What follows belongs to an exercise in optimizing a design on an open flow for a short achievable clock period and few clock cycles; a production flow would make more cautious choices.
Where RTL was checked, it was by simulation tests only, not by an equivalence proof against the original.
Some runs may be left out. An edit can pass the tests and still lose a function that they never use.
For run 2, only the layout was checked, not whether the RTL still works.

$ cat flow/config.mk
export PLATFORM = sky130hd
export DESIGN_NAME = core
export DESIGN_NICKNAME = core
export VERILOG_FILES = /design/flow/design.v
export SDC_FILE = /design/flow/constraint.sdc
export NUM_CORES = 4
export LEC_CHECK = 0
export CAP_MARGIN = 20
export CORE_MARGIN = 2
export CORE_UTILIZATION = 40
export SLEW_MARGIN = 20
$ cat flow/constraint.sdc
create_clock -name core_clock -period 10.0 [get_ports {clk}]
set_input_delay 2.0000 -clock core_clock [delete_from_list [all_inputs] [get_ports {clk}]]
set_output_delay 2.0000 -clock core_clock [all_outputs]
set_load 0.01 [all_outputs]
$ cat flow/design.v
/*verilator lint_off NULLPORT*/
module adder_for_auipc (
    input [31:0] pc_for_auipc,    
    input [31:0] imm_for_btype,   
    output [31:0] pc_plus_imm_for_auipc 
);
    assign pc_plus_imm_for_auipc = pc_for_auipc + imm_for_btype; 
endmodule
module ID_EX (
    input wire clk,rst,
    input wire [3:0] alu_sel_in,
    input wire [31:0] pc_w_in,
    input wire [31:0] instruction_in,
    input wire wenb_in,rs2_imm_sel_in,load_enb_in,jal_enb_in,branch_enb_in,lui_enb_in,auipc_wenb_in,sb_in,sh_in,sw_in,store_enb_in,
    input wire [31:0] rs1_data_in,rs2_data_in,imm_in,pcplus4_in,pc_plus_imm_in,
    input wire [4:0] rd_in,rs1_in,rs2_in,
    input wire [31:0] current_pc_in,jal_return_add_in,
    input wire lb_in,lh_in,lw_in,lbu_in,lhu_in,ins_valid_pin_in,
    input wire we_in,
    input wire [3:0] wmask_in,
    output reg [3:0] alu_sel_out,
    output reg wenb_out,rs2_imm_sel_out,load_enb_out,jal_enb_out,branch_enb_out,lui_enb_out,auipc_wenb_out,sb_out,sh_out,sw_out,store_enb_out,
    output reg [31:0] rs1_data_out,rs2_data_out,imm_out,pcplus4_out,pc_plus_imm_out,
    output reg [4:0] rd_out,rs1_out,rs2_out,
    output reg [31:0] current_pc_out,jal_return_add_out,
    output reg lb_out,lh_out,lw_out,lbu_out,lhu_out,ins_valid_pin_out,
    output reg we_out,
    output reg [3:0] wmask_out,
    output reg [31:0] instruction_out,
    output reg [31:0] pc_w_out,
    input wire stall,flush
);
    always @(posedge clk) begin
        if (rst || flush) begin
            alu_sel_out <= 4'b0;
            wenb_out <= 1'b0; rs2_imm_sel_out <= 1'b0; load_enb_out <= 1'b0; jal_enb_out <= 1'b0; branch_enb_out <= 1'b0; lui_enb_out <= 1'b0;
            auipc_wenb_out <= 1'b0; sb_out <= 1'b0; sw_out <= 1'b0; sh_out <= 1'b0;
            rs1_data_out <= 32'b0; rs2_data_out <= 32'b0; imm_out <= 32'b0; pcplus4_out <= 32'b0;
            rd_out <= 5'b0; rs1_out<=0;rs2_out<=0;store_enb_out<=0;pc_plus_imm_out<=32'b0;
            current_pc_out <= 32'b0;jal_return_add_out<=32'b0;
            lb_out <= 1'b0; lh_out <= 1'b0; lw_out <= 1'b0;
            lhu_out <= 1'b0; lbu_out <= 1'b0;ins_valid_pin_out<=1'b0;
            we_out <= 1'b0; wmask_out <= 4'b0;instruction_out <= 32'b0;
            pc_w_out<=32'b0;
        end
        else if (!stall) begin
            alu_sel_out <= alu_sel_in;
            wenb_out <= wenb_in; rs2_imm_sel_out <= rs2_imm_sel_in; load_enb_out <= load_enb_in; jal_enb_out <= jal_enb_in; branch_enb_out <= branch_enb_in;
            lui_enb_out <= lui_enb_in;
            auipc_wenb_out <= auipc_wenb_in; sb_out <= sb_in; sw_out <= sw_in; sh_out <= sh_in;
            rs1_data_out <= rs1_data_in; rs2_data_out <= rs2_data_in; imm_out <= imm_in; pcplus4_out <= pcplus4_in;
            rd_out <= rd_in;rs1_out<=rs1_in;rs2_out<=rs2_in;store_enb_out<=store_enb_in;pc_plus_imm_out<=pc_plus_imm_in;
            current_pc_out <= current_pc_in;jal_return_add_out<=jal_return_add_in;
            lb_out <= lb_in; lw_out <= lw_in; lh_out <= lh_in;
            lbu_out <= lbu_in; lhu_out<= lhu_in;ins_valid_pin_out<=ins_valid_pin_in;
            we_out <= we_in; wmask_out <= wmask_in;instruction_out <= instruction_in;
            pc_w_out<=pc_w_in;
        end
    end
endmodule
module alu(
  input [31:0] dataA, dataB,
    input [3:0] sel,
    output reg [31:0] out,
    output reg branch_taken  
);
    always @(*) begin
        branch_taken = 1'b0;  
        case(sel)
            4'b0000: out = dataA + dataB;  
            4'b0001: out = dataA << dataB[4:0];  
            4'b0010: out = ($signed(dataA) < $signed(dataB)) ? 32'b1 : 32'b0;  
            4'b0011: out = ($unsigned(dataA) < $unsigned(dataB)) ? 32'b1 : 32'b0;  
            4'b0100: out = dataA ^ dataB;  
            4'b0101: out = dataA >> dataB[4:0];  
            4'b0110: out = dataA | dataB;  
            4'b0111: out = dataA & dataB;  
            4'b1000: out = dataA - dataB;  
            4'b1001: out = $signed(dataA) >>> dataB[4:0];  
            4'b1010: begin  
                out = (dataA == dataB) ? 32'b1 : 32'b0;
                branch_taken = (dataA == dataB) ? 1'b1 : 1'b0;
            end
            4'b1011: begin  
                out = (dataA != dataB) ? 32'b1 : 32'b0;
                branch_taken = (dataA != dataB) ? 1'b1 : 1'b0;
            end
            4'b1100: begin  
                out = ($signed(dataA) < $signed(dataB)) ? 32'b1 : 32'b0;
                branch_taken = ($signed(dataA) < $signed(dataB)) ? 1'b1 : 1'b0;
            end
            4'b1101: begin  
                out = ($signed(dataA) >= $signed(dataB)) ? 32'b1 : 32'b0;
                branch_taken = ($signed(dataA) >= $signed(dataB)) ? 1'b1 : 1'b0;
            end
            4'b1110: begin  
                out = (dataA < dataB) ? 32'b1 : 32'b0;
                branch_taken = (dataA < dataB) ? 1'b1 : 1'b0;
            end
            4'b1111: begin  
                out = (dataA >= dataB) ? 32'b1 : 32'b0;
                branch_taken = (dataA >= dataB) ? 1'b1 : 1'b0;
            end
            default: out = 32'b0;
        endcase
    end
endmodule
module control_unit (
    input clk,rst,
    input [31:0] instruction,
    input wire branch_taken,
    input wire [31:0]current_pc,imm_for_jal,pcplus4,
    output reg [3:0] sel,
    output reg [1:0] sel_bit_mux,
    output addr, sub, sllr, sltr, sltur, xorr, srlr, srar, orr, andr,
    output addi,addi2, slli, slti, sltui, xori, srli, srai, ori, andi,
    output sw, sh, sb, lb, lh, lw, lbu, lhu,
    output jal, jalr,
    output beq, bne, blt, bge, bltu, bgeu,
    output wenb, rs2_imm_sel,
    output wire [31:0] jal_jump_target,jal_return_add, pcplusimm,
    output lui_enb, auipc_wenb, load_enb, jal_enb, branch_enb, in_to_pr,store_enb,
    output wire we,
    output wire [3:0] wmask,
    output wire valid_pin
);
    wire [6:0] opcode = instruction[6:0];
    wire [2:0] funct3 = instruction[14:12];
    wire [9:0] opcode_funct3 = {opcode,funct3};
    wire i0, i1, i2, i3, i4, i5, i6, i7, i8;
    wire [8:0] selected_bits;
    wire out0, out1, out2, out3;
    wire orrr, andd,add, sll, slt, sltu, xorrr, srl, sra;
    assign i0 = instruction[2];
    assign i1 = instruction[3];
    assign i2 = instruction[4];
    assign i3 = instruction[5];
    assign i4 = instruction[6];
    assign i5 = instruction[12];
    assign i6 = instruction[13];
    assign i7 = instruction[14];
    assign i8 = instruction[30];
    assign addr = (~i0)&(~i1)&(i2)&(i3)&(~i4)&(~i5)&(~i6)&(~i7)&(~i8);
    assign sub = (~i0)&(~i1)&(i2)&(i3)&(~i4)&(~i5)&(~i6)&(~i7)&(i8);
    assign sllr = (~i0)&(~i1)&(i2)&(i3)&(~i4)&(i5)&(~i6)&(~i7)&(~i8);
    assign sltr = (~i0)&(~i1)&(i2)&(i3)&(~i4)&(~i5)&(i6)&(~i7)&(~i8);
    assign sltur = (~i0)&(~i1)&(i2)&(i3)&(~i4)&(i5)&(i6)&(~i7)&(~i8);
    assign xorr = (~i0)&(~i1)&(i2)&(i3)&(~i4)&(~i5)&(~i6)&(i7)&(~i8);
    assign srlr = (~i0)&(~i1)&(i2)&(i3)&(~i4)&(i5)&(~i6)&(i7)&(~i8);
    assign srar = (~i0)&(~i1)&(i2)&(i3)&(~i4)&(i5)&(~i6)&(i7)&(i8);
    assign orr = (~i0)&(~i1)&(i2)&(i3)&(~i4)&(~i5)&(i6)&(i7)&(~i8);
    assign andr = (~i0)&(~i1)&(i2)&(i3)&(~i4)&(i5)&(i6)&(i7)&(~i8);
    assign addi = (~i0)&(~i1)&(i2)&(~i3)&(~i4)&(~i5)&(~i6)&(~i7);
    assign addi2 = (~i0)&(~i1)&(i2)&(~i3)&(~i4)&(~i5)&(~i6)&(~i7)&(i8);
    assign slli = (~i0)&(~i1)&(i2)&(~i3)&(~i4)&(i5)&(~i6)&(~i7)&(~i8); 
    assign slti = (~i0)&(~i1)&(i2)&(~i3)&(~i4)&(~i5)&(i6)&(~i7);
    assign sltui = (~i0)&(~i1)&(i2)&(~i3)&(~i4)&(i5)&(i6)&(~i7);
    assign xori = (~i0)&(~i1)&(i2)&(~i3)&(~i4)&(~i5)&(~i6)&(i7);
    assign srli = (~i0)&(~i1)&(i2)&(~i3)&(~i4)&(i5)&(~i6)&(i7)&(~i8);
    assign srai = (~i0)&(~i1)&(i2)&(~i3)&(~i4)&(i5)&(~i6)&(i7)&(i8);
    assign ori = (~i0)&(~i1)&(i2)&(~i3)&(~i4)&(~i5)&(i6)&(i7);
    assign andi = (~i0)&(~i1)&(i2)&(~i3)&(~i4)&(i5)&(i6)&(i7);
    assign sw = (~i0)&(~i1)&(~i2)&(i3)&(~i4)&(~i5)&(i6)&(~i7);
    assign sh = (~i0)&(~i1)&(~i2)&(i3)&(~i4)&(i5)&(~i6)&(~i7);
    assign sb = (~i0)&(~i1)&(~i2)&(i3)&(~i4)&(~i5)&(~i6)&(~i7);
    assign lb = (opcode == 7'b0000011 && funct3 == 3'b000);
    assign lh = (~i0)&(~i1)&(~i2)&(~i3)&(~i4)&(i5)&(~i6)&(~i7);
    assign lw = (~i0)&(~i1)&(~i2)&(~i3)&(~i4)&(~i5)&(i6)&(~i7);
    assign lbu = (~i0)&(~i1)&(~i2)&(~i3)&(~i4)&(~i5)&(~i6)&(i7);
    assign lhu = (~i0)&(~i1)&(~i2)&(~i3)&(~i4)&(i5)&(~i6)&(i7);
    assign load_enb = (lb) | (lh) | (lw) | (lbu) | (lhu);
    assign store_enb = (sb) | (sh) | (sw);
    assign jal = (opcode == 7'b1101111);
    assign jalr = (i0)&(~i1)&(~i2)&(i3)&(i4)&(~i5)&(~i6)&(~i7);
    assign jal_enb = jal | (jalr);
    assign lui_enb = (i0)&(~i1)&(i2)&(i3)&(~i4);
    assign auipc_wenb = (i0)&(~i1)&(i2)&(~i3)&(~i4);
    assign beq = (~i0)&(~i1)&(~i2)&(i3)&(i4)&(~i5)&(~i6)&(~i7);
    assign bne = (~i0)&(~i1)&(~i2)&(i3)&(i4)&(i5)&(~i6)&(~i7);
    assign blt = (~i0)&(~i1)&(~i2)&(i3)&(i4)&(~i5)&(~i6)&(i7);
    assign bge = (~i0)&(~i1)&(~i2)&(i3)&(i4)&(i5)&(~i6)&(i7);
    assign bltu = (~i0)&(~i1)&(~i2)&(i3)&(i4)&(~i5)&(i6)&(i7);
    assign bgeu = (~i0)&(~i1)&(~i2)&(i3)&(i4)&(i5)&(i6)&(i7);
    assign branch_enb = (beq) | (bne) | (blt) | (bge) | (bltu) | (bgeu);
    assign add = (addr) | (addi);
    assign sll = (sllr) | (slli);
    assign slt = (sltr) | (slti);
    assign sltu = (sltur) | (sltui);
    assign xorrr = (xorr) | (xori);
    assign srl = (srlr) | (srli);
    assign sra = (srar) | (srai);
    assign orrr = (orr) | (ori);
    assign andd = (andr) | (andi);
    assign out0 = (sub)| (sra) | (beq) | (bne) | (blt) | (bge) | (bltu) | (bgeu);
    assign out1 = (xorrr) | (orrr) | (andd) | (blt)  | (bge) | (bltu) | (bgeu) | (srl);
    assign out2 =  (orrr) | (andd) | (beq)  | (bne) | (bltu) | (bgeu) | (slt) | (sltu) ;
    assign out3 =  (sra) | (bne)  | (bge) | (bgeu) | (andd) | (sll) | (srl) | (sltu) ;
    always @(*) begin
        sel = {out0, out1, out2, out3};
    end 
    assign wenb = (lw) | (jal) | (lh) | (lb) | (addr) | (sub) | (srar) | (sllr) | (orr) | (andr) | (sltur) | (sltr) | (srai) | (xorr) | (srlr) | (andi) | (auipc_wenb) | (ori) | (xori) | (sltui) | (srli) | (slli) | (addi) | (slti) | (lbu) | (lhu) | (jalr) | (lui_enb) | (addi2);
    assign rs2_imm_sel = (lui_enb) | (jal) | (lb) | (lh) |(addi) | (sh) | (sb) | (sw) | (slli) | (srai) | (auipc_wenb) | (ori) | (andi) | (srli) | (xori) | (sltui) | (slti) | (lbu) | (lhu) | (jalr) | (lw) | (addi2);
    assign in_to_pr = ~(jal | jalr | branch_taken);
    always @(*) 
    begin
      casez({branch_taken, jal, jalr, in_to_pr})
    		4'b1??? : sel_bit_mux = 2'b11;
    		4'b01?? : sel_bit_mux = 2'b10;
    		4'b001? : sel_bit_mux = 2'b01;
            default:  sel_bit_mux = 2'b00;
    	endcase
    end
    assign jal_jump_target =  current_pc + imm_for_jal;
    assign jal_return_add = pcplus4;
    assign pcplusimm = pcplus4 + imm_for_jal;
    assign we = sb | sh | sw;
    assign wmask[0] = sb | sh | sw;
    assign wmask[1] = sh | sw;
    assign wmask[2] = sw;
    assign wmask[3] = sw;
    assign valid_pin = (opcode != 7'h0);
endmodule
module decoder(
    input [31:0] instruction,
    output [4:0] rs1, rs2, rdi
);
    assign rs1 = instruction[19:15];
    assign rs2 = instruction[24:20];
    assign rdi = instruction[11:7];
endmodule
module IF_ID (
    input wire clk,rst,
    input wire [31:0] pc_w_in,
    input wire [31:0] instruction_in,pcplus4_in,current_pc_in,
    input wire ins_valid_pin_in,
    output reg [31:0] instruction_out,pcplus4_out,current_pc_out,
    output reg [31:0] pc_w_out,
    input wire stall,flush,flush_for_if,
    output reg ins_valid_pin_out
);
    always @(posedge clk) begin
        if (rst || (flush_for_if)) begin
            instruction_out <= 32'b0;
            pcplus4_out <= 32'b0;
            current_pc_out <= 32'b0;
            ins_valid_pin_out <= 1'b0;
            pc_w_out <= 32'b0;
        end
        else if (!stall) begin
            instruction_out <= instruction_in;
            pcplus4_out <= pcplus4_in;
            current_pc_out <= current_pc_in;
            ins_valid_pin_out <= ins_valid_pin_in;
            pc_w_out <= pc_w_in;
        end
    end
endmodule
module forwarding_unit (
    input wire [4:0] ex_rs1,ex_rs2,id_rs1,id_rs2,
    input wire [4:0] mem_rd,wb_rd,
    input wire mem_wenb,wb_wenb,mem_wb,
    output reg [1:0] forward_a,forward_b,forward_c,forward_d1,forward_d2
);
    always @(*) begin
        if ((mem_wenb || mem_wb) && mem_rd != 0 && mem_rd == ex_rs1) begin 
            forward_a = 2'b10;
        end
        else if (wb_wenb &&  wb_rd != 0 && wb_rd == ex_rs1) begin
            forward_a = 2'b01;
        end
        else begin
            forward_a = 2'b00;
        end
        if ((mem_wenb || mem_wb) && mem_rd != 0 && mem_rd == ex_rs2) begin
            forward_b = 2'b10;
        end
        else if (wb_wenb && wb_rd !=0 && wb_rd == ex_rs2) begin
            forward_b = 2'b01;
        end
        else begin
            forward_b = 2'b00;
        end
        if (id_rs1 == mem_rd && mem_rd != 0 && mem_wenb) begin
            forward_c = 2'b10;
        end
        else if (wb_wenb && wb_rd != 0 && wb_rd == id_rs1) begin
            forward_c = 2'b01;
        end
        else begin
            forward_c = 2'b00;
        end
        if (wb_wenb && wb_rd != 0 && wb_rd == id_rs1) begin
            forward_d1 = 2'b11;
        end
        else begin
            forward_d1 = 2'b00;
        end
        if (wb_wenb && wb_rd != 0 && wb_rd == id_rs2) begin
            forward_d2 = 2'b11;
        end
        else begin
            forward_d2 = 2'b00;
        end
    end
endmodule
module hazard_detction(
    input wire [4:0] id_rs1,id_rs2,
    input wire [4:0] ex_rd,
    input wire ex_load_enb,
    input wire branch_taken,jal_enb,
    output reg stall,flush,flush_for_if
);
    always @(*) begin
        stall = 0;
        flush = 0;
        flush_for_if = 0;
         if (branch_taken) begin
            flush_for_if = 1;
            flush = 1;
        end
        else if (jal_enb) begin
            flush_for_if = 1;
        end
        else if (ex_load_enb) begin
            flush = 1; 
            stall =1;
        end
    end
endmodule
module immediate_generator(
  input [31:0] instruction,
  output reg [31:0] imm,
  output reg [3:0] sel
);
  always @(*) begin
    casez (instruction[6:0])
      7'b0010011: sel = 4'b0000;  
      7'b0100011: sel = 4'b0001;  
      7'b1100011: sel = 4'b0010;  
      7'b0110111: sel = 4'b0011;  
      7'b1101111: sel = 4'b0100;  
      7'b0110011: sel = 4'b0101;  
      7'b0000011: sel = 4'b0110;  
      7'b1100111: sel = 4'b0111;  
      7'b0010111: sel = 4'b0011;  
      default: sel = 4'b1111;  
    endcase
  end
  always @(*) begin
    case (sel)
      4'b0000: imm = {{20{instruction[31]}}, instruction[31:20]};  
      4'b0001: imm = {{20{instruction[31]}}, instruction[31:25], instruction[11:7]};  
      4'b0010: imm = {{19{instruction[31]}}, instruction[31], instruction[7], instruction[30:25], instruction[11:8], 1'b0};  
      4'b0011: imm = {instruction[31:12], 12'b0};  
      4'b0100: imm = {{11{instruction[31]}}, instruction[31], instruction[19:12], instruction[20], instruction[30:21], 1'b0};  
      4'b0101: imm = 32'b0;  
      4'b0110: imm = {{20{instruction[31]}}, instruction[31:20]};  
      4'b0111: imm = {{20{instruction[31]}}, instruction[31:20]};  
      default: imm = 32'b0;  
    endcase
  end
endmodule
module EX_MEM (
    input wire clk,rst,
    input wire [31:0] current_pc_in,
    input wire [31:0] jal_return_add_in,
    input wire [1:0] sel_bit_mux_in,
    input wire we_in,
    input wire [3:0] wmask_in,
    input wire wb_in,load_enb_in,sb_in,sh_in,sw_in,store_enb_in,jal_enb_in,auipc_wenb_in,lui_enb_in,
    input wire [31:0] alu_result_in, store_data_in,pc_plus_imm_in,
    input wire [4:0] rd_in,rs1_in,rs2_in,
    input wire lb_in,lh_in,lw_in,lbu_in,lhu_in,ins_valid_pin_in,
    output reg wb_out,load_enb_out,sb_out,sh_out,sw_out,store_enb_out,jal_enb_out,
    output reg [31:0] alu_result_out,store_data_out,pc_plus_imm_out,
    output reg [4:0] rd_out,rs1_out,rs2_out,
    output reg [1:0] sel_bit_mux_out,
    output reg [31:0] jal_return_add_out,
    output reg lb_out,lh_out,lw_out,lbu_out,lhu_out,auipc_wenb_out,lui_enb_out,
    output reg ins_valid_pin_out,
    output reg we_out,
    output reg [3:0] wmask_out,
    output reg [31:0] current_pc_out,
    input wire flush
);
    always @(posedge clk) begin
        if (rst) begin
            wb_out <= 1'b0; load_enb_out <= 1'b0; sb_out <= 1'b0; sh_out <= 1'b0; sw_out <= 1'b0;
            alu_result_out <= 32'b0; store_data_out <= 32'b0;
            rd_out <= 5'b0;rs1_out<=5'b0;store_enb_out<=0;jal_enb_out<=0;pc_plus_imm_out<=32'b0;sel_bit_mux_out<=2'b0;jal_return_add_out<=32'b0;
            lb_out <= 1'b0; lh_out <= 1'b0; lw_out <= 1'b0;
            lhu_out <= 1'b0; lbu_out <= 1'b0; rs1_out <= 5'b0; rs2_out <= 5'b0;
            auipc_wenb_out <= 1'b0; lui_enb_out <= 1'b0;ins_valid_pin_out <= 1'b0;
            we_out <= 1'b0; wmask_out <= 4'b0;current_pc_out<=32'b0;
        end
        else begin 
            wb_out <= wb_in; load_enb_out <= load_enb_in; sb_out <= sb_in; sh_out <= sh_in; sw_out <= sw_in;
            alu_result_out <= alu_result_in; store_data_out <= store_data_in;
            rd_out <=rd_in;store_enb_out<=store_enb_in;jal_enb_out<=jal_enb_in;pc_plus_imm_out<=pc_plus_imm_in;sel_bit_mux_out<=sel_bit_mux_in;
            jal_return_add_out <= jal_return_add_in;
            lb_out <= lb_in; lw_out <= lw_in; lh_out <= lh_in;
            lbu_out <= lbu_in; lhu_out<= lhu_in;
            rs1_out <= rs1_in; rs2_out <= rs2_in;
            auipc_wenb_out <= auipc_wenb_in; lui_enb_out <= lui_enb_in;ins_valid_pin_out<=ins_valid_pin_in;
            we_out <= we_in; wmask_out <= wmask_in;current_pc_out<=current_pc_in;
        end
    end
endmodule
module MEM_WB (
    input wire clk,rst,
    input wire [1:0] sel_bit_mux_in,
    input wire [31:0] jal_return_add_in,
    input wire wenb_in,load_enb_in, jal_enb_in,lui_enb_in,auipc_wenb_in,
    input wire [31:0] mem_data_in,alu_result_in,pcplus4_in,pc_plus_imm_in,
    input wire [4:0] rd_in,
    input wire ins_valid_pin_in,
    output reg wenb_out,load_enb_out,jal_enb_out,lui_enb_out,auipc_wenb_out,
    output reg [31:0] mem_data_out, alu_result_out, pcplus4_out,pc_plus_imm_out,
    output reg [4:0] rd_out,
    output reg [1:0] sel_bit_mux_out,
    output reg [31:0] jal_return_add_out,
    output reg ins_valid_pin_out
);
    always @(posedge clk) begin
        if (rst) begin
            wenb_out <= 1'b0; load_enb_out <= 1'b0; jal_enb_out <= 1'b0; lui_enb_out <= 1'b0;
            auipc_wenb_out <= 1'b0;
            mem_data_out <= 32'b0; alu_result_out <= 32'b0; pcplus4_out <= 32'b0;
            rd_out <= 5'b0;pc_plus_imm_out<=32'b0;sel_bit_mux_out<=2'b0;
            jal_return_add_out <= 32'b0;ins_valid_pin_out <= 1'b0;
        end
        else begin
            wenb_out <= wenb_in; load_enb_out <= load_enb_in; jal_enb_out <= jal_enb_in; lui_enb_out <= lui_enb_in; auipc_wenb_out <= auipc_wenb_in;
            mem_data_out <= mem_data_in; alu_result_out <= alu_result_in; pcplus4_out <= pcplus4_in;
            rd_out <= rd_in;pc_plus_imm_out<=pc_plus_imm_in;sel_bit_mux_out<=sel_bit_mux_in;
            jal_return_add_out <= jal_return_add_in;ins_valid_pin_out <= ins_valid_pin_in;
        end
    end
endmodule
module pc_plus_4(
    input wire [31:0] pc,        
    output wire [31:0] pc_plus4  
);
    assign pc_plus4 = pc + 32'd4;  
endmodule
module mux_rs2 (
    input [31:0] rs2,   
    input [3:0] sel_bit, 
    output reg [31:0] output_data_forstore 
);
    always @(*) begin
      case (sel_bit)
            4'b1000: output_data_forstore = rs2;                 
            4'b0010: output_data_forstore = {24'b0, rs2[7:0]};   
            4'b0100: output_data_forstore = {16'b0, rs2[15:0]};  
            default: output_data_forstore = 32'b0;               
        endcase
    end
endmodule
module mux2to1(
	input wire [31:0] imm_input,
  input wire [31:0] reg_input,
	input select,
	output wire [31:0] out
);
	assign out = select ? imm_input : reg_input;
endmodule	
module mux_4to1(
  	input [1:0] sel,
    input [31:0] pc_plus_4,
  	input [31:0] pc_plus_imm, pc_plus_imm_2,
    input [31:0] rs1_plus_imm_for_jalr,
    output reg [31:0] out
);
    always @(*) begin
        case (sel)
            2'b00: out = pc_plus_4;
            2'b01: out = rs1_plus_imm_for_jalr;
            2'b10: out = pc_plus_imm;
            2'b11: out = pc_plus_imm_2; 
            default: out = 32'b0; 
        endcase
    end
endmodule
module mux8to1(
    input wire [31:0] alu_result, load_result, pc_plus_4, pc_plus_imm, imm_for_b_type,  
    input wire [2:0] sel,  
    output reg [31:0] out  
);
    always @(*) begin
        case (sel)
            3'b000: out = alu_result;      
            3'b001: out = load_result;     
            3'b010: out = pc_plus_4;       
            3'b011: out = pc_plus_imm;     
            3'b100: out = imm_for_b_type;  
            default: out = 32'b0;          
        endcase
    end
endmodule
module pc (
    input wire clk,             
    input wire rst,             
    input wire [31:0] pc_next,  
    input wire pc_write,        
    output reg [31:0] pc_out    
);
    always @(posedge clk) begin
        if (rst)
            pc_out <= 32'h00000000; 
        else if (pc_write)
            pc_out <= pc_next;      
    end
endmodule
module prienc(
	input wire enable,
	output wire mux_select
);
	assign mux_select = enable;
endmodule
module priority_encoder_8to3 (
    input wire alu_result,     
    input wire load_enable,    
    input wire jal_enb,        
    input wire enable_for_auipc,
    input wire lui_enable,      
    output reg [2:0] sel        
);
    wire [4:0] input_concat = {lui_enable, enable_for_auipc, jal_enb, load_enable, alu_result};
    always @(*) begin
        casez (input_concat)
            5'b10000: sel = 3'b100;  
            5'b01000: sel = 3'b011;  
            5'b00100: sel = 3'b010;  
            5'b00010: sel = 3'b001;  
            5'b00001: sel = 3'b000;  
            default:  sel = 3'b000;  
        endcase
    end
endmodule
module regfile (
    input clk, reset, enable,
    input [31:0] data_in,
    input [4:0] rs1, rs2, rd_select,
  	output reg [31:0] data_out1, data_out2
);
    reg [31:0] registers[31:0] ;
    integer i; 
    always @(*) begin
        data_out1 = (rs1 == 0) ? 32'b0 : registers[rs1];
        data_out2 = (rs2 == 0) ? 32'b0 : registers[rs2];
    end   
    always @(posedge clk) begin
        if (reset) begin
            for (i = 0; i < 32; i = i + 1)
                registers[i] <= 32'b0;
        end
        else if (enable && rd_select != 0) begin
            registers[rd_select] <= data_in;   
        end
    end
endmodule
module rs1_plus_imm(
	input [31:0] rs1, imm_input,
	output reg [31:0] rs1_plus_im
);
	always @(*) begin 
        rs1_plus_im = rs1+imm_input;
    end 
endmodule
module rs2orimm(
	input [31:0] rs2, imm,
	input select,
	output reg [31:0] dataB
);
	always @(*)
	begin
		dataB = select ? imm : rs2;
	end
endmodule
/*verilator lint_off PINMISSING*/
/*verilator lint_off NULLPORT*/
module core (
    input wire clk,rst,
    output wire [31:0] imem_addr,
    input  wire [31:0] imem_rdata,
    output wire [31:0] dmem_addr,
    output wire [31:0] dmem_wdata,
    output wire [3:0]  dmem_wmask,
    output wire        dmem_we,
    input  wire [31:0] dmem_rdata,
    output wire rvfi_o_valid_0,
    output wire [31:0] rvfi_o_insn_0,
    output wire [4:0] rvfi_o_rd_addr_0,
    output wire [31:0] rvfi_o_rd_wdata_0, rvfi_o_pc_rdata_0,
    output wire [31:0] rvfi_o_pc_wdata_0,rvfi_o_mem_addr_0,
    output wire [3:0] rvfi_o_mem_wmask_0,
    output wire [31:0] rvfi_o_mem_wdata_0
);
    wire [31:0] if_instruction,id_instruction;
    wire [4:0] id_rs1, id_rs2, id_rd,wb_rd;
    wire [31:0] id_rs1_data, id_rs2_data,ex_alu_result,mem_read_data;
    wire [31:0] wb_data;
    wire stall,flush,flush_for_if;
    wire [1:0] forward_a,forward_b,forward_c,forward_d1,forward_d2;
    wire [31:0] if_pc,if_pcplus4,if_pc_next;
    wire [31:0] id_pcplus4,id_current_pc;
    wire [4:0] ex_rd,ex_rs1,ex_rs2,mem_rd;
    wire [31:0] id_imm;
    wire [3:0] id_alu_sel,ex_alu_sel;
    wire id_wenb,id_rs2_imm_sel,id_load_enb,id_jal_enb,id_branch_enb;
    wire id_lui_enb,id_auipc_wenb,id_sb,id_sw,id_sh,id_store_enb;
    wire id_jal, id_jalr;
    wire id_lb,id_lh,id_lhu,id_lbu,id_lw;
    wire ex_branch_taken,ex_jal_enb,ex_wenb,ex_rs2_imm_sel,ex_branch_enb,ex_lui_enb,ex_auipc_wenb,ex_sb,ex_sh,ex_sw;
    wire [31:0] ex_alu_data_B,ex_rs1_data,ex_rs2_data,ex_imm,ex_pcplus4,ex_rs1_forwarded,ex_rs2_forwarded;
    wire [31:0] ex_current_pc,ex_instruction,ex_store_data;
    wire ex_store_enb,ex_lb,ex_lh,ex_lw,ex_lbu,ex_lhu,ex_load_enb;
    wire [31:0] id_rs1_forwarded,id_rs2_forwarded;
    wire mem_wenb,mem_load_enb,mem_lb,mem_lh,mem_lw,mem_lbu,mem_lhu,mem_we;
    wire [31:0] mem_alu_result,mem_store_data,mem_current_pc;
    wire [3:0] mem_wmask;
    wire wb_wenb,wb_load_enb;
    wire [31:0] wb_mem_data,wb_alu_result;
    wire if_id_ins_valid_pin,id_ex_ins_valid_pin,ex_mem_ins_valid_pin,mem_wb_ins_valid_pin;
    wire [3:0] id_wmask, ex_wmask;
    wire id_we, ex_we;
    wire [31:0] mem_instruction, mem_pc;
    wire [31:0] wb_next_pc, wb_pc, wb_instruction;
    pc PC (
        .clk(clk),
        .rst(rst),
        .pc_next(if_pc_next),
        .pc_write(!stall),
        .pc_out(if_pc)
    );
    pc_plus_4 pcplus4(
        .pc(if_pc),
        .pc_plus4(if_pcplus4)
    );
    assign imem_addr = if_pc;
    assign if_instruction = imem_rdata;
    IF_ID if_id(
        .clk(clk),
        .rst(rst),
        .instruction_in(if_instruction),
        .pcplus4_in(if_pcplus4),
        .instruction_out(id_instruction),
        .pcplus4_out(id_pcplus4),
        .stall(stall),
        .flush(flush),
        .flush_for_if(flush_for_if),
        .current_pc_in(if_pc),
        .current_pc_out(id_current_pc),
        .pc_w_in(32'b0),
        .pc_w_out()
    );
    decoder decoder(
        .instruction(id_instruction),
        .rs1(id_rs1),
        .rs2(id_rs2),
        .rdi(id_rd)
    );
    regfile regfile(
        .clk(clk),
        .reset(rst),
        .enable(wb_wenb),
        .data_in(wb_data),
        .rs1(id_rs1),
        .rs2(id_rs2),
        .rd_select(wb_rd),
        .data_out1(id_rs1_data),
        .data_out2(id_rs2_data)
    );
    immediate_generator immediate_generator(
        .instruction(id_instruction),
        .imm(id_imm),
        .sel()
    );
    control_unit control_unit(
        .clk(clk), .rst(rst),
        .valid_pin(if_id_ins_valid_pin),
        .instruction(id_instruction),
        .branch_taken(1'b0),
        .sel(id_alu_sel),
        .sel_bit_mux(),
        .sw(id_sw), .sh(id_sh), .sb(id_sb), .lb(id_lb), .lh(id_lh), .lw(id_lw), .lbu(id_lbu), .lhu(id_lhu),
        .jal(id_jal), .jalr(id_jalr),
        .wenb(id_wenb),
        .rs2_imm_sel(id_rs2_imm_sel),
        .lui_enb(id_lui_enb),
        .auipc_wenb(id_auipc_wenb),
        .load_enb(id_load_enb),
        .jal_enb(id_jal_enb),
        .branch_enb(id_branch_enb),
        .in_to_pr(),.store_enb(id_store_enb),
        .jal_jump_target(),
        .current_pc(id_current_pc),
        .imm_for_jal(id_imm),
        .jal_return_add(),
        .pcplus4(id_pcplus4),
        .pcplusimm(),
        .we(id_we),
        .wmask(id_wmask)
    );
    wire ex_jalr = ex_jal_enb & ~ex_instruction[3];
    wire ex_jal  = ex_jal_enb &  ex_instruction[3];
    wire ex_redirect = ex_branch_taken | ex_jalr;
    hazard_detction hazard_detction(
        .id_rs1(id_rs1),
        .id_rs2(id_rs2),.ex_rd(ex_rd),
        .ex_load_enb(ex_load_enb),
        .branch_taken(ex_redirect),
        .jal_enb(id_jal),
        .stall(stall),
        .flush(flush),
        .flush_for_if(flush_for_if)
    );
    wire [31:0] id_jal_target = id_current_pc + id_imm;
    wire [31:0] ex_pc_plus_imm = ex_current_pc + ex_imm;
    wire [31:0] ex_jalr_target = {ex_alu_result[31:1], 1'b0};
    wire [31:0] ex_redirect_target = ex_jalr ? ex_jalr_target : ex_pc_plus_imm;
    assign if_pc_next = ex_redirect ? ex_redirect_target :
                        id_jal      ? id_jal_target :
                                      if_pcplus4;
    ID_EX id_ex(
        .clk(clk),
        .rst(rst),
        .alu_sel_in(id_alu_sel),
        .wenb_in(id_wenb),
        .rs2_imm_sel_in(id_rs2_imm_sel),
        .load_enb_in(id_load_enb),
        .jal_enb_in(id_jal_enb),
        .branch_enb_in(id_branch_enb),
        .lui_enb_in(id_lui_enb),
        .auipc_wenb_in(id_auipc_wenb),
        .sb_in(id_sb),
        .sh_in(id_sh),
        .sw_in(id_sw),
        .rs1_data_in(id_rs1_forwarded),
        .rs2_data_in(id_rs2_forwarded),
        .imm_in(id_imm),.store_enb_in(id_store_enb),
        .pcplus4_in(id_pcplus4),.pc_plus_imm_in(32'b0),
        .rd_in(id_rd),.rs1_in(id_rs1),.rs2_in(id_rs2),
        .rs1_out(ex_rs1),.rs2_out(ex_rs2),
        .alu_sel_out(ex_alu_sel),
        .wenb_out(ex_wenb),
        .rs2_imm_sel_out(ex_rs2_imm_sel),
        .load_enb_out(ex_load_enb),.jal_enb_out(ex_jal_enb),.branch_enb_out(ex_branch_enb),
        .lui_enb_out(ex_lui_enb),.auipc_wenb_out(ex_auipc_wenb),.sb_out(ex_sb),.sh_out(ex_sh),.sw_out(ex_sw),
        .rs1_data_out(ex_rs1_data),.rs2_data_out(ex_rs2_data),.imm_out(ex_imm),
        .pcplus4_out(ex_pcplus4),.pc_plus_imm_out(),.rd_out(ex_rd),.stall(stall),.flush(flush),.store_enb_out(ex_store_enb),
        .current_pc_in(id_current_pc),
        .current_pc_out(ex_current_pc),
        .jal_return_add_in(32'b0),
        .jal_return_add_out(),
        .lb_in(id_lb), .lh_in(id_lh), .lw_in(id_lw),
        .lhu_in(id_lhu), .lbu_in(id_lbu),
        .lb_out(ex_lb), .lh_out(ex_lh), .lw_out(ex_lw),
        .lbu_out(ex_lbu), .lhu_out(ex_lhu),
        .ins_valid_pin_in(if_id_ins_valid_pin),.ins_valid_pin_out(id_ex_ins_valid_pin),
        .we_in(id_we), .wmask_in(id_wmask),
        .we_out(ex_we), .wmask_out(ex_wmask),
        .instruction_in(id_instruction), .instruction_out(ex_instruction),
        .pc_w_in(32'b0),.pc_w_out()
    );
    forwarding_unit forwarding_unit(
        .ex_rs1(ex_rs1),.ex_rs2(ex_rs2),.id_rs1(id_rs1),.id_rs2(id_rs2),
        .mem_rd(mem_rd),.wb_rd(wb_rd),
        .mem_wenb(1'b0),.wb_wenb(wb_wenb),.mem_wb(mem_wenb),
        .forward_a(forward_a),.forward_b(forward_b),.forward_c(forward_c),
        .forward_d1(forward_d1),.forward_d2(forward_d2)
    );
    assign ex_rs1_forwarded = (forward_a == 2'b10) ? mem_alu_result : (forward_a == 2'b01) ? wb_data : ex_rs1_data;
    assign ex_rs2_forwarded = (forward_b == 2'b10) ? mem_alu_result : (forward_b == 2'b01) ? wb_data : ex_rs2_data;
    assign id_rs1_forwarded = (forward_d1 == 2'b11) ? wb_data : id_rs1_data;
    assign id_rs2_forwarded = (forward_d2 == 2'b11) ? wb_data : id_rs2_data;
    rs2orimm rs2orimm(
        .rs2(ex_rs2_forwarded),.imm(ex_imm),
        .select(ex_rs2_imm_sel),.dataB(ex_alu_data_B)
    );
    alu alu(
        .dataA(ex_rs1_forwarded),.dataB(ex_alu_data_B),
        .sel(ex_alu_sel),.out(ex_alu_result),
        .branch_taken(ex_branch_taken)
    );
    wire [31:0] ex_result = ex_lui_enb    ? ex_imm :
                            ex_auipc_wenb ? ex_pc_plus_imm :
                            ex_jal_enb    ? ex_pcplus4 :
                                            ex_alu_result;
    mux_rs2 mux_rs2(
        .rs2(ex_rs2_forwarded),.sel_bit({ex_sw,ex_sh,ex_sb,1'b0}),
        .output_data_forstore(ex_store_data)
    );
    wire [31:0] ex_next_pc = ex_redirect ? ex_redirect_target :
                             ex_jal      ? ex_pc_plus_imm :
                                           ex_pcplus4;
    EX_MEM ex_mem(
        .clk(clk),
        .rst(rst),
        .wb_in(ex_wenb),.jal_enb_in(ex_jal_enb),.jal_enb_out(),
        .load_enb_in(ex_load_enb),
        .sb_in(ex_sb),.pc_plus_imm_in(ex_next_pc),.pc_plus_imm_out(mem_current_pc),
        .sh_in(ex_sh),.sel_bit_mux_in(2'b0),.sel_bit_mux_out(),
        .sw_in(ex_sw),.store_enb_in(ex_store_enb),
        .alu_result_in(ex_result),.store_data_in(ex_store_data),
        .rd_in(ex_rd),.rs1_in(ex_rs1),.rs2_in(ex_rs2),
        .wb_out(mem_wenb),.load_enb_out(mem_load_enb),.sb_out(),
        .sh_out(),.sw_out(),
        .alu_result_out(mem_alu_result),.store_data_out(mem_store_data),
        .rd_out(mem_rd),.flush(flush),.store_enb_out(),
        .jal_return_add_in(ex_instruction),
        .jal_return_add_out(mem_instruction),
        .lb_in(ex_lb), .lh_in(ex_lh), .lw_in(ex_lw),
        .lbu_in(ex_lbu), .lhu_in(ex_lhu),
        .lb_out(mem_lb), .lh_out(mem_lh), .lw_out(mem_lw),
        .lbu_out(mem_lbu), .lhu_out(mem_lhu),
        .rs1_out(), .rs2_out(),
        .auipc_wenb_in(1'b0), .auipc_wenb_out(),
        .lui_enb_in(1'b0), .lui_enb_out(),
        .ins_valid_pin_in(id_ex_ins_valid_pin),.ins_valid_pin_out(ex_mem_ins_valid_pin),
        .we_in(ex_we), .wmask_in(ex_wmask),
        .we_out(mem_we), .wmask_out(mem_wmask),
        .current_pc_in(ex_current_pc),.current_pc_out(mem_pc)
    );
    wire [1:0] mem_off = mem_alu_result[1:0];
    wire [3:0] mem_lanes = mem_wmask << mem_off;
    wire [31:0] mem_lane_data = mem_wmask[2] ? mem_store_data :
                                mem_wmask[1] ? {2{mem_store_data[15:0]}} :
                                               {4{mem_store_data[7:0]}};
    assign dmem_addr  = mem_alu_result;
    assign dmem_we    = mem_we;
    assign dmem_wmask = mem_we ? mem_lanes : 4'b0;
    assign dmem_wdata = mem_lane_data;
    wire [31:0] mem_shifted = dmem_rdata >> {mem_off, 3'b000};
    assign mem_read_data = mem_lw  ? dmem_rdata :
                           mem_lh  ? {{16{mem_shifted[15]}}, mem_shifted[15:0]} :
                           mem_lhu ? {16'b0, mem_shifted[15:0]} :
                           mem_lb  ? {{24{mem_shifted[7]}}, mem_shifted[7:0]} :
                                     {24'b0, mem_shifted[7:0]};
    MEM_WB mem_wb(
        .clk(clk),
        .rst(rst),
        .load_enb_in(mem_load_enb),.wenb_in(mem_wenb),
        .jal_enb_in(1'b0), .pc_plus_imm_in(mem_current_pc),.pc_plus_imm_out(wb_next_pc),
        .lui_enb_in(1'b0),.sel_bit_mux_in(2'b0),.sel_bit_mux_out(),
        .auipc_wenb_in(1'b0),
        .mem_data_in(mem_read_data),.alu_result_in(mem_alu_result),
        .pcplus4_in(mem_pc),.rd_in(mem_rd),
        .load_enb_out(wb_load_enb),
        .jal_enb_out(),
        .lui_enb_out(),
        .auipc_wenb_out(),
        .mem_data_out(wb_mem_data),.alu_result_out(wb_alu_result),
        .pcplus4_out(wb_pc),.rd_out(wb_rd),.wenb_out(wb_wenb),
        .jal_return_add_in(mem_instruction),
        .jal_return_add_out(wb_instruction),
        .ins_valid_pin_in(ex_mem_ins_valid_pin),.ins_valid_pin_out(mem_wb_ins_valid_pin)
    );
    assign wb_data = wb_load_enb ? wb_mem_data : wb_alu_result;
    reg [31:0] wb_mem_addr, wb_mem_wdata;
    reg [3:0]  wb_mem_wmask;
    reg        wb_mem_access;
    always @(posedge clk) begin
        if (rst) begin
            wb_mem_addr <= 32'b0; wb_mem_wdata <= 32'b0; wb_mem_wmask <= 4'b0; wb_mem_access <= 1'b0;
        end else begin
            wb_mem_addr <= mem_alu_result;
            wb_mem_wdata <= mem_we ? mem_lane_data : 32'b0;
            wb_mem_wmask <= dmem_wmask;
            wb_mem_access <= mem_we | mem_load_enb;
        end
    end
    wire wb_writes = wb_wenb && (wb_rd != 5'd0);
    assign rvfi_o_valid_0     = mem_wb_ins_valid_pin;
    assign rvfi_o_insn_0      = wb_instruction;
    assign rvfi_o_pc_rdata_0  = wb_pc;
    assign rvfi_o_pc_wdata_0  = wb_next_pc;
    assign rvfi_o_rd_addr_0   = wb_writes ? wb_rd : 5'd0;
    assign rvfi_o_rd_wdata_0  = wb_writes ? wb_data : 32'b0;
    assign rvfi_o_mem_addr_0  = wb_mem_access ? wb_mem_addr : 32'b0;
    assign rvfi_o_mem_wmask_0 = wb_mem_wmask;
    assign rvfi_o_mem_wdata_0 = wb_mem_wdata;
endmodule
$ cat flow/run.sh
#!/bin/bash
# synth_recipe.tcl (not shown) runs the flow's synth.tcl, then flattens the netlist and writes it again
# the make line also repeats each setting of config.mk as NAME=value (left out here)
make -C /OpenROAD-flow-scripts/flow DESIGN_CONFIG=/design/flow/config.mk WORK_HOME=/design/flow/orfs CLKGATE_MAP_FILE= SYNTH_SCRIPT=/design/flow/synth_recipe.tcl finish
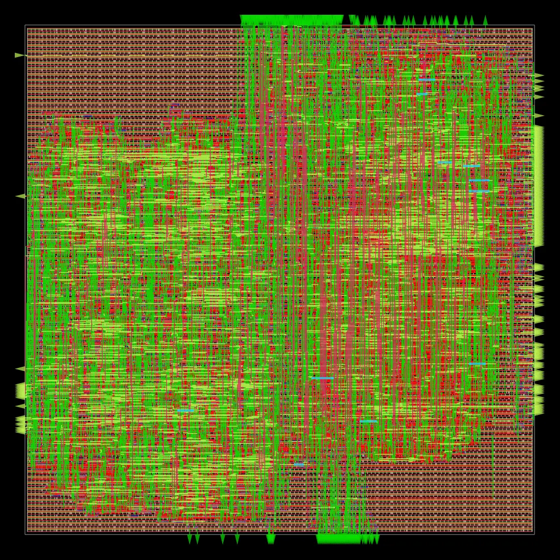
**Above:** run 1 (wires after detailed routing).
met2 WL post-DR: 182 mm
routed via count: 72228
M1 WL: 141 mm
met3 WL: 39.2 mm

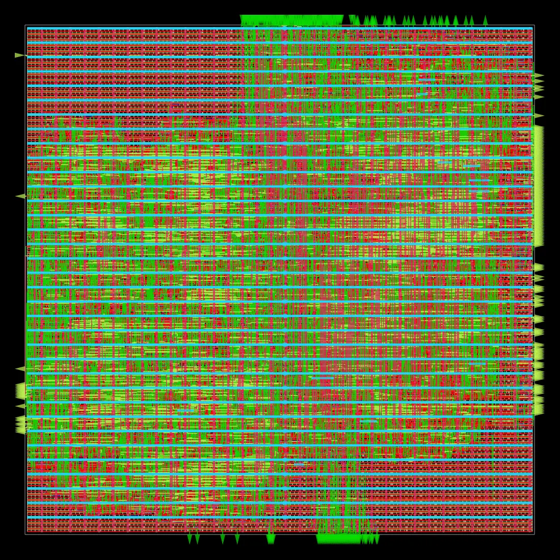
**Above:** run 1 (final layout).
Non-Filler Cell Area, Final: 0.105 mm^2
final core utilization: 0.461
die area: 0.232 mm^2
non-filler cells, final: 11373

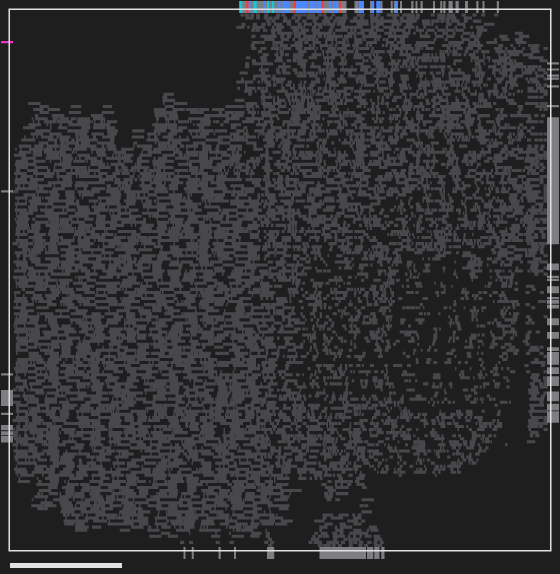
**Above:** run 1 (ports around the boundary).
Scale bar: 100 um. Pins as bars across the die edge, other pins in grey.
Key: cyan = rvfi_o_rd_addr_0 [pins 5, direction output, edge north]; magenta = clk [pins 1, direction input, edge west]; blue = rvfi_o_insn_0 [pins 32, direction output, edge north]; red = rvfi_o_mem_wmask_0 [pins 4, direction output, edge north]
All pins by edge: 149 east, 134 north, 63 south, 23 west.
Port Buffers: 368
die width: 482 um
die height: 482 um

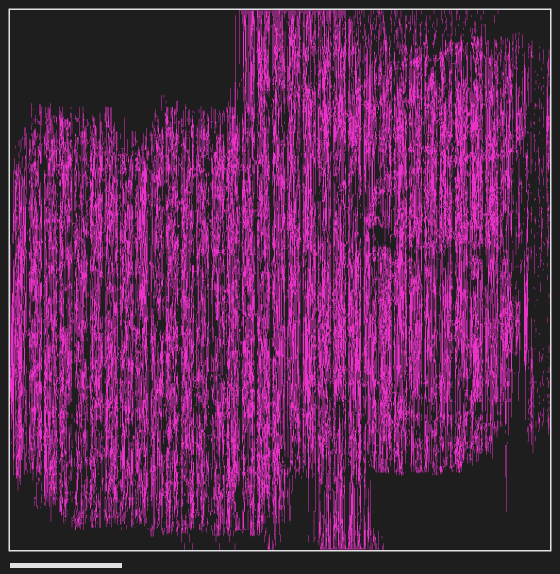
**Above:** run 1 (metal 2).
Scale bar: 100 um.
The layer holds 47% of the routed length. The layer carries 182 mm of wire. 7109 nets have wire on it. The wires run mostly vertical. The longest straight run is 157 um.

-- run 1: metrics by stage --
step                      worst slack (ns)  hold slack, ns  instances  area [um^2]
after floorplan                       3.97           0.414       8118        91500
after global routing                  1.28           0.438      11361       105000
after global placement                2.11           0.420      11005        98500
after CTS                             1.89           0.411      11354       105000
after detailed placement              1.95           0.422      11006        98500
final                                 1.68           0.424      11373       105000
-- run 1: cell families (layout without fill, tap and decap cells) --
| group | after synthesis | count (layout) | share of synthesized area |
|---|---|---|---|
| buf+inv | 868 | 1096 | 0.0385 |
| flops | 1740 | 1740 | 0.494 |
| xor+xnor | 135 | 135 | 0.0129 |
| compound gates | 1428 | 1428 | 0.104 |
| mux | 874 | 874 | 0.185 |
| other cells | 1 | 50 | 0.0000411 |
| simple gates | 2877 | 2877 | 0.143 |
| fa+ha+maj | 164 | 164 | 0.0228 |
-- run 1: cell type report --
class	count	share of cell area
Antenna cell	18	0.000430
Clock buffer	256	0.0495
Clock inverter	92	0.0101
Inverter	134	0.00481
Multi-Input combinational cell	5510	0.415
Sequential cell	1740	0.431
Tap cell	3009	0.0359
Timing Repair Buffer	614	0.0534
-- run 1: worst register-to-register path: stages, from the launching register on --
cell and delay [ns]:
dfxtp_1 0.35, or4_4 0.56, o21a_1 0.52, and3_2 0.44, buf_4 0.30, o21ai_0 0.48
mux2i_1 0.34, ha_1 0.58, nor2b_1 0.39, nand3b_1 0.24, or3_1 0.42, nor4_1 0.87
a311oi_1 0.21, a21oi_1 0.32, o221a_2 0.58, or3_4 0.76, buf_4 0.48, nor2_1 0.08
nor4_1 0.26
-- run 1: worst paths after layout --
path	start	to	slack, ns	cells after the start
max	ex_mem.rd_out[0]	PC.pc_out[11]	1.68	18
min	ex_mem.current_pc_out[27]	mem_wb.pcplus4_out[27]	0.42	1
max reg2reg	ex_mem.rd_out[0]	PC.pc_out[11]	1.68	18
min reg2reg	ex_mem.current_pc_out[27]	mem_wb.pcplus4_out[27]	0.42	1
-- run 1: routing by layer --
layer	track usage	up-vias	wire length (um)
met5	0	-	149
met4	0.198	22	28200
met3	0.0710	1040	39200
met2	0.528	4617	182000
met1	0.407	36417	141000
li1	-	30132	-
-- run 1: layout by cell type (no fill, tap or decap), drive strengths merged, types with 28 or more instances in the layout --
cell type      Yosys  routed
nor2            1354    1354
edfxtp          1024    1024
dfxtp            716     716
mux4             648     648
nand2            567     567
a21oi            375     375
clkdlybuf4s50      0     367
o21ai            316     316
clkbuf           569     256
buf              165     247
nor2b            234     234
and3             222     222
mux2i            199     199
ha               160     160
inv              132     141
nand3            124     124
and2             114     114
o211ai           107     107
nor3              95      95
o22ai             90      90
xnor2             80      80
a211oi            71      71
a21o              67      67
clkinv             2      65
xor2              55      55
a31oi             42      42
nand4             36      36
o31ai             36      36
or3               35      35
o221ai            33      33
conb               1      32
nand2b            29      29
o21a              28      28
==> flow_summary_export.csv, run 1 <==
group,metric,value,unit
clock_tree,cts_tree,"built",
clock_tree,clock_latency,0.91,ns
yosys,synth.distinct_cells,109,
final_layout,fill_cells,20651,
critical_path,cp_top_family,"simple AND/OR/NAND/NOR gates",
yosys,yosysTopAreaCell,"edfxtp_1",
critical_path,path_max_fanout,67,
clock_tree,clockBufferDepth,3,
route,avgViaCountPerCell,6.35,
run_status,status,"no timing/DRC/antenna violations",
clock_tree,cts_hold_buf,0,
job,maxCapViolations,0,
clock_tree,clkSinkCount,1740,
timing,worstMarginPinSlew,1.22,ns
final_layout,area_growth,14.7,%
floorplanning,io_pins,369,
yosys,syn-instance-count,8087,
clock_tree,cts-root-buf,"clkbuf_16",
yosys,async_flop_share,0,
route,drt_pass1_iterations,10,
final_layout,fin_nets,8418,
yosys,ys.flop_type,"edfxtp_1",
timing,worst_clock_skew,0.0961,ns
timing,setup_viol,0,
timing,rsz0062_at_grt,"false",
final_layout,multiInputGateArea,0.0435,mm^2
route,antenna_left,0,
place,gp_congestion,1.06,
yosys,syn_area,0.0913,mm^2
yosys,synth_area_leaders,"edfxtp_1 (34%), mux4_2 (16%), dfxtp_1 (16%), nor2_1 (5.6%), clkbuf_1 (2.3%)",
yosys,synth_seq_cells,1740,
route,drt-initial-drc-count,11182,
yosys,synth_edf_count,1024,
grt,track_usage,0.329,
floorplanning,fp-row-count,175,
grt,grt_pass1_wl,539,mm
critical_path,path_cells,"or4_4, o21a_1, and3_2, buf_4, o21ai_0, mux2i_1, ha_1, nor2b_1, nand3b_1, or3_1, nor4_1, a311oi_1, a21oi_1, o221a_2, or3_4, buf_4, nor2_1, nor4_1",
grt,grt_overflow,0,
clock_tree,htreeDepth,4,
yosys,yosysTopAreaCellShare,0.337,
grt,grt_antenna_before_repair,29,
timing,hold_viol,0,
critical_path,cp.arrival,9.06,ns
yosys,avgSynthCellArea,11.3,um^2
floorplanning,core_area,0.227,mm^2
critical_path,crit_path_start_kind,"register",
final_layout,drive_gt1_frac,0.170,
Testbench counts for the RTL of run 1, summed over its fixed seeds: cycles 46,801.
## Run 2: files that changed since run 1, shown whole
==> flow/design.v <==
module core (
    input wire clk,rst,
    output wire [31:0] imem_addr,
    input  wire [31:0] imem_rdata,
    output wire [31:0] dmem_addr,
    output wire [31:0] dmem_wdata,
    output wire [3:0]  dmem_wmask,
    output wire        dmem_we,
    input  wire [31:0] dmem_rdata,
    output wire rvfi_o_valid_0,
    output wire [31:0] rvfi_o_insn_0,
    output wire [4:0] rvfi_o_rd_addr_0,
    output wire [31:0] rvfi_o_rd_wdata_0, rvfi_o_pc_rdata_0,
    output wire [31:0] rvfi_o_pc_wdata_0,rvfi_o_mem_addr_0,
    output wire [3:0] rvfi_o_mem_wmask_0,
    output wire [31:0] rvfi_o_mem_wdata_0
);
    reg  [31:0] pc;
    reg         d_valid;
    reg  [31:0] d_insn, d_pc;
    reg         x_valid, x_wen, x_load, x_store, x_branch, x_pred, x_jalr_slow, x_jalr, x_jal, x_is_pre;
    reg  [4:0]  x_rd;
    reg  [31:0] x_insn, x_pc, x_pc4, x_imm, x_rs1v, x_rs2v, x_pre, x_alt, x_tgt;
    reg         x_fa_m, x_fa_w, x_fb_m, x_fb_w, x_use_imm, x_inv;
    reg         x_op_add, x_op_slt, x_op_sltu, x_op_xor, x_op_or, x_op_and, x_op_sll, x_op_srl, x_op_sra;
    reg  [2:0]  x_f3;
    reg         m_valid, m_wen, m_load, m_store;
    reg  [4:0]  m_rd;
    reg  [31:0] m_result, m_wdata, m_insn, m_pc, m_npc;
    reg  [3:0]  m_wmask;
    reg         m_lw, m_lh, m_lb, m_lsign;
    reg         w_valid, w_wen;
    reg  [4:0]  w_rd, w_rd_tr;
    reg  [31:0] w_result, w_rdata_tr, w_insn, w_pc, w_npc, w_maddr, w_mwdata;
    reg  [3:0]  w_mwmask;
    reg  [31:0] rf [1:31];
    wire [4:0] d_opc = d_insn[6:2];
    wire [4:0] d_rs1 = d_insn[19:15];
    wire [4:0] d_rs2 = d_insn[24:20];
    wire [4:0] d_rd  = d_insn[11:7];
    wire [2:0] d_f3  = d_insn[14:12];
    wire d_lui   = d_opc == 5'b01101;
    wire d_auipc = d_opc == 5'b00101;
    wire d_jal   = d_opc == 5'b11011;
    wire d_jalr  = d_opc == 5'b11001;
    wire d_br    = d_opc == 5'b11000;
    wire d_load  = d_opc == 5'b00000;
    wire d_store = d_opc == 5'b01000;
    wire d_opimm = d_opc == 5'b00100;
    wire d_op    = d_opc == 5'b01100;
    wire d_use1 = d_jalr | d_br | d_load | d_store | d_opimm | d_op;
    wire d_use2 = d_br | d_store | d_op;
    wire d_wen  = (d_lui | d_auipc | d_jal | d_jalr | d_load | d_opimm | d_op) & (d_rd != 5'd0);
    wire [31:0] d_imm_i = {{20{d_insn[31]}}, d_insn[31:20]};
    wire [31:0] d_imm_s = {{20{d_insn[31]}}, d_insn[31:25], d_insn[11:7]};
    wire [31:0] d_imm_b = {{20{d_insn[31]}}, d_insn[7], d_insn[30:25], d_insn[11:8], 1'b0};
    wire [31:0] d_imm_u = {d_insn[31:12], 12'b0};
    wire [31:0] d_imm_j = {{12{d_insn[31]}}, d_insn[19:12], d_insn[20], d_insn[30:21], 1'b0};
    wire [31:0] d_pcimm = d_pc + (d_jal ? d_imm_j : d_br ? d_imm_b : d_imm_u);
    wire [31:0] d_pc4   = d_pc + 32'd4;
    wire [31:0] d_pre   = d_lui ? d_imm_u : d_auipc ? d_pcimm : d_pc4;
    wire [31:0] d_rf1 = (d_rs1 == 5'd0) ? 32'b0 : rf[d_rs1];
    wire [31:0] d_rf2 = (d_rs2 == 5'd0) ? 32'b0 : rf[d_rs2];
    wire [31:0] d_rs1v = (w_wen && w_rd == d_rs1) ? w_result : d_rf1;
    wire [31:0] d_rs2v = (w_wen && w_rd == d_rs2) ? w_result : d_rf2;
    wire d_x1 = x_wen && x_rd == d_rs1;
    wire d_x2 = x_wen && x_rd == d_rs2;
    wire d_m1 = m_wen && m_rd == d_rs1;
    wire d_m2 = m_wen && m_rd == d_rs2;
    wire stall = d_valid && x_load && ((d_use1 && d_x1) || (d_use2 && d_x2));
    wire d_jb_x = d_x1 && x_is_pre;
    wire d_jb_m = !d_x1 && d_m1 && !m_load;
    wire d_jb_z = d_rs1 == 5'd0;
    wire d_jalr_fast = d_jalr && (d_jb_x || d_jb_m || d_jb_z);
    wire [31:0] d_jbase = d_jb_x ? x_pre : d_jb_m ? m_result : 32'b0;
    wire [31:0] d_jsum  = d_jbase + d_imm_i;
    wire [31:0] d_jtgt  = {d_jsum[31:1], 1'b0};
    wire d_pred = d_br && d_insn[31];
    wire d_redirect = d_valid && (d_jal || d_pred || d_jalr_fast);
    wire [31:0] d_rtgt = d_jalr ? d_jtgt : d_pcimm;
    wire d_alu = d_opimm | d_op;
    wire d_sub = d_op && d_insn[30] && d_f3 == 3'b000;
    wire d_op_add  = (d_alu && d_f3 == 3'b000) | d_load | d_store;
    wire d_op_sll  = d_alu && d_f3 == 3'b001;
    wire d_op_slt  = d_alu && d_f3 == 3'b010;
    wire d_op_sltu = d_alu && d_f3 == 3'b011;
    wire d_op_xor  = d_alu && d_f3 == 3'b100;
    wire d_op_srl  = d_alu && d_f3 == 3'b101 && !d_insn[30];
    wire d_op_sra  = d_alu && d_f3 == 3'b101 && d_insn[30];
    wire d_op_or   = d_alu && d_f3 == 3'b110;
    wire d_op_and  = d_alu && d_f3 == 3'b111;
    wire [31:0] x_a  = x_fa_m ? m_result : x_fa_w ? w_result : x_rs1v;
    wire [31:0] x_b  = x_fb_m ? m_result : x_fb_w ? w_result : x_rs2v;
    wire [31:0] x_b2 = x_use_imm ? x_imm : x_b;
    wire [31:0] x_sum = x_a + (x_inv ? ~x_b2 : x_b2) + {31'b0, x_inv};
    wire x_eq  = x_a == x_b;
    wire x_lt  = $signed(x_a) < $signed(x_b2);
    wire x_ltu = x_a < x_b2;
    wire [31:0] x_sll = x_a << x_b2[4:0];
    wire [31:0] x_srl = x_a >> x_b2[4:0];
    wire [31:0] x_sra = $signed(x_a) >>> x_b2[4:0];
    wire [31:0] x_alu = ({32{x_op_add}}  & x_sum)
                      | ({32{x_op_slt}}  & {31'b0, x_lt})
                      | ({32{x_op_sltu}} & {31'b0, x_ltu})
                      | ({32{x_op_xor}}  & (x_a ^ x_b2))
                      | ({32{x_op_or}}   & (x_a | x_b2))
                      | ({32{x_op_and}}  & (x_a & x_b2))
                      | ({32{x_op_sll}}  & x_sll)
                      | ({32{x_op_srl}}  & x_srl)
                      | ({32{x_op_sra}}  & x_sra)
                      | ({32{x_is_pre}}  & x_pre);
    reg x_taken;
    always @(*) begin
        case (x_f3)
            3'b000: x_taken = x_eq;
            3'b001: x_taken = !x_eq;
            3'b100: x_taken = x_lt;
            3'b101: x_taken = !x_lt;
            3'b110: x_taken = x_ltu;
            3'b111: x_taken = !x_ltu;
            default: x_taken = 1'b0;
        endcase
    end
    wire [31:0] x_jtgt = {x_sum[31:1], 1'b0};
    wire x_mispredict = x_branch && (x_taken != x_pred);
    wire x_redirect = x_mispredict || x_jalr_slow;
    wire [31:0] x_rtgt = x_jalr_slow ? x_jtgt : x_alt;
    wire [31:0] x_npc = x_jalr ? x_jtgt :
                        x_jal ? x_tgt :
                        (x_branch && x_taken) ? x_tgt : x_pc4;
    wire [1:0] x_off = x_sum[1:0];
    wire [3:0] x_size = (x_f3[1:0] == 2'b00) ? 4'b0001 : (x_f3[1:0] == 2'b01) ? 4'b0011 : 4'b1111;
    wire [3:0] x_wmask = x_store ? (x_size << x_off) : 4'b0;
    wire [31:0] x_wdata = (x_f3[1:0] == 2'b00) ? {4{x_b[7:0]}} :
                          (x_f3[1:0] == 2'b01) ? {2{x_b[15:0]}} : x_b;
    wire [1:0] m_off = m_result[1:0];
    wire [7:0] m_byte = m_off == 2'd0 ? dmem_rdata[7:0] :
                        m_off == 2'd1 ? dmem_rdata[15:8] :
                        m_off == 2'd2 ? dmem_rdata[23:16] : dmem_rdata[31:24];
    wire [15:0] m_half = m_off[1] ? dmem_rdata[31:16] : dmem_rdata[15:0];
    wire [31:0] m_ld = m_lw ? dmem_rdata :
                       m_lh ? {{16{m_lsign & m_half[15]}}, m_half} :
                              {{24{m_lsign & m_byte[7]}}, m_byte};
    wire [31:0] m_res2 = m_load ? m_ld : m_result;
    assign dmem_addr  = m_result;
    assign dmem_we    = m_store;
    assign dmem_wmask = m_wmask;
    assign dmem_wdata = m_wdata;
    wire [31:0] f_pc4 = pc + 32'd4;
    wire [31:0] f_next = stall ? pc : d_redirect ? d_rtgt : f_pc4;
    always @(posedge clk) begin
        if (rst) pc <= 32'b0;
        else pc <= x_redirect ? x_rtgt : f_next;
        if (rst || x_redirect || (d_redirect && !stall)) d_valid <= 1'b0;
        else if (!stall) d_valid <= 1'b1;
        if (!stall) begin
            d_insn <= imem_rdata;
            d_pc   <= pc;
        end
        begin : idex
            reg go;
            go = !rst && !x_redirect && !stall && d_valid;
            x_valid     <= go;
            x_wen       <= go && d_wen;
            x_load      <= go && d_load;
            x_store     <= go && d_store;
            x_branch    <= go && d_br;
            x_jalr_slow <= go && d_jalr && !d_jalr_fast;
        end
        x_jalr   <= d_jalr;
        x_jal    <= d_jal;
        x_is_pre <= d_lui | d_auipc | d_jal | d_jalr;
        x_pred   <= d_pred;
        x_rd     <= d_rd;
        x_insn   <= d_insn;
        x_pc     <= d_pc;
        x_pc4    <= d_pc4;
        x_imm    <= d_store ? d_imm_s : d_imm_i;
        x_rs1v   <= d_rs1v;
        x_rs2v   <= d_rs2v;
        x_pre    <= d_pre;
        x_tgt    <= d_jalr ? d_jtgt : d_pcimm;
        x_alt    <= d_pred ? d_pc4 : d_pcimm;
        x_fa_m   <= d_x1;
        x_fa_w   <= !d_x1 && d_m1;
        x_fb_m   <= d_x2;
        x_fb_w   <= !d_x2 && d_m2;
        x_use_imm <= !(d_op | d_br);
        x_inv    <= d_sub;
        x_op_add <= d_op_add;
        x_op_sll <= d_op_sll;
        x_op_slt <= d_op_slt;
        x_op_sltu <= d_op_sltu;
        x_op_xor <= d_op_xor;
        x_op_srl <= d_op_srl;
        x_op_sra <= d_op_sra;
        x_op_or  <= d_op_or;
        x_op_and <= d_op_and;
        x_f3     <= d_f3;
        m_valid  <= !rst && x_valid;
        m_wen    <= !rst && x_wen;
        m_load   <= !rst && x_load;
        m_store  <= !rst && x_store;
        m_rd     <= x_rd;
        m_result <= x_alu;
        m_wdata  <= x_wdata;
        m_wmask  <= x_wmask;
        m_insn   <= x_insn;
        m_pc     <= x_pc;
        m_npc    <= x_npc;
        m_lw     <= x_f3[1];
        m_lh     <= x_f3[0];
        m_lb     <= !x_f3[1] && !x_f3[0];
        m_lsign  <= !x_f3[2];
        w_valid    <= !rst && m_valid;
        w_wen      <= !rst && m_wen;
        w_rd       <= m_rd;
        w_rd_tr    <= m_wen ? m_rd : 5'd0;
        w_result   <= m_res2;
        w_rdata_tr <= m_wen ? m_res2 : 32'b0;
        w_insn     <= m_insn;
        w_pc       <= m_pc;
        w_npc      <= m_npc;
        w_maddr    <= (m_load || m_store) ? m_result : 32'b0;
        w_mwmask   <= m_wmask;
        w_mwdata   <= m_store ? m_wdata : 32'b0;
    end
    integer i;
    always @(posedge clk) begin
        if (rst) begin
            for (i = 1; i < 32; i = i + 1) rf[i] <= 32'b0;
        end else if (w_wen) begin
            rf[w_rd] <= w_result;
        end
    end
    assign imem_addr = pc;
    assign rvfi_o_valid_0     = w_valid;
    assign rvfi_o_insn_0      = w_insn;
    assign rvfi_o_pc_rdata_0  = w_pc;
    assign rvfi_o_pc_wdata_0  = w_npc;
    assign rvfi_o_rd_addr_0   = w_rd_tr;
    assign rvfi_o_rd_wdata_0  = w_rdata_tr;
    assign rvfi_o_mem_addr_0  = w_maddr;
    assign rvfi_o_mem_wmask_0 = w_mwmask;
    assign rvfi_o_mem_wdata_0 = w_mwdata;
endmodule
==> flow/config.mk <==
export PLATFORM = sky130hd
export DESIGN_NAME = core
export DESIGN_NICKNAME = core
export VERILOG_FILES = /design/flow/design.v
export SDC_FILE = /design/flow/constraint.sdc
export NUM_CORES = 4
export LEC_CHECK = 0
export ABC_CLOCK_PERIOD_IN_PS = 2800
export CAP_MARGIN = 20
export CORE_MARGIN = 2
export CORE_UTILIZATION = 40
export SETUP_SLACK_MARGIN = 5
export SLEW_MARGIN = 20
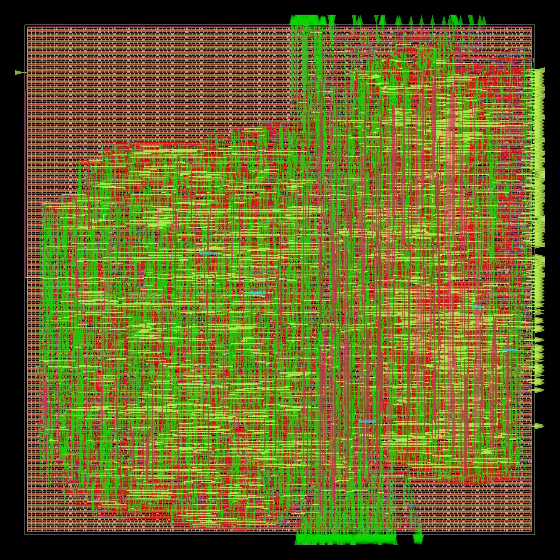
**Above:** run 2 (wires after detailed routing).
met3 WL: 39.0 mm
met2 WL post-DR: 170 mm
highest metal used: met5
routed via count: 66724
M1 WL: 142 mm

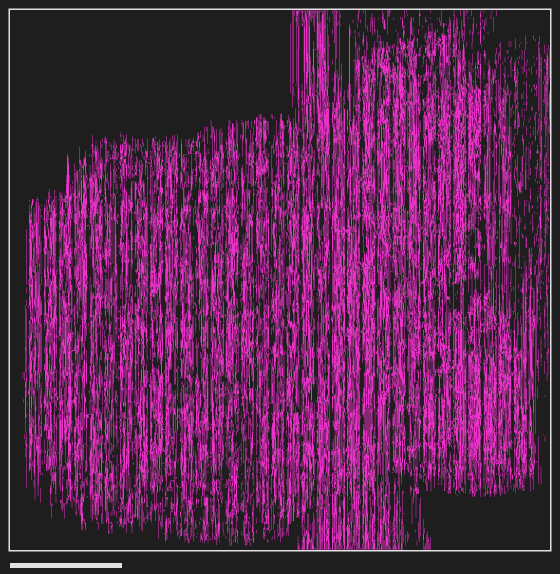
**Above:** run 2 (metal 2).
Scale bar: 100 um.
The layer carries 170 mm of wire. The longest straight run is 167 um. The wires run mostly vertical. The layer holds 45% of the routed length. 6503 nets have wire on it.

==> flow_summary_export.csv, run 2 <==
group,metric,value,unit
yosys,synth_area_leaders,"edfxtp_1 (36%), dfxtp_1 (16%), mux4_2 (16%), and2_1 (7.4%), mux2i_1 (3.2%)",
route,drc,0,
final_layout,final_cell_mix,"edfxtp_1 (1088), and2_1 (1081), dfxtp_1 (686)",
yosys,synth_edf_count,1088,
timing,hold_viol,0,
timing,worstMarginPinSlew,1.34,ns
yosys,synth_seq_cells,1818,
floorplanning,fp.dieH,484,um
clock_tree,clock_latency,0.89,ns
yosys,async_flop_share,0,
grt,grt_overflow,0,
timing,fin_ws,4.95,ns
final_layout,final_area,0.107,mm^2
critical_path,ff2ff_path_depth,16,
worst_hold_path,hold_depth,0,
place,dp_slack,3.66,ns
final_layout,fin_nets,7793,
route,drt-initial-drc-count,9315,
place,io_buffers,368,
yosys,synth.distinct_cells,93,
grt,grt_pass1_wl,518,mm
final_layout,area_growth,16.1,%
grt,track_usage,0.314,
route,avgViaCountPerCell,6.21,
floorplanning,core_area,0.229,mm^2
job,maxCapViolations,0,
route,antenna_left,0,
timing,worst_clock_skew,0.0663,ns
floorplanning,fp-row-count,176,
clock_tree,htreeDepth,4,
final_layout,drive_gt1_frac,0.194,
yosys,yosysTopAreaCellShare,0.355,
yosys,yosysTopAreaCell,"edfxtp_1",
yosys,syn_area,0.0920,mm^2
grt,grt_antenna_before_repair,35,
yosys,ys.flop_type,"edfxtp_1",
floorplanning,die_area,0.234,mm^2
clock_tree,clkSinkCount,1818,
clock_tree,cts_tree,"built",
route,drt_pass1_iterations,6,
yosys,syn-instance-count,7307,
floorplanning,io_pins,369,
place,place_area,0.0993,mm^2
clock_tree,cts-root-buf,"clkbuf_16",
floorplanning,die_w,484,um
timing,rsz0062_at_grt,"false",
clock_tree,cts_hold_buf,0,
final_layout,layout_commonest_cell,"edfxtp_1",
critical_path,crit_path_start_kind,"register",
critical_path,path_max_fanout,12,
run_status,status,"no timing/DRC/antenna violations",
[run 2: changes by cell type after synthesis, sizes merged, moves of 101 or more]
cell    delta
a21oi    -155
mux2i    +109
nor2b    -191
and3     -186
nand2    -101
and2     +968
clkbuf   -106
nor2    -1054
[run 2: logic make-up after synthesis]
| logic type | Yosys count | synth area share |
|---|---|---|
| muxes | 1025 | 0.201 |
| and+or+nand+nor | 2181 | 0.127 |
| DFF | 1818 | 0.514 |
| xor gates and xnor gates | 231 | 0.0220 |
| buffers and inverters | 750 | 0.0320 |
| adders and majority gates | 191 | 0.0262 |
| AOI/OAI and AO/OA | 1111 | 0.0776 |
[run 2: metal layers]
metal  GRT usage  up-vias
li1            -    27491
met1       0.405    33952
met2       0.487     4299
met3      0.0695      972
met4       0.185       10
met5           0        -
[run 2: final cells by class]
cell class,count,area (um^2)
Sequential cell,1818,47400
Antenna cell,14,35.0
Fill cell,20252,122000
Timing Repair Buffer,623,5850
Clock inverter,92,917
Multi-Input combinational cell,4740,42800
Clock buffer,271,5430
Tap cell,3026,3790
Inverter,159,604
[run 2: path summary, 6_finish.rpt]
path | from | to | slack [ns]
max | x_fb_w | pc[14] | 4.95
min | x_insn[15] | m_insn[15] | 0.31
max reg2reg | x_fb_w | pc[14] | 4.95
min reg2reg | x_insn[15] | m_insn[15] | 0.31
[run 2: critical path: stages, from the launching register on]
cell,delay [ns]
dfxtp_4,0.44
buf_4,0.14
mux2_2,0.34
mux2i_1,0.54
o21ai_1,0.30
inv_1,0.15
ha_1,0.25
and4_1,0.20
a221oi_1,0.40
nor2_1,0.14
nor3_4,0.30
mux2i_1,0.11
o21a_2,0.30
or3_4,0.47
nand2_8,0.19
mux2_2,0.36
o41ai_1,0.32
[run 2: timing repair]
action / 4_1_cts / 5_1_grt
buffers inserted: 12 / 35
endpoints found under the hold margin: 0 / 0
pin swaps: 5 / 12
gates resized for setup: 93 / 92
cloned: 2 / 2
setup endpoints to repair: 109 / 92
[run 2: per-stage QoR]
step                       util  cells  hold WS (ns)
final                     0.466  10743         0.312
after global routing      0.466  10731         0.312
after CTS                 0.463  10692         0.316
after detailed placement  0.433  10315         0.312
after global placement    0.433  10315         0.310
after floorplan               -   7307         0.310
**Run 2: final layout**

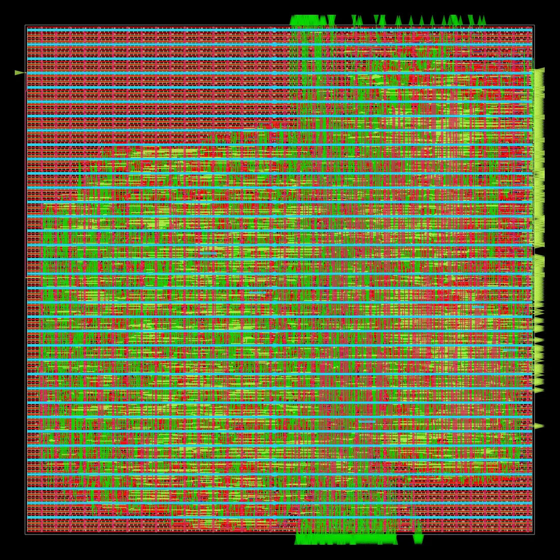

## Run 3: files that changed since run 2, shown whole
removed: flow/run.sh
==> flow/design.v <==
module core (
    input wire clk,rst,
    output wire [31:0] imem_addr,
    input  wire [31:0] imem_rdata,
    output wire [31:0] dmem_addr,
    output wire [31:0] dmem_wdata,
    output wire [3:0]  dmem_wmask,
    output wire        dmem_we,
    input  wire [31:0] dmem_rdata,
    output wire rvfi_o_valid_0,
    output wire [31:0] rvfi_o_insn_0,
    output wire [4:0] rvfi_o_rd_addr_0,
    output wire [31:0] rvfi_o_rd_wdata_0, rvfi_o_pc_rdata_0,
    output wire [31:0] rvfi_o_pc_wdata_0,rvfi_o_mem_addr_0,
    output wire [3:0] rvfi_o_mem_wmask_0,
    output wire [31:0] rvfi_o_mem_wdata_0
);
    reg rst_r;
    always @(posedge clk) rst_r <= rst;
    reg  [31:0] pc;
    reg         d_valid;
    reg  [31:0] d_insn, d_pc, d_pc4;
    reg         d_bhit;
    reg  [31:0] d_btgt;
    reg  [31:0] d_rs1_raw, d_rs2_raw;  
    reg  [31:0] d_rs1_oh, d_rs2_oh;    
    reg  [7:0]  bt_v;
    reg  [6:0]  bt_tag [0:7];
    reg  [29:0] bt_tgt [0:7];
    reg         x_valid, x_kill, x_wen, x_load, x_store, x_ctl, x_jalr_slow, x_jalr, x_jal, x_is_pre;
    reg         x_beq, x_bne, x_blt, x_bge, x_bltu, x_bgeu, x_isbr, x_bpt, x_bok;
    reg  [4:0]  x_rd;
    reg  [31:0] x_insn, x_pc, x_pc4, x_a, x_bv, x_rs2v, x_pre, x_tgt, x_btgt;
    reg  [31:0] x_ca, x_cb;        
    reg  [31:0] x_sa;              
    reg  [4:0]  x_shl, x_shr;
    reg         x_op_add, x_op_sub, x_op_slt, x_op_sltu, x_op_xor, x_op_or, x_op_and;
    reg         x_op_sll, x_op_srl, x_op_sra;
    reg  [1:0]  x_size;
    reg         m_valid, m_wen, m_load, m_store, m_jalr, m_to_tgt, m_ctl;
    reg  [4:0]  m_rd;
    reg  [31:0] m_result, m_addr, m_wdata, m_insn, m_pc, m_pc4, m_tgt, m_jtgt;
    reg  [3:0]  m_wmask;
    reg  [3:0]  m_bsel;            
    reg         m_hsel0, m_hsel1;  
    reg         m_word, m_sb, m_sh;
    reg         w_valid, w_wen;
    reg  [4:0]  w_rd, w_rd_tr;
    reg  [31:1] w_we;
    reg  [31:0] w_result, w_rdata_tr, w_insn, w_pc, w_npc, w_maddr, w_mwdata;
    reg  [3:0]  w_mwmask;
    reg  [31:0] rf [1:31];
    reg  [31:1] rf_v;              
    wire [4:0] d_opc = d_insn[6:2];
    wire [4:0] d_rs1 = d_insn[19:15];
    wire [4:0] d_rs2 = d_insn[24:20];
    wire [4:0] d_rd  = d_insn[11:7];
    wire [2:0] d_f3  = d_insn[14:12];
    wire d_lui   = d_opc == 5'b01101;
    wire d_auipc = d_opc == 5'b00101;
    wire d_jal   = d_opc == 5'b11011;
    wire d_jalr  = d_opc == 5'b11001;
    wire d_br    = d_opc == 5'b11000;
    wire d_load  = d_opc == 5'b00000;
    wire d_store = d_opc == 5'b01000;
    wire d_opimm = d_opc == 5'b00100;
    wire d_op    = d_opc == 5'b01100;
    wire d_use1 = d_jalr | d_br | d_load | d_store | d_opimm | d_op;
    wire d_use2 = d_br | d_store | d_op;
    wire d_wen  = (d_lui | d_auipc | d_jal | d_jalr | d_load | d_opimm | d_op) & (d_rd != 5'd0);
    wire [31:0] d_imm_i = {{20{d_insn[31]}}, d_insn[31:20]};
    wire [31:0] d_imm_s = {{20{d_insn[31]}}, d_insn[31:25], d_insn[11:7]};
    wire [31:0] d_imm_b = {{20{d_insn[31]}}, d_insn[7], d_insn[30:25], d_insn[11:8], 1'b0};
    wire [31:0] d_imm_u = {d_insn[31:12], 12'b0};
    wire [31:0] d_imm_j = {{12{d_insn[31]}}, d_insn[19:12], d_insn[20], d_insn[30:21], 1'b0};
    wire [31:0] d_tj = d_pc + d_imm_j;
    wire [31:0] d_tb = d_pc + d_imm_b;
    wire [31:0] d_tu = d_pc + d_imm_u;
    wire [31:0] d_pcimm = ({32{d_jal}} & d_tj) | ({32{!d_jal}} & d_tb);
    wire [31:0] d_pre   = d_lui ? d_imm_u : d_auipc ? d_tu : d_pc4;
    wire x_wen_e  = x_wen && !x_kill;
    wire x_load_e = x_load && !x_kill;
    wire d_x1 = x_wen_e && x_rd == d_rs1;
    wire d_x2 = x_wen_e && x_rd == d_rs2;
    wire d_m1 = m_wen && m_rd == d_rs1;
    wire d_m2 = m_wen && m_rd == d_rs2;
    wire d_w1 = w_wen && w_rd == d_rs1;
    wire d_w2 = w_wen && w_rd == d_rs2;
    wire [31:0] m_res2;
    reg  [31:0] d_rf1, d_rf2;
    integer k;
    always @(*) begin
        d_rf1 = 32'b0;
        d_rf2 = 32'b0;
        for (k = 1; k < 32; k = k + 1) begin
            d_rf1 = d_rf1 | ({32{d_rs1_oh[k]}} & rf[k]);
            d_rf2 = d_rf2 | ({32{d_rs2_oh[k]}} & rf[k]);
        end
    end
    wire [31:0] d_rs1e = d_w1 ? w_result : d_rf1;
    wire [31:0] d_rs2e = d_w2 ? w_result : d_rf2;
    wire stall = d_valid && x_load_e && ((d_use1 && d_x1) || (d_use2 && d_x2));
    wire d_jb_x = d_x1 && x_is_pre;
    wire d_jb_m = !d_x1 && d_m1 && !m_load;
    wire d_jb_z = d_rs1 == 5'd0;
    wire d_jalr_fast = d_jalr && (d_jb_x || d_jb_m || d_jb_z);
    wire [31:0] d_js_x = x_pre + d_imm_i;
    wire [31:0] d_js_m = m_result + d_imm_i;
    wire [31:0] d_jsum = ({32{d_jb_x}} & d_js_x) | ({32{d_jb_m}} & d_js_m)
                       | ({32{!d_jb_x && !d_jb_m}} & d_imm_i);
    wire [31:0] d_jtgt = {d_jsum[31:1], 1'b0};
    wire d_pred = d_br && d_insn[31];
    wire d_static = d_jal || d_pred || d_jalr_fast;
    wire d_bok = d_bhit && (d_jal || d_br);
    wire d_redirect = d_valid && !d_bok && (d_static || d_bhit);
    wire [31:0] d_rtgt = ({32{!d_static}} & d_pc4) | ({32{d_static && d_jalr}} & d_jtgt)
                       | ({32{d_static && !d_jalr}} & d_pcimm);
    wire d_alu = d_opimm | d_op;
    wire d_sub = d_op && d_insn[30] && d_f3 == 3'b000;
    wire d_op_add  = (d_alu && d_f3 == 3'b000 && !d_sub) | d_load | d_store;
    wire d_op_sll  = d_alu && d_f3 == 3'b001;
    wire d_op_slt  = d_alu && d_f3 == 3'b010;
    wire d_op_sltu = d_alu && d_f3 == 3'b011;
    wire d_op_xor  = d_alu && d_f3 == 3'b100;
    wire d_op_srl  = d_alu && d_f3 == 3'b101 && !d_insn[30];
    wire d_op_sra  = d_alu && d_f3 == 3'b101 && d_insn[30];
    wire d_op_or   = d_alu && d_f3 == 3'b110;
    wire d_op_and  = d_alu && d_f3 == 3'b111;
    wire d_bimm = !(d_op | d_br);
    wire [31:0] d_bearly = !d_bimm ? d_rs2e : d_store ? d_imm_s : d_imm_i;
    wire [31:0] x_sum  = x_a + x_bv;
    wire [31:0] x_diff = x_a - x_bv;
    wire x_slt  = $signed(x_a) < $signed(x_bv);
    wire x_sltu = x_a < x_bv;
    wire [31:0] x_sll = x_sa << x_shl;
    wire [31:0] x_srl = x_sa >> x_shr;
    wire [31:0] x_sra = $signed(x_sa) >>> x_shr;
    wire [31:0] x_alu = ({32{x_op_add}}  & x_sum)
                      | ({32{x_op_sub}}  & x_diff)
                      | ({32{x_op_slt}}  & {31'b0, x_slt})
                      | ({32{x_op_sltu}} & {31'b0, x_sltu})
                      | ({32{x_op_xor}}  & (x_a ^ x_bv))
                      | ({32{x_op_or}}   & (x_a | x_bv))
                      | ({32{x_op_and}}  & (x_a & x_bv))
                      | ({32{x_op_sll}}  & x_sll)
                      | ({32{x_op_srl}}  & x_srl)
                      | ({32{x_op_sra}}  & x_sra)
                      | ({32{x_is_pre}}  & x_pre);
    wire x_eq  = x_ca == x_cb;
    wire x_lt  = $signed(x_ca) < $signed(x_cb);
    wire x_ltu = x_ca < x_cb;
    wire x_taken = (x_beq & x_eq) | (x_bne & !x_eq) | (x_blt & x_lt) | (x_bge & !x_lt)
                 | (x_bltu & x_ltu) | (x_bgeu & !x_ltu);
    wire x_mis   = !x_kill && x_isbr && (x_taken != x_bpt);
    wire [31:0] x_alt = x_bpt ? x_pc4 : x_tgt;
    wire x_js    = !x_kill && x_jalr_slow;
    wire x_bad   = !x_kill && x_bok && (x_btgt[31:2] != x_tgt[31:2]);
    wire x_to_tgt = x_jal || x_taken;
    wire [31:0] x_jtgt = {x_sum[31:1], 1'b0};
    wire x_redirect = x_mis || x_js || x_bad;
    wire [1:0] x_off = x_sum[1:0];
    wire [3:0] x_lanes = (x_size == 2'b00) ? 4'b0001 : (x_size == 2'b01) ? 4'b0011 : 4'b1111;
    wire [3:0] x_wmask = (x_store && !x_kill) ? (x_lanes << x_off) : 4'b0;
    wire [31:0] x_wdata = (x_size == 2'b00) ? {4{x_rs2v[7:0]}} :
                          (x_size == 2'b01) ? {2{x_rs2v[15:0]}} : x_rs2v;
    wire [3:0] x_bsel = (x_size == 2'b10) ? 4'b0001 :
                        (x_size == 2'b01) ? (x_off[1] ? 4'b0100 : 4'b0001) :
                                            (4'b0001 << x_off);
    wire [7:0] m_b = ({8{m_bsel[0]}} & dmem_rdata[7:0])  | ({8{m_bsel[1]}} & dmem_rdata[15:8])
                   | ({8{m_bsel[2]}} & dmem_rdata[23:16]) | ({8{m_bsel[3]}} & dmem_rdata[31:24]);
    wire [7:0] m_h = ({8{m_hsel0}} & dmem_rdata[15:8]) | ({8{m_hsel1}} & dmem_rdata[31:24]);
    wire m_fill = (m_sb & m_b[7]) | (m_sh & m_h[7]);
    wire [31:0] m_ld = {m_word ? dmem_rdata[31:16] : {16{m_fill}},
                        (m_hsel0 | m_hsel1) ? m_h : {8{m_fill}},
                        m_b};
    assign m_res2 = m_load ? m_ld : m_result;
    wire [31:0] m_npc = m_jalr ? m_jtgt : m_to_tgt ? m_tgt : m_pc4;
    assign dmem_addr  = m_addr;
    assign dmem_we    = m_store;
    assign dmem_wmask = m_wmask;
    assign dmem_wdata = m_wdata;
    wire [31:0] f_pc4  = pc + 32'd4;
    wire [2:0]  f_idx  = pc[4:2];
    wire        f_hit  = bt_v[f_idx] && bt_tag[f_idx] == pc[11:5];
    wire [31:0] f_btgt = {bt_tgt[f_idx], 2'b00};
    wire [31:0] f_next = stall ? pc : d_redirect ? d_rtgt : f_hit ? f_btgt : f_pc4;
    wire [31:0] f_next2 = x_js ? x_jtgt : x_bad ? x_tgt : f_next;
    always @(posedge clk) begin
        if (rst_r) pc <= 32'b0;
        else pc <= x_mis ? x_alt : f_next2;
        begin : rsdec
            reg [31:0] n1, n2;
            n1 = stall ? d_rs1_raw : (32'b1 << imem_rdata[19:15]);
            n2 = stall ? d_rs2_raw : (32'b1 << imem_rdata[24:20]);
            d_rs1_raw <= n1;
            d_rs2_raw <= n2;
            d_rs1_oh  <= rst_r ? 32'b0 : n1 & {rf_v | w_we, 1'b0};
            d_rs2_oh  <= rst_r ? 32'b0 : n2 & {rf_v | w_we, 1'b0};
        end
        if (rst_r || x_redirect || (d_redirect && !stall)) d_valid <= 1'b0;
        else if (!stall) d_valid <= 1'b1;
        if (!stall) begin
            d_insn <= imem_rdata;
            d_pc   <= pc;
            d_pc4  <= f_pc4;
            d_bhit <= f_hit;
            d_btgt <= f_btgt;
        end
        begin : idex
            reg go;
            go = !rst_r && !stall && d_valid;
            x_valid     <= go;
            x_kill      <= x_redirect;
            x_wen       <= go && d_wen;
            x_load      <= go && d_load;
            x_store     <= go && d_store;
            x_ctl       <= go && (d_jal || d_br);
            x_jalr_slow <= go && d_jalr && !d_jalr_fast;
            x_isbr      <= go && d_br;
            x_beq       <= go && d_br && d_f3 == 3'b000;
            x_bne       <= go && d_br && d_f3 == 3'b001;
            x_blt       <= go && d_br && d_f3 == 3'b100;
            x_bge       <= go && d_br && d_f3 == 3'b101;
            x_bltu      <= go && d_br && d_f3 == 3'b110;
            x_bgeu      <= go && d_br && d_f3 == 3'b111;
            x_bok       <= go && d_bok;
        end
        x_btgt   <= d_btgt;
        x_bpt    <= d_bok || d_pred;
        x_jalr   <= d_jalr;
        x_jal    <= d_jal;
        x_is_pre <= d_lui | d_auipc | d_jal | d_jalr;
        x_rd     <= d_rd;
        x_insn   <= d_insn;
        x_pc     <= d_pc;
        x_pc4    <= d_pc4;
        x_a      <= d_x1 ? x_alu : d_m1 ? m_res2 : d_rs1e;
        x_rs2v   <= d_x2 ? x_alu : d_m2 ? m_res2 : d_rs2e;
        if (d_op_sll || d_op_srl || d_op_sra)
            x_sa <= d_x1 ? x_alu : d_m1 ? m_res2 : d_rs1e;
        if (d_op_sll)
            x_shl <= (d_bimm || !d_x2) ? ((d_bimm || !d_m2) ? d_bearly[4:0] : m_res2[4:0]) : x_alu[4:0];
        if (d_op_srl || d_op_sra)
            x_shr <= (d_bimm || !d_x2) ? ((d_bimm || !d_m2) ? d_bearly[4:0] : m_res2[4:0]) : x_alu[4:0];
        if (d_br) begin
            x_ca <= d_x1 ? x_alu : d_m1 ? m_res2 : d_rs1e;
            x_cb <= d_x2 ? x_alu : d_m2 ? m_res2 : d_rs2e;
        end
        x_bv     <= (d_bimm || !d_x2) ? ((d_bimm || !d_m2) ? d_bearly : m_res2) : x_alu;
        x_pre    <= d_pre;
        x_tgt    <= ({32{d_jalr}} & d_jtgt) | ({32{!d_jalr}} & d_pcimm);
        x_op_add <= d_op_add;
        x_op_sub <= d_sub;
        x_op_sll <= d_op_sll;
        x_op_slt <= d_op_slt;
        x_op_sltu <= d_op_sltu;
        x_op_xor <= d_op_xor;
        x_op_srl <= d_op_srl;
        x_op_sra <= d_op_sra;
        x_op_or  <= d_op_or;
        x_op_and <= d_op_and;
        x_size   <= d_f3[1:0];
        m_valid  <= !rst_r && x_valid && !x_kill;
        m_wen    <= !rst_r && x_wen_e;
        m_load   <= !rst_r && x_load_e;
        m_store  <= !rst_r && x_store && !x_kill;
        m_rd     <= x_rd;
        m_result <= x_alu;
        m_addr   <= x_sum;
        m_wdata  <= x_wdata;
        m_wmask  <= x_wmask;
        m_insn   <= x_insn;
        m_pc     <= x_pc;
        m_pc4    <= x_pc4;
        m_tgt    <= x_tgt;
        m_jtgt   <= x_jtgt;
        m_jalr   <= x_jalr;
        m_to_tgt <= x_to_tgt;
        m_ctl    <= !rst_r && x_ctl && !x_kill;
        m_bsel   <= x_bsel;
        m_hsel0  <= x_size == 2'b10 || (x_size == 2'b01 && !x_off[1]);
        m_hsel1  <= x_size == 2'b01 && x_off[1];
        m_word   <= x_size == 2'b10;
        m_sb     <= x_size == 2'b00 && !x_insn[14];
        m_sh     <= x_size == 2'b01 && !x_insn[14];
        w_valid    <= !rst_r && m_valid;
        w_wen      <= !rst_r && m_wen;
        w_we       <= (!rst_r && m_wen) ? (31'b1 << (m_rd - 5'd1)) : 31'b0;
        w_rd       <= m_rd;
        w_rd_tr    <= m_wen ? m_rd : 5'd0;
        w_result   <= m_res2;
        w_rdata_tr <= m_wen ? m_res2 : 32'b0;
        w_insn     <= m_insn;
        w_pc       <= m_pc;
        w_npc      <= m_npc;
        w_maddr    <= (m_load || m_store) ? m_addr : 32'b0;
        w_mwmask   <= m_wmask;
        w_mwdata   <= m_store ? m_wdata : 32'b0;
    end
    always @(posedge clk) begin
        if (rst_r) bt_v <= 8'b0;
        else if (m_ctl) begin
            bt_v[m_pc[4:2]] <= m_to_tgt;
            bt_tag[m_pc[4:2]] <= m_pc[11:5];
            bt_tgt[m_pc[4:2]] <= m_tgt[31:2];
        end
    end
    always @(posedge clk) begin
        if (rst_r) rf_v <= 31'b0;
        else rf_v <= rf_v | w_we;
    end
    genvar r;
    generate
        for (r = 1; r < 32; r = r + 1) begin : regs
            always @(posedge clk) begin
                if (w_we[r]) rf[r] <= w_result;
            end
        end
    endgenerate
    assign imem_addr = pc;
    assign rvfi_o_valid_0     = w_valid;
    assign rvfi_o_insn_0      = w_insn;
    assign rvfi_o_pc_rdata_0  = w_pc;
    assign rvfi_o_pc_wdata_0  = w_npc;
    assign rvfi_o_rd_addr_0   = w_rd_tr;
    assign rvfi_o_rd_wdata_0  = w_rdata_tr;
    assign rvfi_o_mem_addr_0  = w_maddr;
    assign rvfi_o_mem_wmask_0 = w_mwmask;
    assign rvfi_o_mem_wdata_0 = w_mwdata;
endmodule
==> flow/flow/run.sh <==
#!/bin/bash
# Own flow: the standard layout (standard.sh: unchanged SDC and synthesis) with
#  - port buffers of a real drive strength (buffer_ports picks a delay cell otherwise);
#  - sizing not limited to cells of the same footprint;
#  - one site of padding around cells in placement, for routability.
set -uo pipefail
bash standard.sh SETUP_SLACK_MARGIN=6.8 TNS_END_PERCENT=30 ABC_CLOCK_PERIOD_IN_PS=2500 \
    MATCH_CELL_FOOTPRINT=0 "BUFFER_PORTS_ARGS=-buffer_cell sky130_fd_sc_hd__buf_8" \
    CELL_PAD_IN_SITES_GLOBAL_PLACEMENT=1 CELL_PAD_IN_SITES_DETAIL_PLACEMENT=1 \
    finish > make_finish.log 2>&1
rc=$?
cp -r orfs/logs flow_logs 2>/dev/null || true
cp -r orfs/reports flow_reports 2>/dev/null || true
exit $rc
==> flow/standard.sh <==
#!/bin/bash
# synth_recipe.tcl (not shown) runs the flow's synth.tcl, then flattens the netlist and writes it again
# the make line also repeats each setting of config.mk as NAME=value (left out here)
make -C /OpenROAD-flow-scripts/flow DESIGN_CONFIG=/design/flow/config.mk WORK_HOME=/design/flow/orfs CLKGATE_MAP_FILE= SYNTH_SCRIPT=/design/flow/synth_recipe.tcl "${@:-finish}"
==> flow/config.mk <==
export PLATFORM = sky130hd
export DESIGN_NAME = core
export DESIGN_NICKNAME = core
export VERILOG_FILES = /design/flow/design.v
export SDC_FILE = /design/flow/constraint.sdc
export NUM_CORES = 4
export LEC_CHECK = 0
export CAP_MARGIN = 20
export CORE_MARGIN = 2
export CORE_UTILIZATION = 40
export SLEW_MARGIN = 20
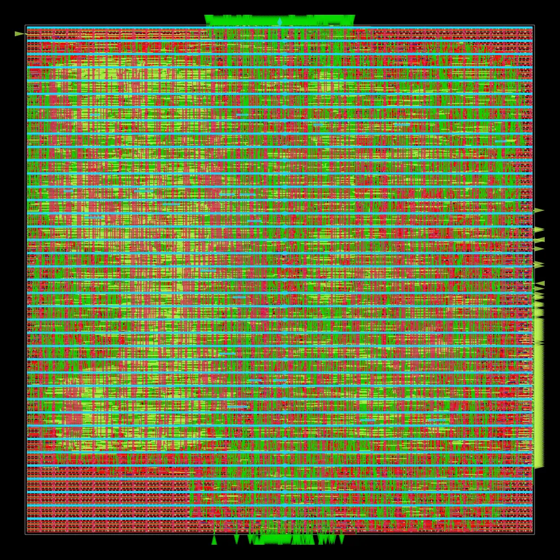
**Above:** run 3 (final layout).
Post-Route WL: 560 mm
die width: 522 um
non-filler cells, final: 13289

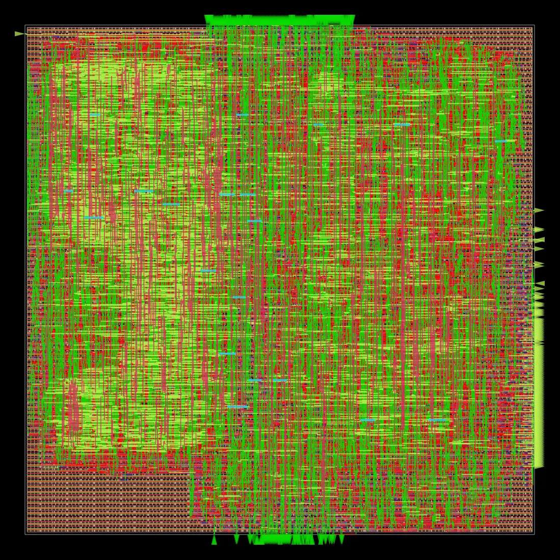
**Above:** run 3 (wires after detailed routing).
drt wl/cell: 42.1 um
M1 WL: 208 mm
routed via count: 89697

==> flow_summary_export.csv, run 3 <==
group,metric,value,unit
run_status,status,"no timing/DRC/antenna violations",
yosys,synth.distinct_cells,111,
yosys,async_flop_share,0,
place,place_inst,12251,
worst_hold_path,hold_depth,0,
grt,grt_antenna_before_repair,49,
route,avgViaCountPerCell,6.75,
timing,hold_viol,0,
yosys,yosysTopAreaCell,"edfxtp_1",
route,drt-initial-drc-count,13737,
yosys,syn-instance-count,8644,
critical_path,startpoint,"d_rs2_oh[20]",
floorplanning,core_area,0.267,mm^2
critical_path,ff2ff_path_depth,10,
floorplanning,die_area,0.273,mm^2
yosys,syn_area,0.107,mm^2
yosys,synth_seq_cells,2540,
timing,worst_clock_skew,0.0884,ns
route,drc,0,
grt,track_usage,0.395,
route,drt_pass1_iterations,10,
critical_path,path_max_fanout,32,
final_layout,fin_nets,9798,
place,place_area,0.117,mm^2
place,io_buffers,368,
clock_tree,cts-root-buf,"clkbuf_16",
worst_hold_path,hold_start,"m_pc4[0]",
route,antenna_left,0,
final_layout,fill_cells,26488,
floorplanning,io_pins,369,
clock_tree,clkSinkCount,2540,
final_layout,layout.area.seq,0.0665,mm^2
place,dp_slack,4.97,ns
final_layout,drive_gt1_frac,0.273,
final_layout,layout_commonest_cell,"edfxtp_1",
worst_hold_path,min_to,"w_pc[0]",
critical_path,regToRegEndpoint,"x_cb[30]",
grt,grt_overflow,0,
final_layout,multiInputGateArea,0.0438,mm^2
clock_tree,cts_hold_buf,0,
clock_tree,htreeDepth,5,
yosys,synth_area_leaders,"edfxtp_1 (42%), dfxtp_1 (19%), a221oi_1 (3.1%), ha_1 (2.9%), a22o_1 (2.6%)",
timing,fin_ws,6.18,ns
yosys,yosysTopAreaCellShare,0.425,
final_layout,final_area,0.137,mm^2
critical_path,r2r-start,"d_rs2_oh[20]",
grt,grt_pass1_wl,744,mm
timing,worstMarginPinSlew,1.24,ns
yosys,ys.flop_type,"edfxtp_1",
floorplanning,fp-row-count,190,
clock_tree,cts_tree,"built",
Testbench counts for the RTL of run 3, summed over its fixed seeds: cycles 40,599.
## run 3: repair_timing
item / in CTS / in global routing
pin swaps: 265 / 227
endpoints found under the setup margin: 906 / 656
gates cloned: 25 / 3
resized for setup: 976 / 424
setup buffers: 274 / 187
## run 3: worst max-delay path by stage
stage	end	cells after the start
global placement	x_bv[8]	13
finish	x_cb[30]	10
detailed placement	x_bv[8]	11
CTS	dmem_addr[12]	1
global route	x_shl[0]	16
floorplan	pc[14]	11
## run 3: through the flow
step | hold WS [ns] | util
6_report | 0.313 | 0.514
5_1_grt | 0.305 | 0.514
4_1_cts | 0.313 | 0.501
3_5_place_dp | 0.313 | 0.439
2_1_floorplan | 0.310 | -
3_3_place_gp | 0.311 | 0.439
## run 3: cell families (layout without fill, tap and decap cells)
logic type	count (synthesis)	count (layout)	synth area share
buffers and inverters	793	1859	0.0287
adders and majority gates	256	256	0.0303
xor gates and xnor gates	235	235	0.0192
DFF	2540	2540	0.615
and+or+nand+nor	1975	1978	0.0884
muxes	364	364	0.0486
AOI/OAI and AO/OA	2481	2481	0.170
other	0	24	0
## run 3: metal layers
metal,share of wire,vias to the layer above,wire length [um],track usage
met5,0.00046,-,257,0
met4,0.082,40,45700,0.261
met3,0.11,1901,62000,0.0993
met2,0.43,6626,243000,0.595
met1,0.37,45894,208000,0.504
li1,-,35236,-,-
## run 3: worst max-delay path, cell delays in order (launching register included)
cell and delay (ns):
dfxtp_4 0.33, buf_4 0.44, a22o_1 0.36, a221oi_1 0.24
nand4_1 0.14, nor3_2 0.72, nand2_1 0.36, o21ai_0 0.16
nor2_1 0.07, a211oi_2 0.56, a21oi_4 0.05
## run 3: area by class of cell
class / instances / area share
antenna: 24 / 0.000437
clock buffer: 377 / 0.0587
clock inverter: 147 / 0.00912
inverter: 252 / 0.00738
multi-input combinational: 5314 / 0.319
sequential: 2540 / 0.484
tap: 3552 / 0.0323
timing repair buffer: 1083 / 0.0897
**Run 3: ports around the boundary**

Scale bar: 200 um. Pins as bars across the die edge, other pins in grey.
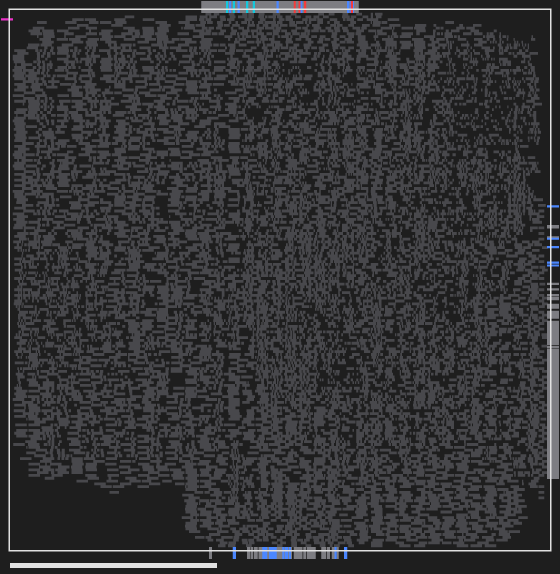

## Run 4: what changed since run 3
--- a/flow/design.v
+++ b/flow/design.v
@@ -26,5 +26,5 @@
     reg  [31:0] d_rs1_oh, d_rs2_oh;    
-    reg  [7:0]  bt_v;
-    reg  [6:0]  bt_tag [0:7];
-    reg  [29:0] bt_tgt [0:7];
+    reg  [15:0] bt_v;
+    reg  [5:0]  bt_tag [0:15];
+    reg  [29:0] bt_tgt [0:15];
     reg         x_valid, x_kill, x_wen, x_load, x_store, x_ctl, x_jalr_slow, x_jalr, x_jal, x_is_pre;
@@ -182,4 +182,4 @@
     wire [31:0] f_pc4  = pc + 32'd4;
-    wire [2:0]  f_idx  = pc[4:2];
-    wire        f_hit  = bt_v[f_idx] && bt_tag[f_idx] == pc[11:5];
+    wire [3:0]  f_idx  = pc[5:2];
+    wire        f_hit  = bt_v[f_idx] && bt_tag[f_idx] == pc[11:6];
     wire [31:0] f_btgt = {bt_tgt[f_idx], 2'b00};
@@ -300,7 +300,7 @@
     always @(posedge clk) begin
-        if (rst_r) bt_v <= 8'b0;
+        if (rst_r) bt_v <= 16'b0;
         else if (m_ctl) begin
-            bt_v[m_pc[4:2]] <= m_to_tgt;
-            bt_tag[m_pc[4:2]] <= m_pc[11:5];
-            bt_tgt[m_pc[4:2]] <= m_tgt[31:2];
+            bt_v[m_pc[5:2]] <= m_to_tgt;
+            bt_tag[m_pc[5:2]] <= m_pc[11:6];
+            bt_tgt[m_pc[5:2]] <= m_tgt[31:2];
         end
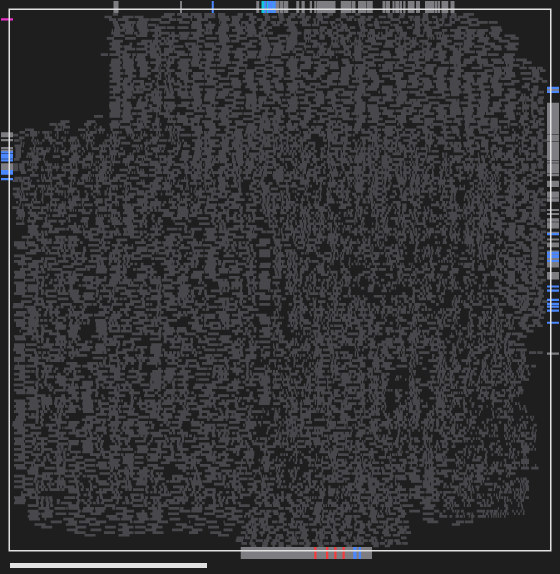
**Above:** run 4 (ports around the boundary).
Scale bar: 200 um. Pins as bars across the die edge, other pins in grey.
die height: 547 um
die width: 547 um

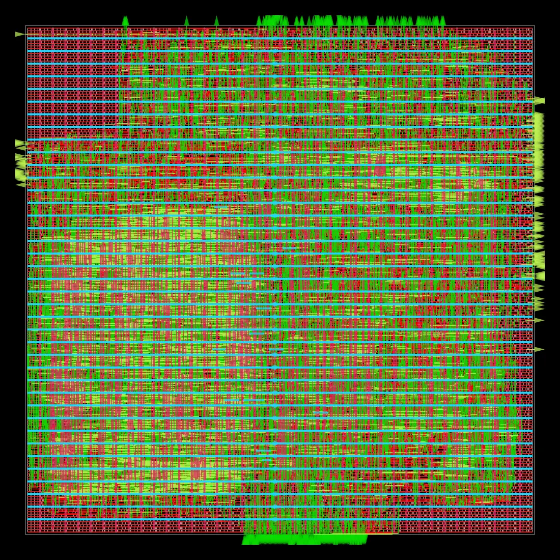
**Above:** run 4 (final layout).
final core utilization: 0.510
num rows: 199
Non-Filler Cell Area, Final: 0.150 mm^2
Boundary Pins: 369
Post-Route WL: 570 mm

==> flow_summary_export.csv, run 4 <==
group,metric,value,unit
run_status,status,"no timing/DRC/antenna violations",
worst_hold_path,min_to,"m_insn[15]",
grt,track_usage,0.365,
worst_hold_path,hold_start,"x_insn[15]",
yosys,synth_area_leaders,"edfxtp_1 (46%), dfxtp_1 (17%), mux4_2 (4.1%), a221oi_1 (3.0%), ha_1 (2.7%)",
place,io_buffers,368,
yosys,ys.flop_type,"edfxtp_1",
yosys,synth_compound_area_frac,0.154,
critical_path,ff2ff_path_depth,10,
yosys,yosys.area_share.simple,0.0815,
clock_tree,cts_tree,"built",
timing,worstMarginPinSlew,1.24,ns
worst_hold_path,hold_depth,0,
floorplanning,core_area,0.294,mm^2
grt,grt_overflow,0,
yosys,synth_seq_cells,2829,
clock_tree,cts-root-buf,"clkbuf_16",
clock_tree,htreeDepth,5,
critical_path,regToRegEndpoint,"x_shl[0]",
critical_path,r2r-start,"d_rs2_oh[12]",
yosys,yosysTopAreaCell,"edfxtp_1",
clock_tree,clkSinkCount,2829,
yosys,syn-instance-count,9064,
yosys,synth_adder_area_share,0.0279,
yosys,yosys.area_share.xor_xnor,0.0182,
route,avgViaCountPerCell,6.65,
grt,grt_antenna_before_repair,54,
place,place_area,0.129,mm^2
final_layout,drive_gt1_frac,0.267,
route,antenna_left,0,
place,dp_slack,4.68,ns
critical_path,cp_slowest_cell,"a211oi_1",
timing,worst_clock_skew,0.0763,ns
final_layout,fill_cells,28577,
yosys,syn_area,0.118,mm^2
grt,grt_pass1_wl,765,mm
Testbench counts for the RTL of run 4, summed over its fixed seeds: cycles 40,325.
run 4: cell count changes after synthesis, sizes merged, moves of 28 or more:
cell,previous run,this run
a22o,323,352
clkbuf,430,461
edfxtp,1519,1799
a21oi,326,356
and3,70,98
mux4,119,216
nor3,126,93
mux2,66,25
a22oi,299,260
run 4: per-layer routing:
metal / GRT usage / part of all wire / vias to the layer above
li1: - / - / 37077
met1: 0.470 / 0.38 / 47983
met4: 0.207 / 0.071 / 28
met5: 0 / 0.00033 / -
met2: 0.565 / 0.44 / 6809
met3: 0.0879 / 0.11 / 1926
run 4: cell type report:
class,instances,area [um^2],share of cell area
Sequential cell,2829,75100,0.502
Inverter,252,976,0.00652
Tap cell,3919,4900,0.0328
Multi-Input combinational cell,5424,45800,0.306
Clock inverter,160,1650,0.0110
Antenna cell,21,52.6,0.000351
Clock buffer,409,8540,0.0571
Timing Repair Buffer,1090,12600,0.0842
run 4: logic make-up (layout without fill, tap and decap cells):
kind of cell,Yosys count,after routing
buffers and inverters,812,1911
other,0,21
XOR/XNOR,245,245
AO/OA/AOI/OAI,2485,2485
adder cells (fa/ha/maj),259,259
flip-flops,2829,2829
multiplexers,430,430
AND/OR/NAND/NOR,2004,2005
run 4: worst max-delay path by stage:
stage / startpoint / end / slack, ns / cells after the start
3_5_place_dp: register / pc[29] / 4.68 / 10
5_1_grt: d_insn[20] / pc[30] / 6.00 / 17
3_3_place_gp: x_a[1] / x_sa[17] / 4.14 / 12
4_1_cts: x_a[0] / x_cb[20] / 6.08 / 14
6_report: d_rs2_oh[12] / x_shl[0] / 5.98 / 10
2_1_floorplan: d_insn[31] / pc[27] / 5.84 / 13
run 4: repair_timing:
action,4_1_cts,5_1_grt
endpoints found under the setup margin,957,807
resized for setup,934,440
buffers inserted,260,181
pin swaps,229,214
cloned,21,6
run 4: worst max-delay path, delay by kind of cell, from the launching register on:
kind,cells,cell delay [ns]
AND/OR/NAND/NOR,3,0.30
buffers and inverters,2,1.02
multiplexers,1,0.26
AO/OA/AOI/OAI,4,1.65
flip-flops,1,0.45
run 4: metrics by stage:
step                std cells  hold slack, ns
finish                  14104           0.321
global route            14088           0.320
CTS                     13895           0.304
detailed placement      13045           0.313
global placement        13042           0.310
floorplan                9064           0.310
**Run 4: metal 2**

Scale bar: 200 um.
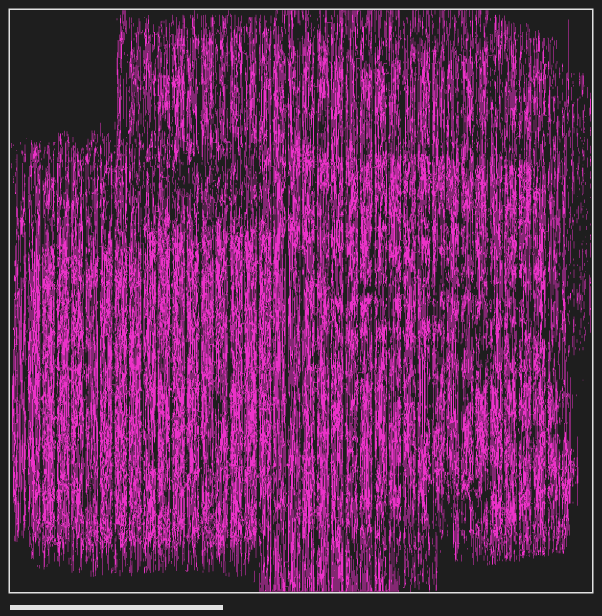

## Run 5: what changed since run 4
--- a/flow/design.v
+++ b/flow/design.v
@@ -113,3 +113,3 @@
     wire d_static = d_jal || d_pred || d_jalr_fast;
-    wire d_bok = d_bhit && (d_jal || d_br);
+    wire d_bok = d_bhit && (d_jal || d_br || d_jalr_fast);
     wire d_redirect = d_valid && !d_bok && (d_static || d_bhit);
@@ -157,3 +157,3 @@
     wire x_bad   = !x_kill && x_bok && (x_btgt[31:2] != x_tgt[31:2]);
-    wire x_to_tgt = x_jal || x_taken;
+    wire x_to_tgt = x_jal || x_jalr || x_taken;
     wire [31:0] x_jtgt = {x_sum[31:1], 1'b0};
@@ -216,3 +216,3 @@
             x_store     <= go && d_store;
-            x_ctl       <= go && (d_jal || d_br);
+            x_ctl       <= go && (d_jal || d_br || d_jalr_fast);
             x_jalr_slow <= go && d_jalr && !d_jalr_fast;
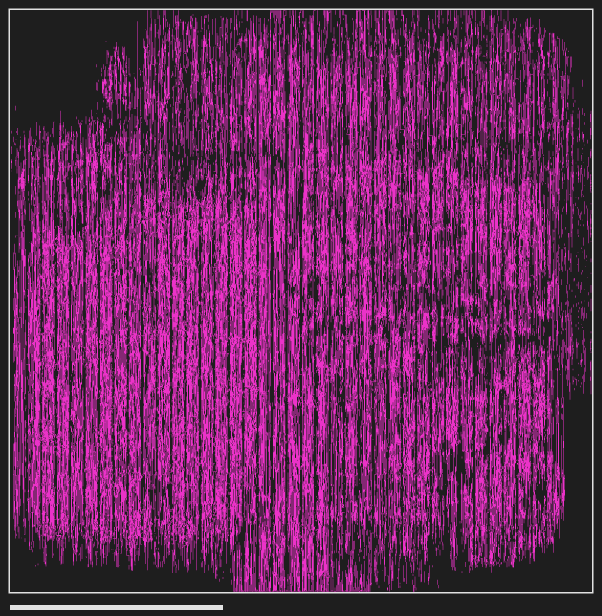
**Above:** run 5 (metal 2).
Scale bar: 200 um.
Post-Route WL: 575 mm
routed via count: 94090

==> flow_summary_export.csv, run 5 <==
group,metric,value,unit
clock_tree,clkSinkCount,2829,
floorplanning,io_pins,369,
grt,grt_overflow,0,
run_status,status,"no timing/DRC/antenna violations",
clock_tree,cts_tree,"built",
critical_path,cp_slowest_cell,"edfxtp_1",
critical_path,critPathBufInv,2,
final_layout,drive_gt1_frac,0.258,
floorplanning,fp-row-count,199,
place,place_inst,13042,
clock_tree,htreeDepth,5,
floorplanning,core_area,0.294,mm^2
yosys,syn-instance-count,9090,
grt,track_usage,0.370,
final_layout,fill_cells,28749,
timing,worstMarginPinSlew,1.26,ns
floorplanning,die_w,548,um
route,avgViaCountPerCell,6.70,
worst_hold_path,hold_start,"x_pc[30]",
final_layout,fin_cells,14052,
route,antenna_left,0,
grt,grt_antenna_before_repair,50,
place,io_buffers,368,
yosys,ys.flop_type,"edfxtp_1",
yosys,synth_area_leaders,"edfxtp_1 (46%), dfxtp_1 (17%), mux4_2 (4.0%), a221oi_1 (2.9%), ha_1 (2.7%)",
timing,worst_clock_skew,0.0862,ns
yosys,yosysTopAreaCell,"edfxtp_1",
clock_tree,cts-root-buf,"clkbuf_16",
Testbench counts for the RTL of run 5, summed over its fixed seeds: cycles 39,914.
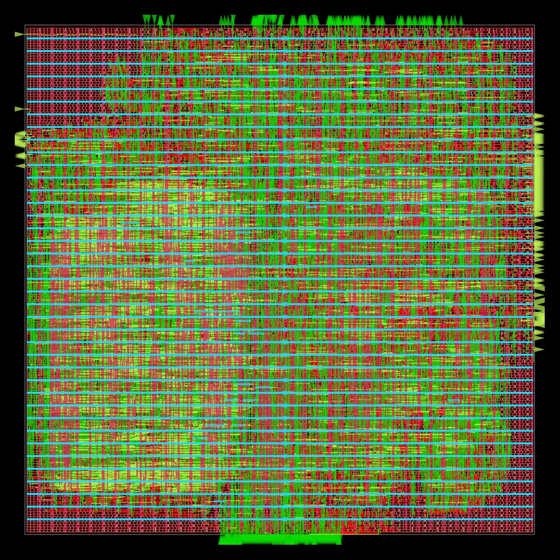
**Above:** run 5 (final layout).
Non-Filler Cell Area, Final: 0.149 mm^2
die area: 0.300 mm^2
die height: 548 um

-- run 5: cell count changes in the layout (fill, tap and decap cells not counted), sizes merged, moves of 24 or more --
cell and delta:
a21oi -26, nor2 -30, a22oi +29, buf -92, mux2 +25, clkinv +25
nor3 +24
-- run 5: metrics by stage --
stage	hold WS [ns]	setup WS [ns]
2_1_floorplan	0.310	5.74
3_3_place_gp	0.311	4.67
3_5_place_dp	0.313	4.82
4_1_cts	0.297	6.06
5_1_grt	0.316	5.94
6_report	0.308	5.99
-- run 5: path summary, 6_finish.rpt --
path         endpoint  slack, ns  cells past startpoint
max             pc[0]       5.99                     14
max reg2reg     pc[0]       5.99                     14
min reg2reg  m_pc[30]       0.31                      0
min          m_pc[30]       0.31                      0
-- run 5: cell type report --
type | count | area share
Inverter | 246 | 0.00649
Multi-Input combinational cell | 5465 | 0.305
Antenna cell | 23 | 0.000387
Clock inverter | 180 | 0.0138
Clock buffer | 396 | 0.0573
Timing Repair Buffer | 994 | 0.0787
Sequential cell | 2829 | 0.505
Tap cell | 3919 | 0.0330
-- run 5: what timing repair did --
item,4_1_cts,5_1_grt
pin swaps,220,169
gates cloned,18,7
setup buffers,226,159
resized for setup,771,484
endpoints found under the setup margin,1017,983
-- run 5: logic make-up (layout without fill, tap and decap cells) --
family / after synthesis / count (layout) / share of synthesized area
flops: 2829 / 2829 / 0.632
compound gates: 2527 / 2527 / 0.155
simple gates: 1995 / 1999 / 0.0811
buf+inv: 800 / 1816 / 0.0262
mux: 452 / 452 / 0.0608
fa+ha+maj: 259 / 259 / 0.0279
xor+xnor: 228 / 228 / 0.0170
other cells: 0 / 23 / 0
-- run 5: per-layer routing --
metal,track usage,share of wire,up-vias
met2,0.563,0.44,6658
met5,0,0.00044,-
met3,0.0797,0.10,1926
li1,-,-,37095
met1,0.481,0.38,48377
met4,0.230,0.074,34
**Run 5: wires after detailed routing**

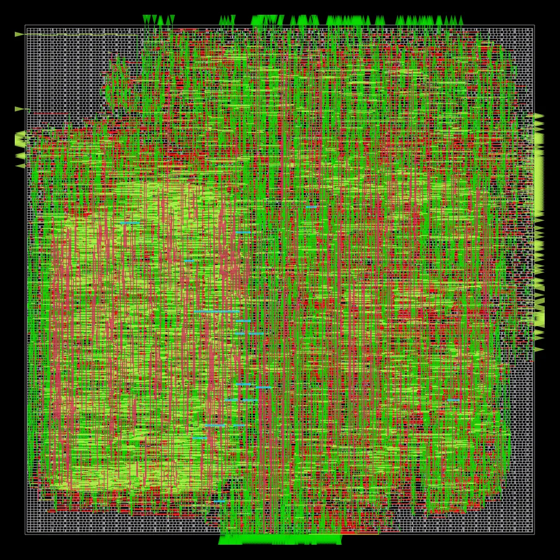

## Run 6: what changed since run 5
--- a/flow/design.v
+++ b/flow/design.v
@@ -35,3 +35,3 @@
     reg  [31:0] x_sa;              
-    reg  [4:0]  x_shl, x_shr;
+    reg  [4:0]  x_shl, x_shr;      
     reg         x_op_add, x_op_sub, x_op_slt, x_op_sltu, x_op_xor, x_op_or, x_op_and;
@@ -45,3 +45,4 @@
     reg         m_hsel0, m_hsel1;  
-    reg         m_word, m_sb, m_sh;
+    reg         m_word, m_fill_b;
+    reg  [3:0]  m_ssel;            
     reg         w_valid, w_wen;
@@ -86,5 +87,7 @@
     wire d_m2 = m_wen && m_rd == d_rs2;
+    wire d_m1l = d_m1 && m_load;
+    wire d_m2l = d_m2 && m_load;
     wire d_w1 = w_wen && w_rd == d_rs1;
     wire d_w2 = w_wen && w_rd == d_rs2;
-    wire [31:0] m_res2;
+    wire [31:0] m_ld;
     reg  [31:0] d_rf1, d_rf2;
@@ -99,4 +102,2 @@
     end
-    wire [31:0] d_rs1e = d_w1 ? w_result : d_rf1;
-    wire [31:0] d_rs2e = d_w2 ? w_result : d_rf2;
     wire stall = d_valid && x_load_e && ((d_use1 && d_x1) || (d_use2 && d_x2));
@@ -113,3 +114,3 @@
     wire d_static = d_jal || d_pred || d_jalr_fast;
-    wire d_bok = d_bhit && (d_jal || d_br || d_jalr_fast);
+    wire d_bok = d_bhit && (d_jal || d_br);
     wire d_redirect = d_valid && !d_bok && (d_static || d_bhit);
@@ -129,3 +130,20 @@
     wire d_bimm = !(d_op | d_br);
-    wire [31:0] d_bearly = !d_bimm ? d_rs2e : d_store ? d_imm_s : d_imm_i;
+    wire [31:0] d_immv = d_store ? d_imm_s : d_imm_i;
+    wire s1_x  = d_x1;
+    wire s1_ml = !d_x1 && d_m1l;
+    wire s1_ma = !d_x1 && d_m1 && !m_load;
+    wire s1_w  = !d_x1 && !d_m1 && d_w1;
+    wire s1_rf = !d_x1 && !d_m1 && !d_w1;
+    wire s2_x  = d_x2;
+    wire s2_ml = !d_x2 && d_m2l;
+    wire s2_ma = !d_x2 && d_m2 && !m_load;
+    wire s2_w  = !d_x2 && !d_m2 && d_w2;
+    wire s2_rf = !d_x2 && !d_m2 && !d_w2;
+    wire [31:0] d_v1 = ({32{s1_x}} & x_alu) | ({32{s1_ml}} & m_ld) | ({32{s1_ma}} & m_result)
+                     | ({32{s1_w}} & w_result) | ({32{s1_rf}} & d_rf1);
+    wire [31:0] d_v2 = ({32{s2_x}} & x_alu) | ({32{s2_ml}} & m_ld) | ({32{s2_ma}} & m_result)
+                     | ({32{s2_w}} & w_result) | ({32{s2_rf}} & d_rf2);
+    wire [31:0] d_vb = ({32{!d_bimm && s2_x}} & x_alu) | ({32{!d_bimm && s2_ml}} & m_ld)
+                     | ({32{!d_bimm && s2_ma}} & m_result) | ({32{!d_bimm && s2_w}} & w_result)
+                     | ({32{!d_bimm && s2_rf}} & d_rf2) | ({32{d_bimm}} & d_immv);
     wire [31:0] x_sum  = x_a + x_bv;
@@ -135,4 +153,4 @@
     wire [31:0] x_sll = x_sa << x_shl;
-    wire [31:0] x_srl = x_sa >> x_shr;
-    wire [31:0] x_sra = $signed(x_sa) >>> x_shr;
+    wire [32:0] x_srx33 = $signed({x_op_sra & x_sa[31], x_sa}) >>> x_shr;
+    wire [31:0] x_srx = x_srx33[31:0];
     wire [31:0] x_alu = ({32{x_op_add}}  & x_sum)
@@ -145,4 +163,3 @@
                       | ({32{x_op_sll}}  & x_sll)
-                      | ({32{x_op_srl}}  & x_srl)
-                      | ({32{x_op_sra}}  & x_sra)
+                      | ({32{x_op_srl | x_op_sra}} & x_srx)
                       | ({32{x_is_pre}}  & x_pre);
@@ -157,3 +174,3 @@
     wire x_bad   = !x_kill && x_bok && (x_btgt[31:2] != x_tgt[31:2]);
-    wire x_to_tgt = x_jal || x_jalr || x_taken;
+    wire x_to_tgt = x_jal || x_taken;
     wire [31:0] x_jtgt = {x_sum[31:1], 1'b0};
@@ -170,8 +187,7 @@
                    | ({8{m_bsel[2]}} & dmem_rdata[23:16]) | ({8{m_bsel[3]}} & dmem_rdata[31:24]);
-    wire [7:0] m_h = ({8{m_hsel0}} & dmem_rdata[15:8]) | ({8{m_hsel1}} & dmem_rdata[31:24]);
-    wire m_fill = (m_sb & m_b[7]) | (m_sh & m_h[7]);
-    wire [31:0] m_ld = {m_word ? dmem_rdata[31:16] : {16{m_fill}},
-                        (m_hsel0 | m_hsel1) ? m_h : {8{m_fill}},
-                        m_b};
-    assign m_res2 = m_load ? m_ld : m_result;
+    wire m_fill = |(m_ssel & {dmem_rdata[31], dmem_rdata[23], dmem_rdata[15], dmem_rdata[7]});
+    wire [7:0] m_h = ({8{m_hsel0}} & dmem_rdata[15:8]) | ({8{m_hsel1}} & dmem_rdata[31:24])
+                   | ({8{m_fill_b}} & {8{m_fill}});
+    assign m_ld = {({16{m_word}} & dmem_rdata[31:16]) | ({16{!m_word}} & {16{m_fill}}), m_h, m_b};
+    wire [31:0] m_res2 = m_load ? m_ld : m_result;
     wire [31:0] m_npc = m_jalr ? m_jtgt : m_to_tgt ? m_tgt : m_pc4;
@@ -216,3 +232,3 @@
             x_store     <= go && d_store;
-            x_ctl       <= go && (d_jal || d_br || d_jalr_fast);
+            x_ctl       <= go && (d_jal || d_br);
             x_jalr_slow <= go && d_jalr && !d_jalr_fast;
@@ -236,15 +252,17 @@
         x_pc4    <= d_pc4;
-        x_a      <= d_x1 ? x_alu : d_m1 ? m_res2 : d_rs1e;
-        x_rs2v   <= d_x2 ? x_alu : d_m2 ? m_res2 : d_rs2e;
+        x_a      <= d_v1;
+        x_rs2v   <= d_v2;
         if (d_op_sll || d_op_srl || d_op_sra)
-            x_sa <= d_x1 ? x_alu : d_m1 ? m_res2 : d_rs1e;
-        if (d_op_sll)
-            x_shl <= (d_bimm || !d_x2) ? ((d_bimm || !d_m2) ? d_bearly[4:0] : m_res2[4:0]) : x_alu[4:0];
-        if (d_op_srl || d_op_sra)
-            x_shr <= (d_bimm || !d_x2) ? ((d_bimm || !d_m2) ? d_bearly[4:0] : m_res2[4:0]) : x_alu[4:0];
+            x_sa <= d_v1;
+        begin : shamt
+            reg [4:0] a;
+            a = d_vb[4:0];
+            if (d_op_sll) x_shl <= a;
+            if (d_op_srl || d_op_sra) x_shr <= a;
+        end
         if (d_br) begin
-            x_ca <= d_x1 ? x_alu : d_m1 ? m_res2 : d_rs1e;
-            x_cb <= d_x2 ? x_alu : d_m2 ? m_res2 : d_rs2e;
+            x_ca <= d_v1;
+            x_cb <= d_v2;
         end
-        x_bv     <= (d_bimm || !d_x2) ? ((d_bimm || !d_m2) ? d_bearly : m_res2) : x_alu;
+        x_bv     <= d_vb;
         x_pre    <= d_pre;
@@ -283,4 +301,6 @@
         m_word   <= x_size == 2'b10;
-        m_sb     <= x_size == 2'b00 && !x_insn[14];
-        m_sh     <= x_size == 2'b01 && !x_insn[14];
+        m_fill_b <= x_size == 2'b00;
+        m_ssel   <= x_insn[14] ? 4'b0000 :
+                    (x_size == 2'b00) ? x_bsel :
+                    (x_size == 2'b01) ? (x_off[1] ? 4'b1000 : 4'b0010) : 4'b0000;
         w_valid    <= !rst_r && m_valid;
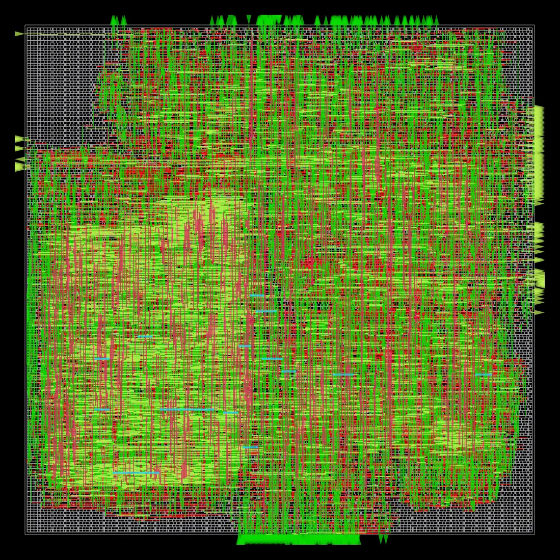
**Above:** run 6 (wires after detailed routing).
met2 WL post-DR: 253 mm
M1 WL: 217 mm
drt wl/cell: 41.4 um

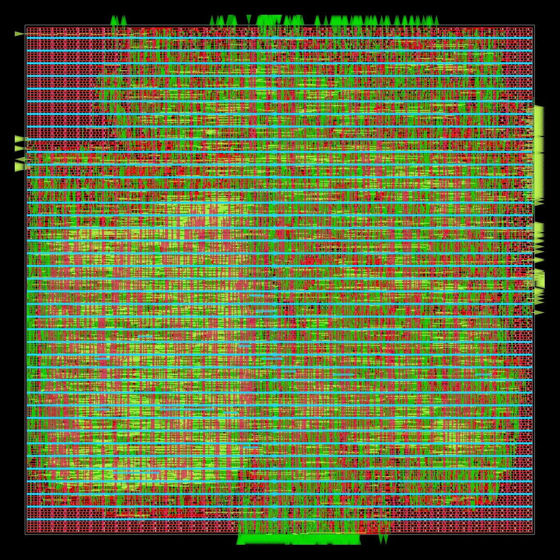
**Above:** run 6 (final layout).
non-filler cells, final: 13929
Post-Route WL: 577 mm
die width: 547 um
Non-Filler Cell Area, Final: 0.150 mm^2
die height: 547 um

==> flow_summary_export.csv, run 6 <==
group,metric,value,unit
yosys,synth_area_leaders,"edfxtp_1 (46%), dfxtp_1 (18%), mux4_2 (4.3%), a221oi_1 (2.8%), ha_1 (2.6%)",
place,place_inst,12843,
grt,grt_overflow,0,
yosys,ys.flop_type,"edfxtp_1",
route,antenna_left,0,
timing,worstMarginPinSlew,1.26,ns
run_status,status,"no timing/DRC/antenna violations",
yosys,yosys.area_share.xor_xnor,0.0176,
clock_tree,cts_tree,"built",
floorplanning,core_area,0.294,mm^2
yosys,syn-instance-count,8849,
grt,grtUsageMet3,0.0970,
critical_path,endpoint,"x_shr[0]",
clock_tree,cts-root-buf,"clkbuf_16",
route,via_count,93384,
yosys,synth_adder_area_share,0.0277,
route,dr_wl_met3,64.0,mm
critical_path,r2r_slack,6.07,ns
yosys,synthMuxAreaShare,0.0681,
grt,grt.met2_usage,0.564,
clock_tree,clkSinkCount,2832,
Testbench counts for the RTL of run 6, summed over its fixed seeds: cycles 40,325.
run 6: layout make-up:
cell class	count	area, um^2	share of cell area
Sequential cell	2832	75200	0.503
Multi-Input combinational cell	5274	45900	0.306
Timing Repair Buffer	1077	12400	0.0827
Clock buffer	422	8760	0.0586
Tap cell	3919	4900	0.0328
Clock inverter	163	1620	0.0109
Inverter	216	838	0.00560
Antenna cell	26	65.1	0.000435
run 6: critical path, stage by stage, from the launching register on:
cell	delay (ns)
dfxtp_4	0.37
inv_4	0.04
ha_4	0.16
fa_2	0.39
o21bai_4	0.18
a21oi_4	0.08
o21ai_2	0.18
and4b_2	0.31
o311ai_4	0.14
buf_4	0.19
a211oi_4	0.29
nor2_2	0.09
o21a_1	0.21
a311o_2	0.44
o21a_4	0.26
a21o_4	0.28
run 6: worst min path at each step:
stage	from	endpoint	slack, ns
global placement	x_insn[28]	m_insn[28]	0.31
global route	x_insn[25]	m_insn[25]	0.32
floorplan	x_insn[0]	m_insn[0]	0.31
CTS	m_insn[12]	w_insn[12]	0.31
finish	m_insn[12]	w_insn[12]	0.31
detailed placement	x_insn[22]	m_insn[22]	0.31

==> layout pictures side by side <==
Ports around the boundary.
picture 1
Scale bar: 200 um. Pins as bars across the die edge, other pins in grey.
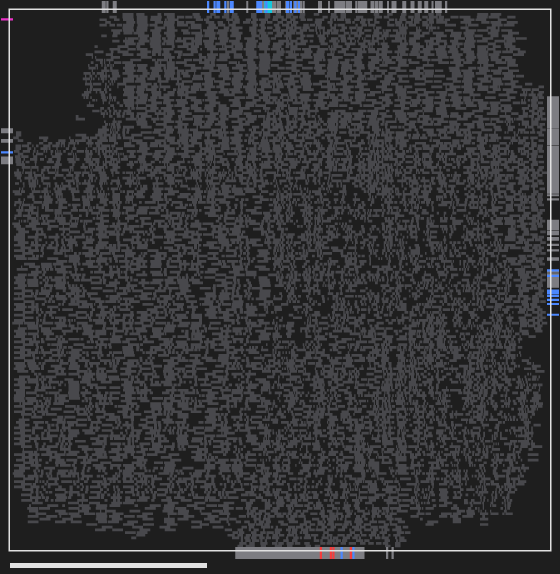
picture 2
Scale bar: 100 um. Pins as bars across the die edge, other pins in grey.
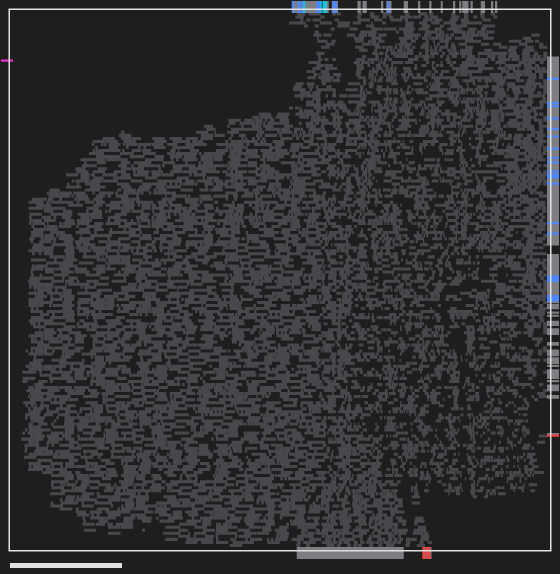
- largest die: picture 1
run 2 -> picture 2
run 6 -> picture 1

Key to picture 2:
Key: red = rvfi_o_mem_wmask_0 [pins 4, direction output, edge 3 south, 1 east]; magenta = clk [pins 1, direction input, edge west]; blue = rvfi_o_insn_0 [pins 32, direction output, edge 24 east, 8 north]; cyan = rvfi_o_rd_addr_0 [pins 5, direction output, edge north]

[static timing again, ports no longer ideal]
In the flow no input, the clock included, has a driving cell. The finished layouts below were timed again as built, in two steps.
Step 1 (the two cells are an assumption about what drives the block):
set clk [get_ports {clk}]
set_driving_cell -lib_cell sky130_fd_sc_hd__clkbuf_16 $clk
set_driving_cell -lib_cell sky130_fd_sc_hd__buf_2 [delete_from_list [all_inputs] $clk]
Step 2, shift: input delay + t, output delay - t, t = (earliest + latest rising clock arrival at the registers) / 2. This alone moves slack from input paths to output paths.
a / b / c = ideal ports / drivers / drivers and shift; a / b = the first two.
| run | t, ns | setup slack, ns | latest minus earliest clock arrival (ns) |
|---|---|---|---|
| run 1 | 0.960 | 1.684 / 1.684 / 1.684 | 0.101 / 0.101 |
| run 2 | 0.944 | 4.947 / 4.947 / 4.095 | 0.068 / 0.068 |
| run 3 | 1.002 | 6.181 / 6.181 / 5.348 | 0.090 / 0.089 |
| run 4 | 1.040 | 5.982 / 5.982 / 5.386 | 0.080 / 0.081 |
| run 5 | 1.014 | 5.994 / 5.994 / 5.328 | 0.087 / 0.087 |
| run 6 | 1.028 | 6.074 / 6.074 / 5.595 | 0.075 / 0.076 |
After both steps setup and hold are still met in every run listed. The setup slack of run 2, which loses most, moves by 0.000 ns with the drivers and by -0.852 ns with both steps.
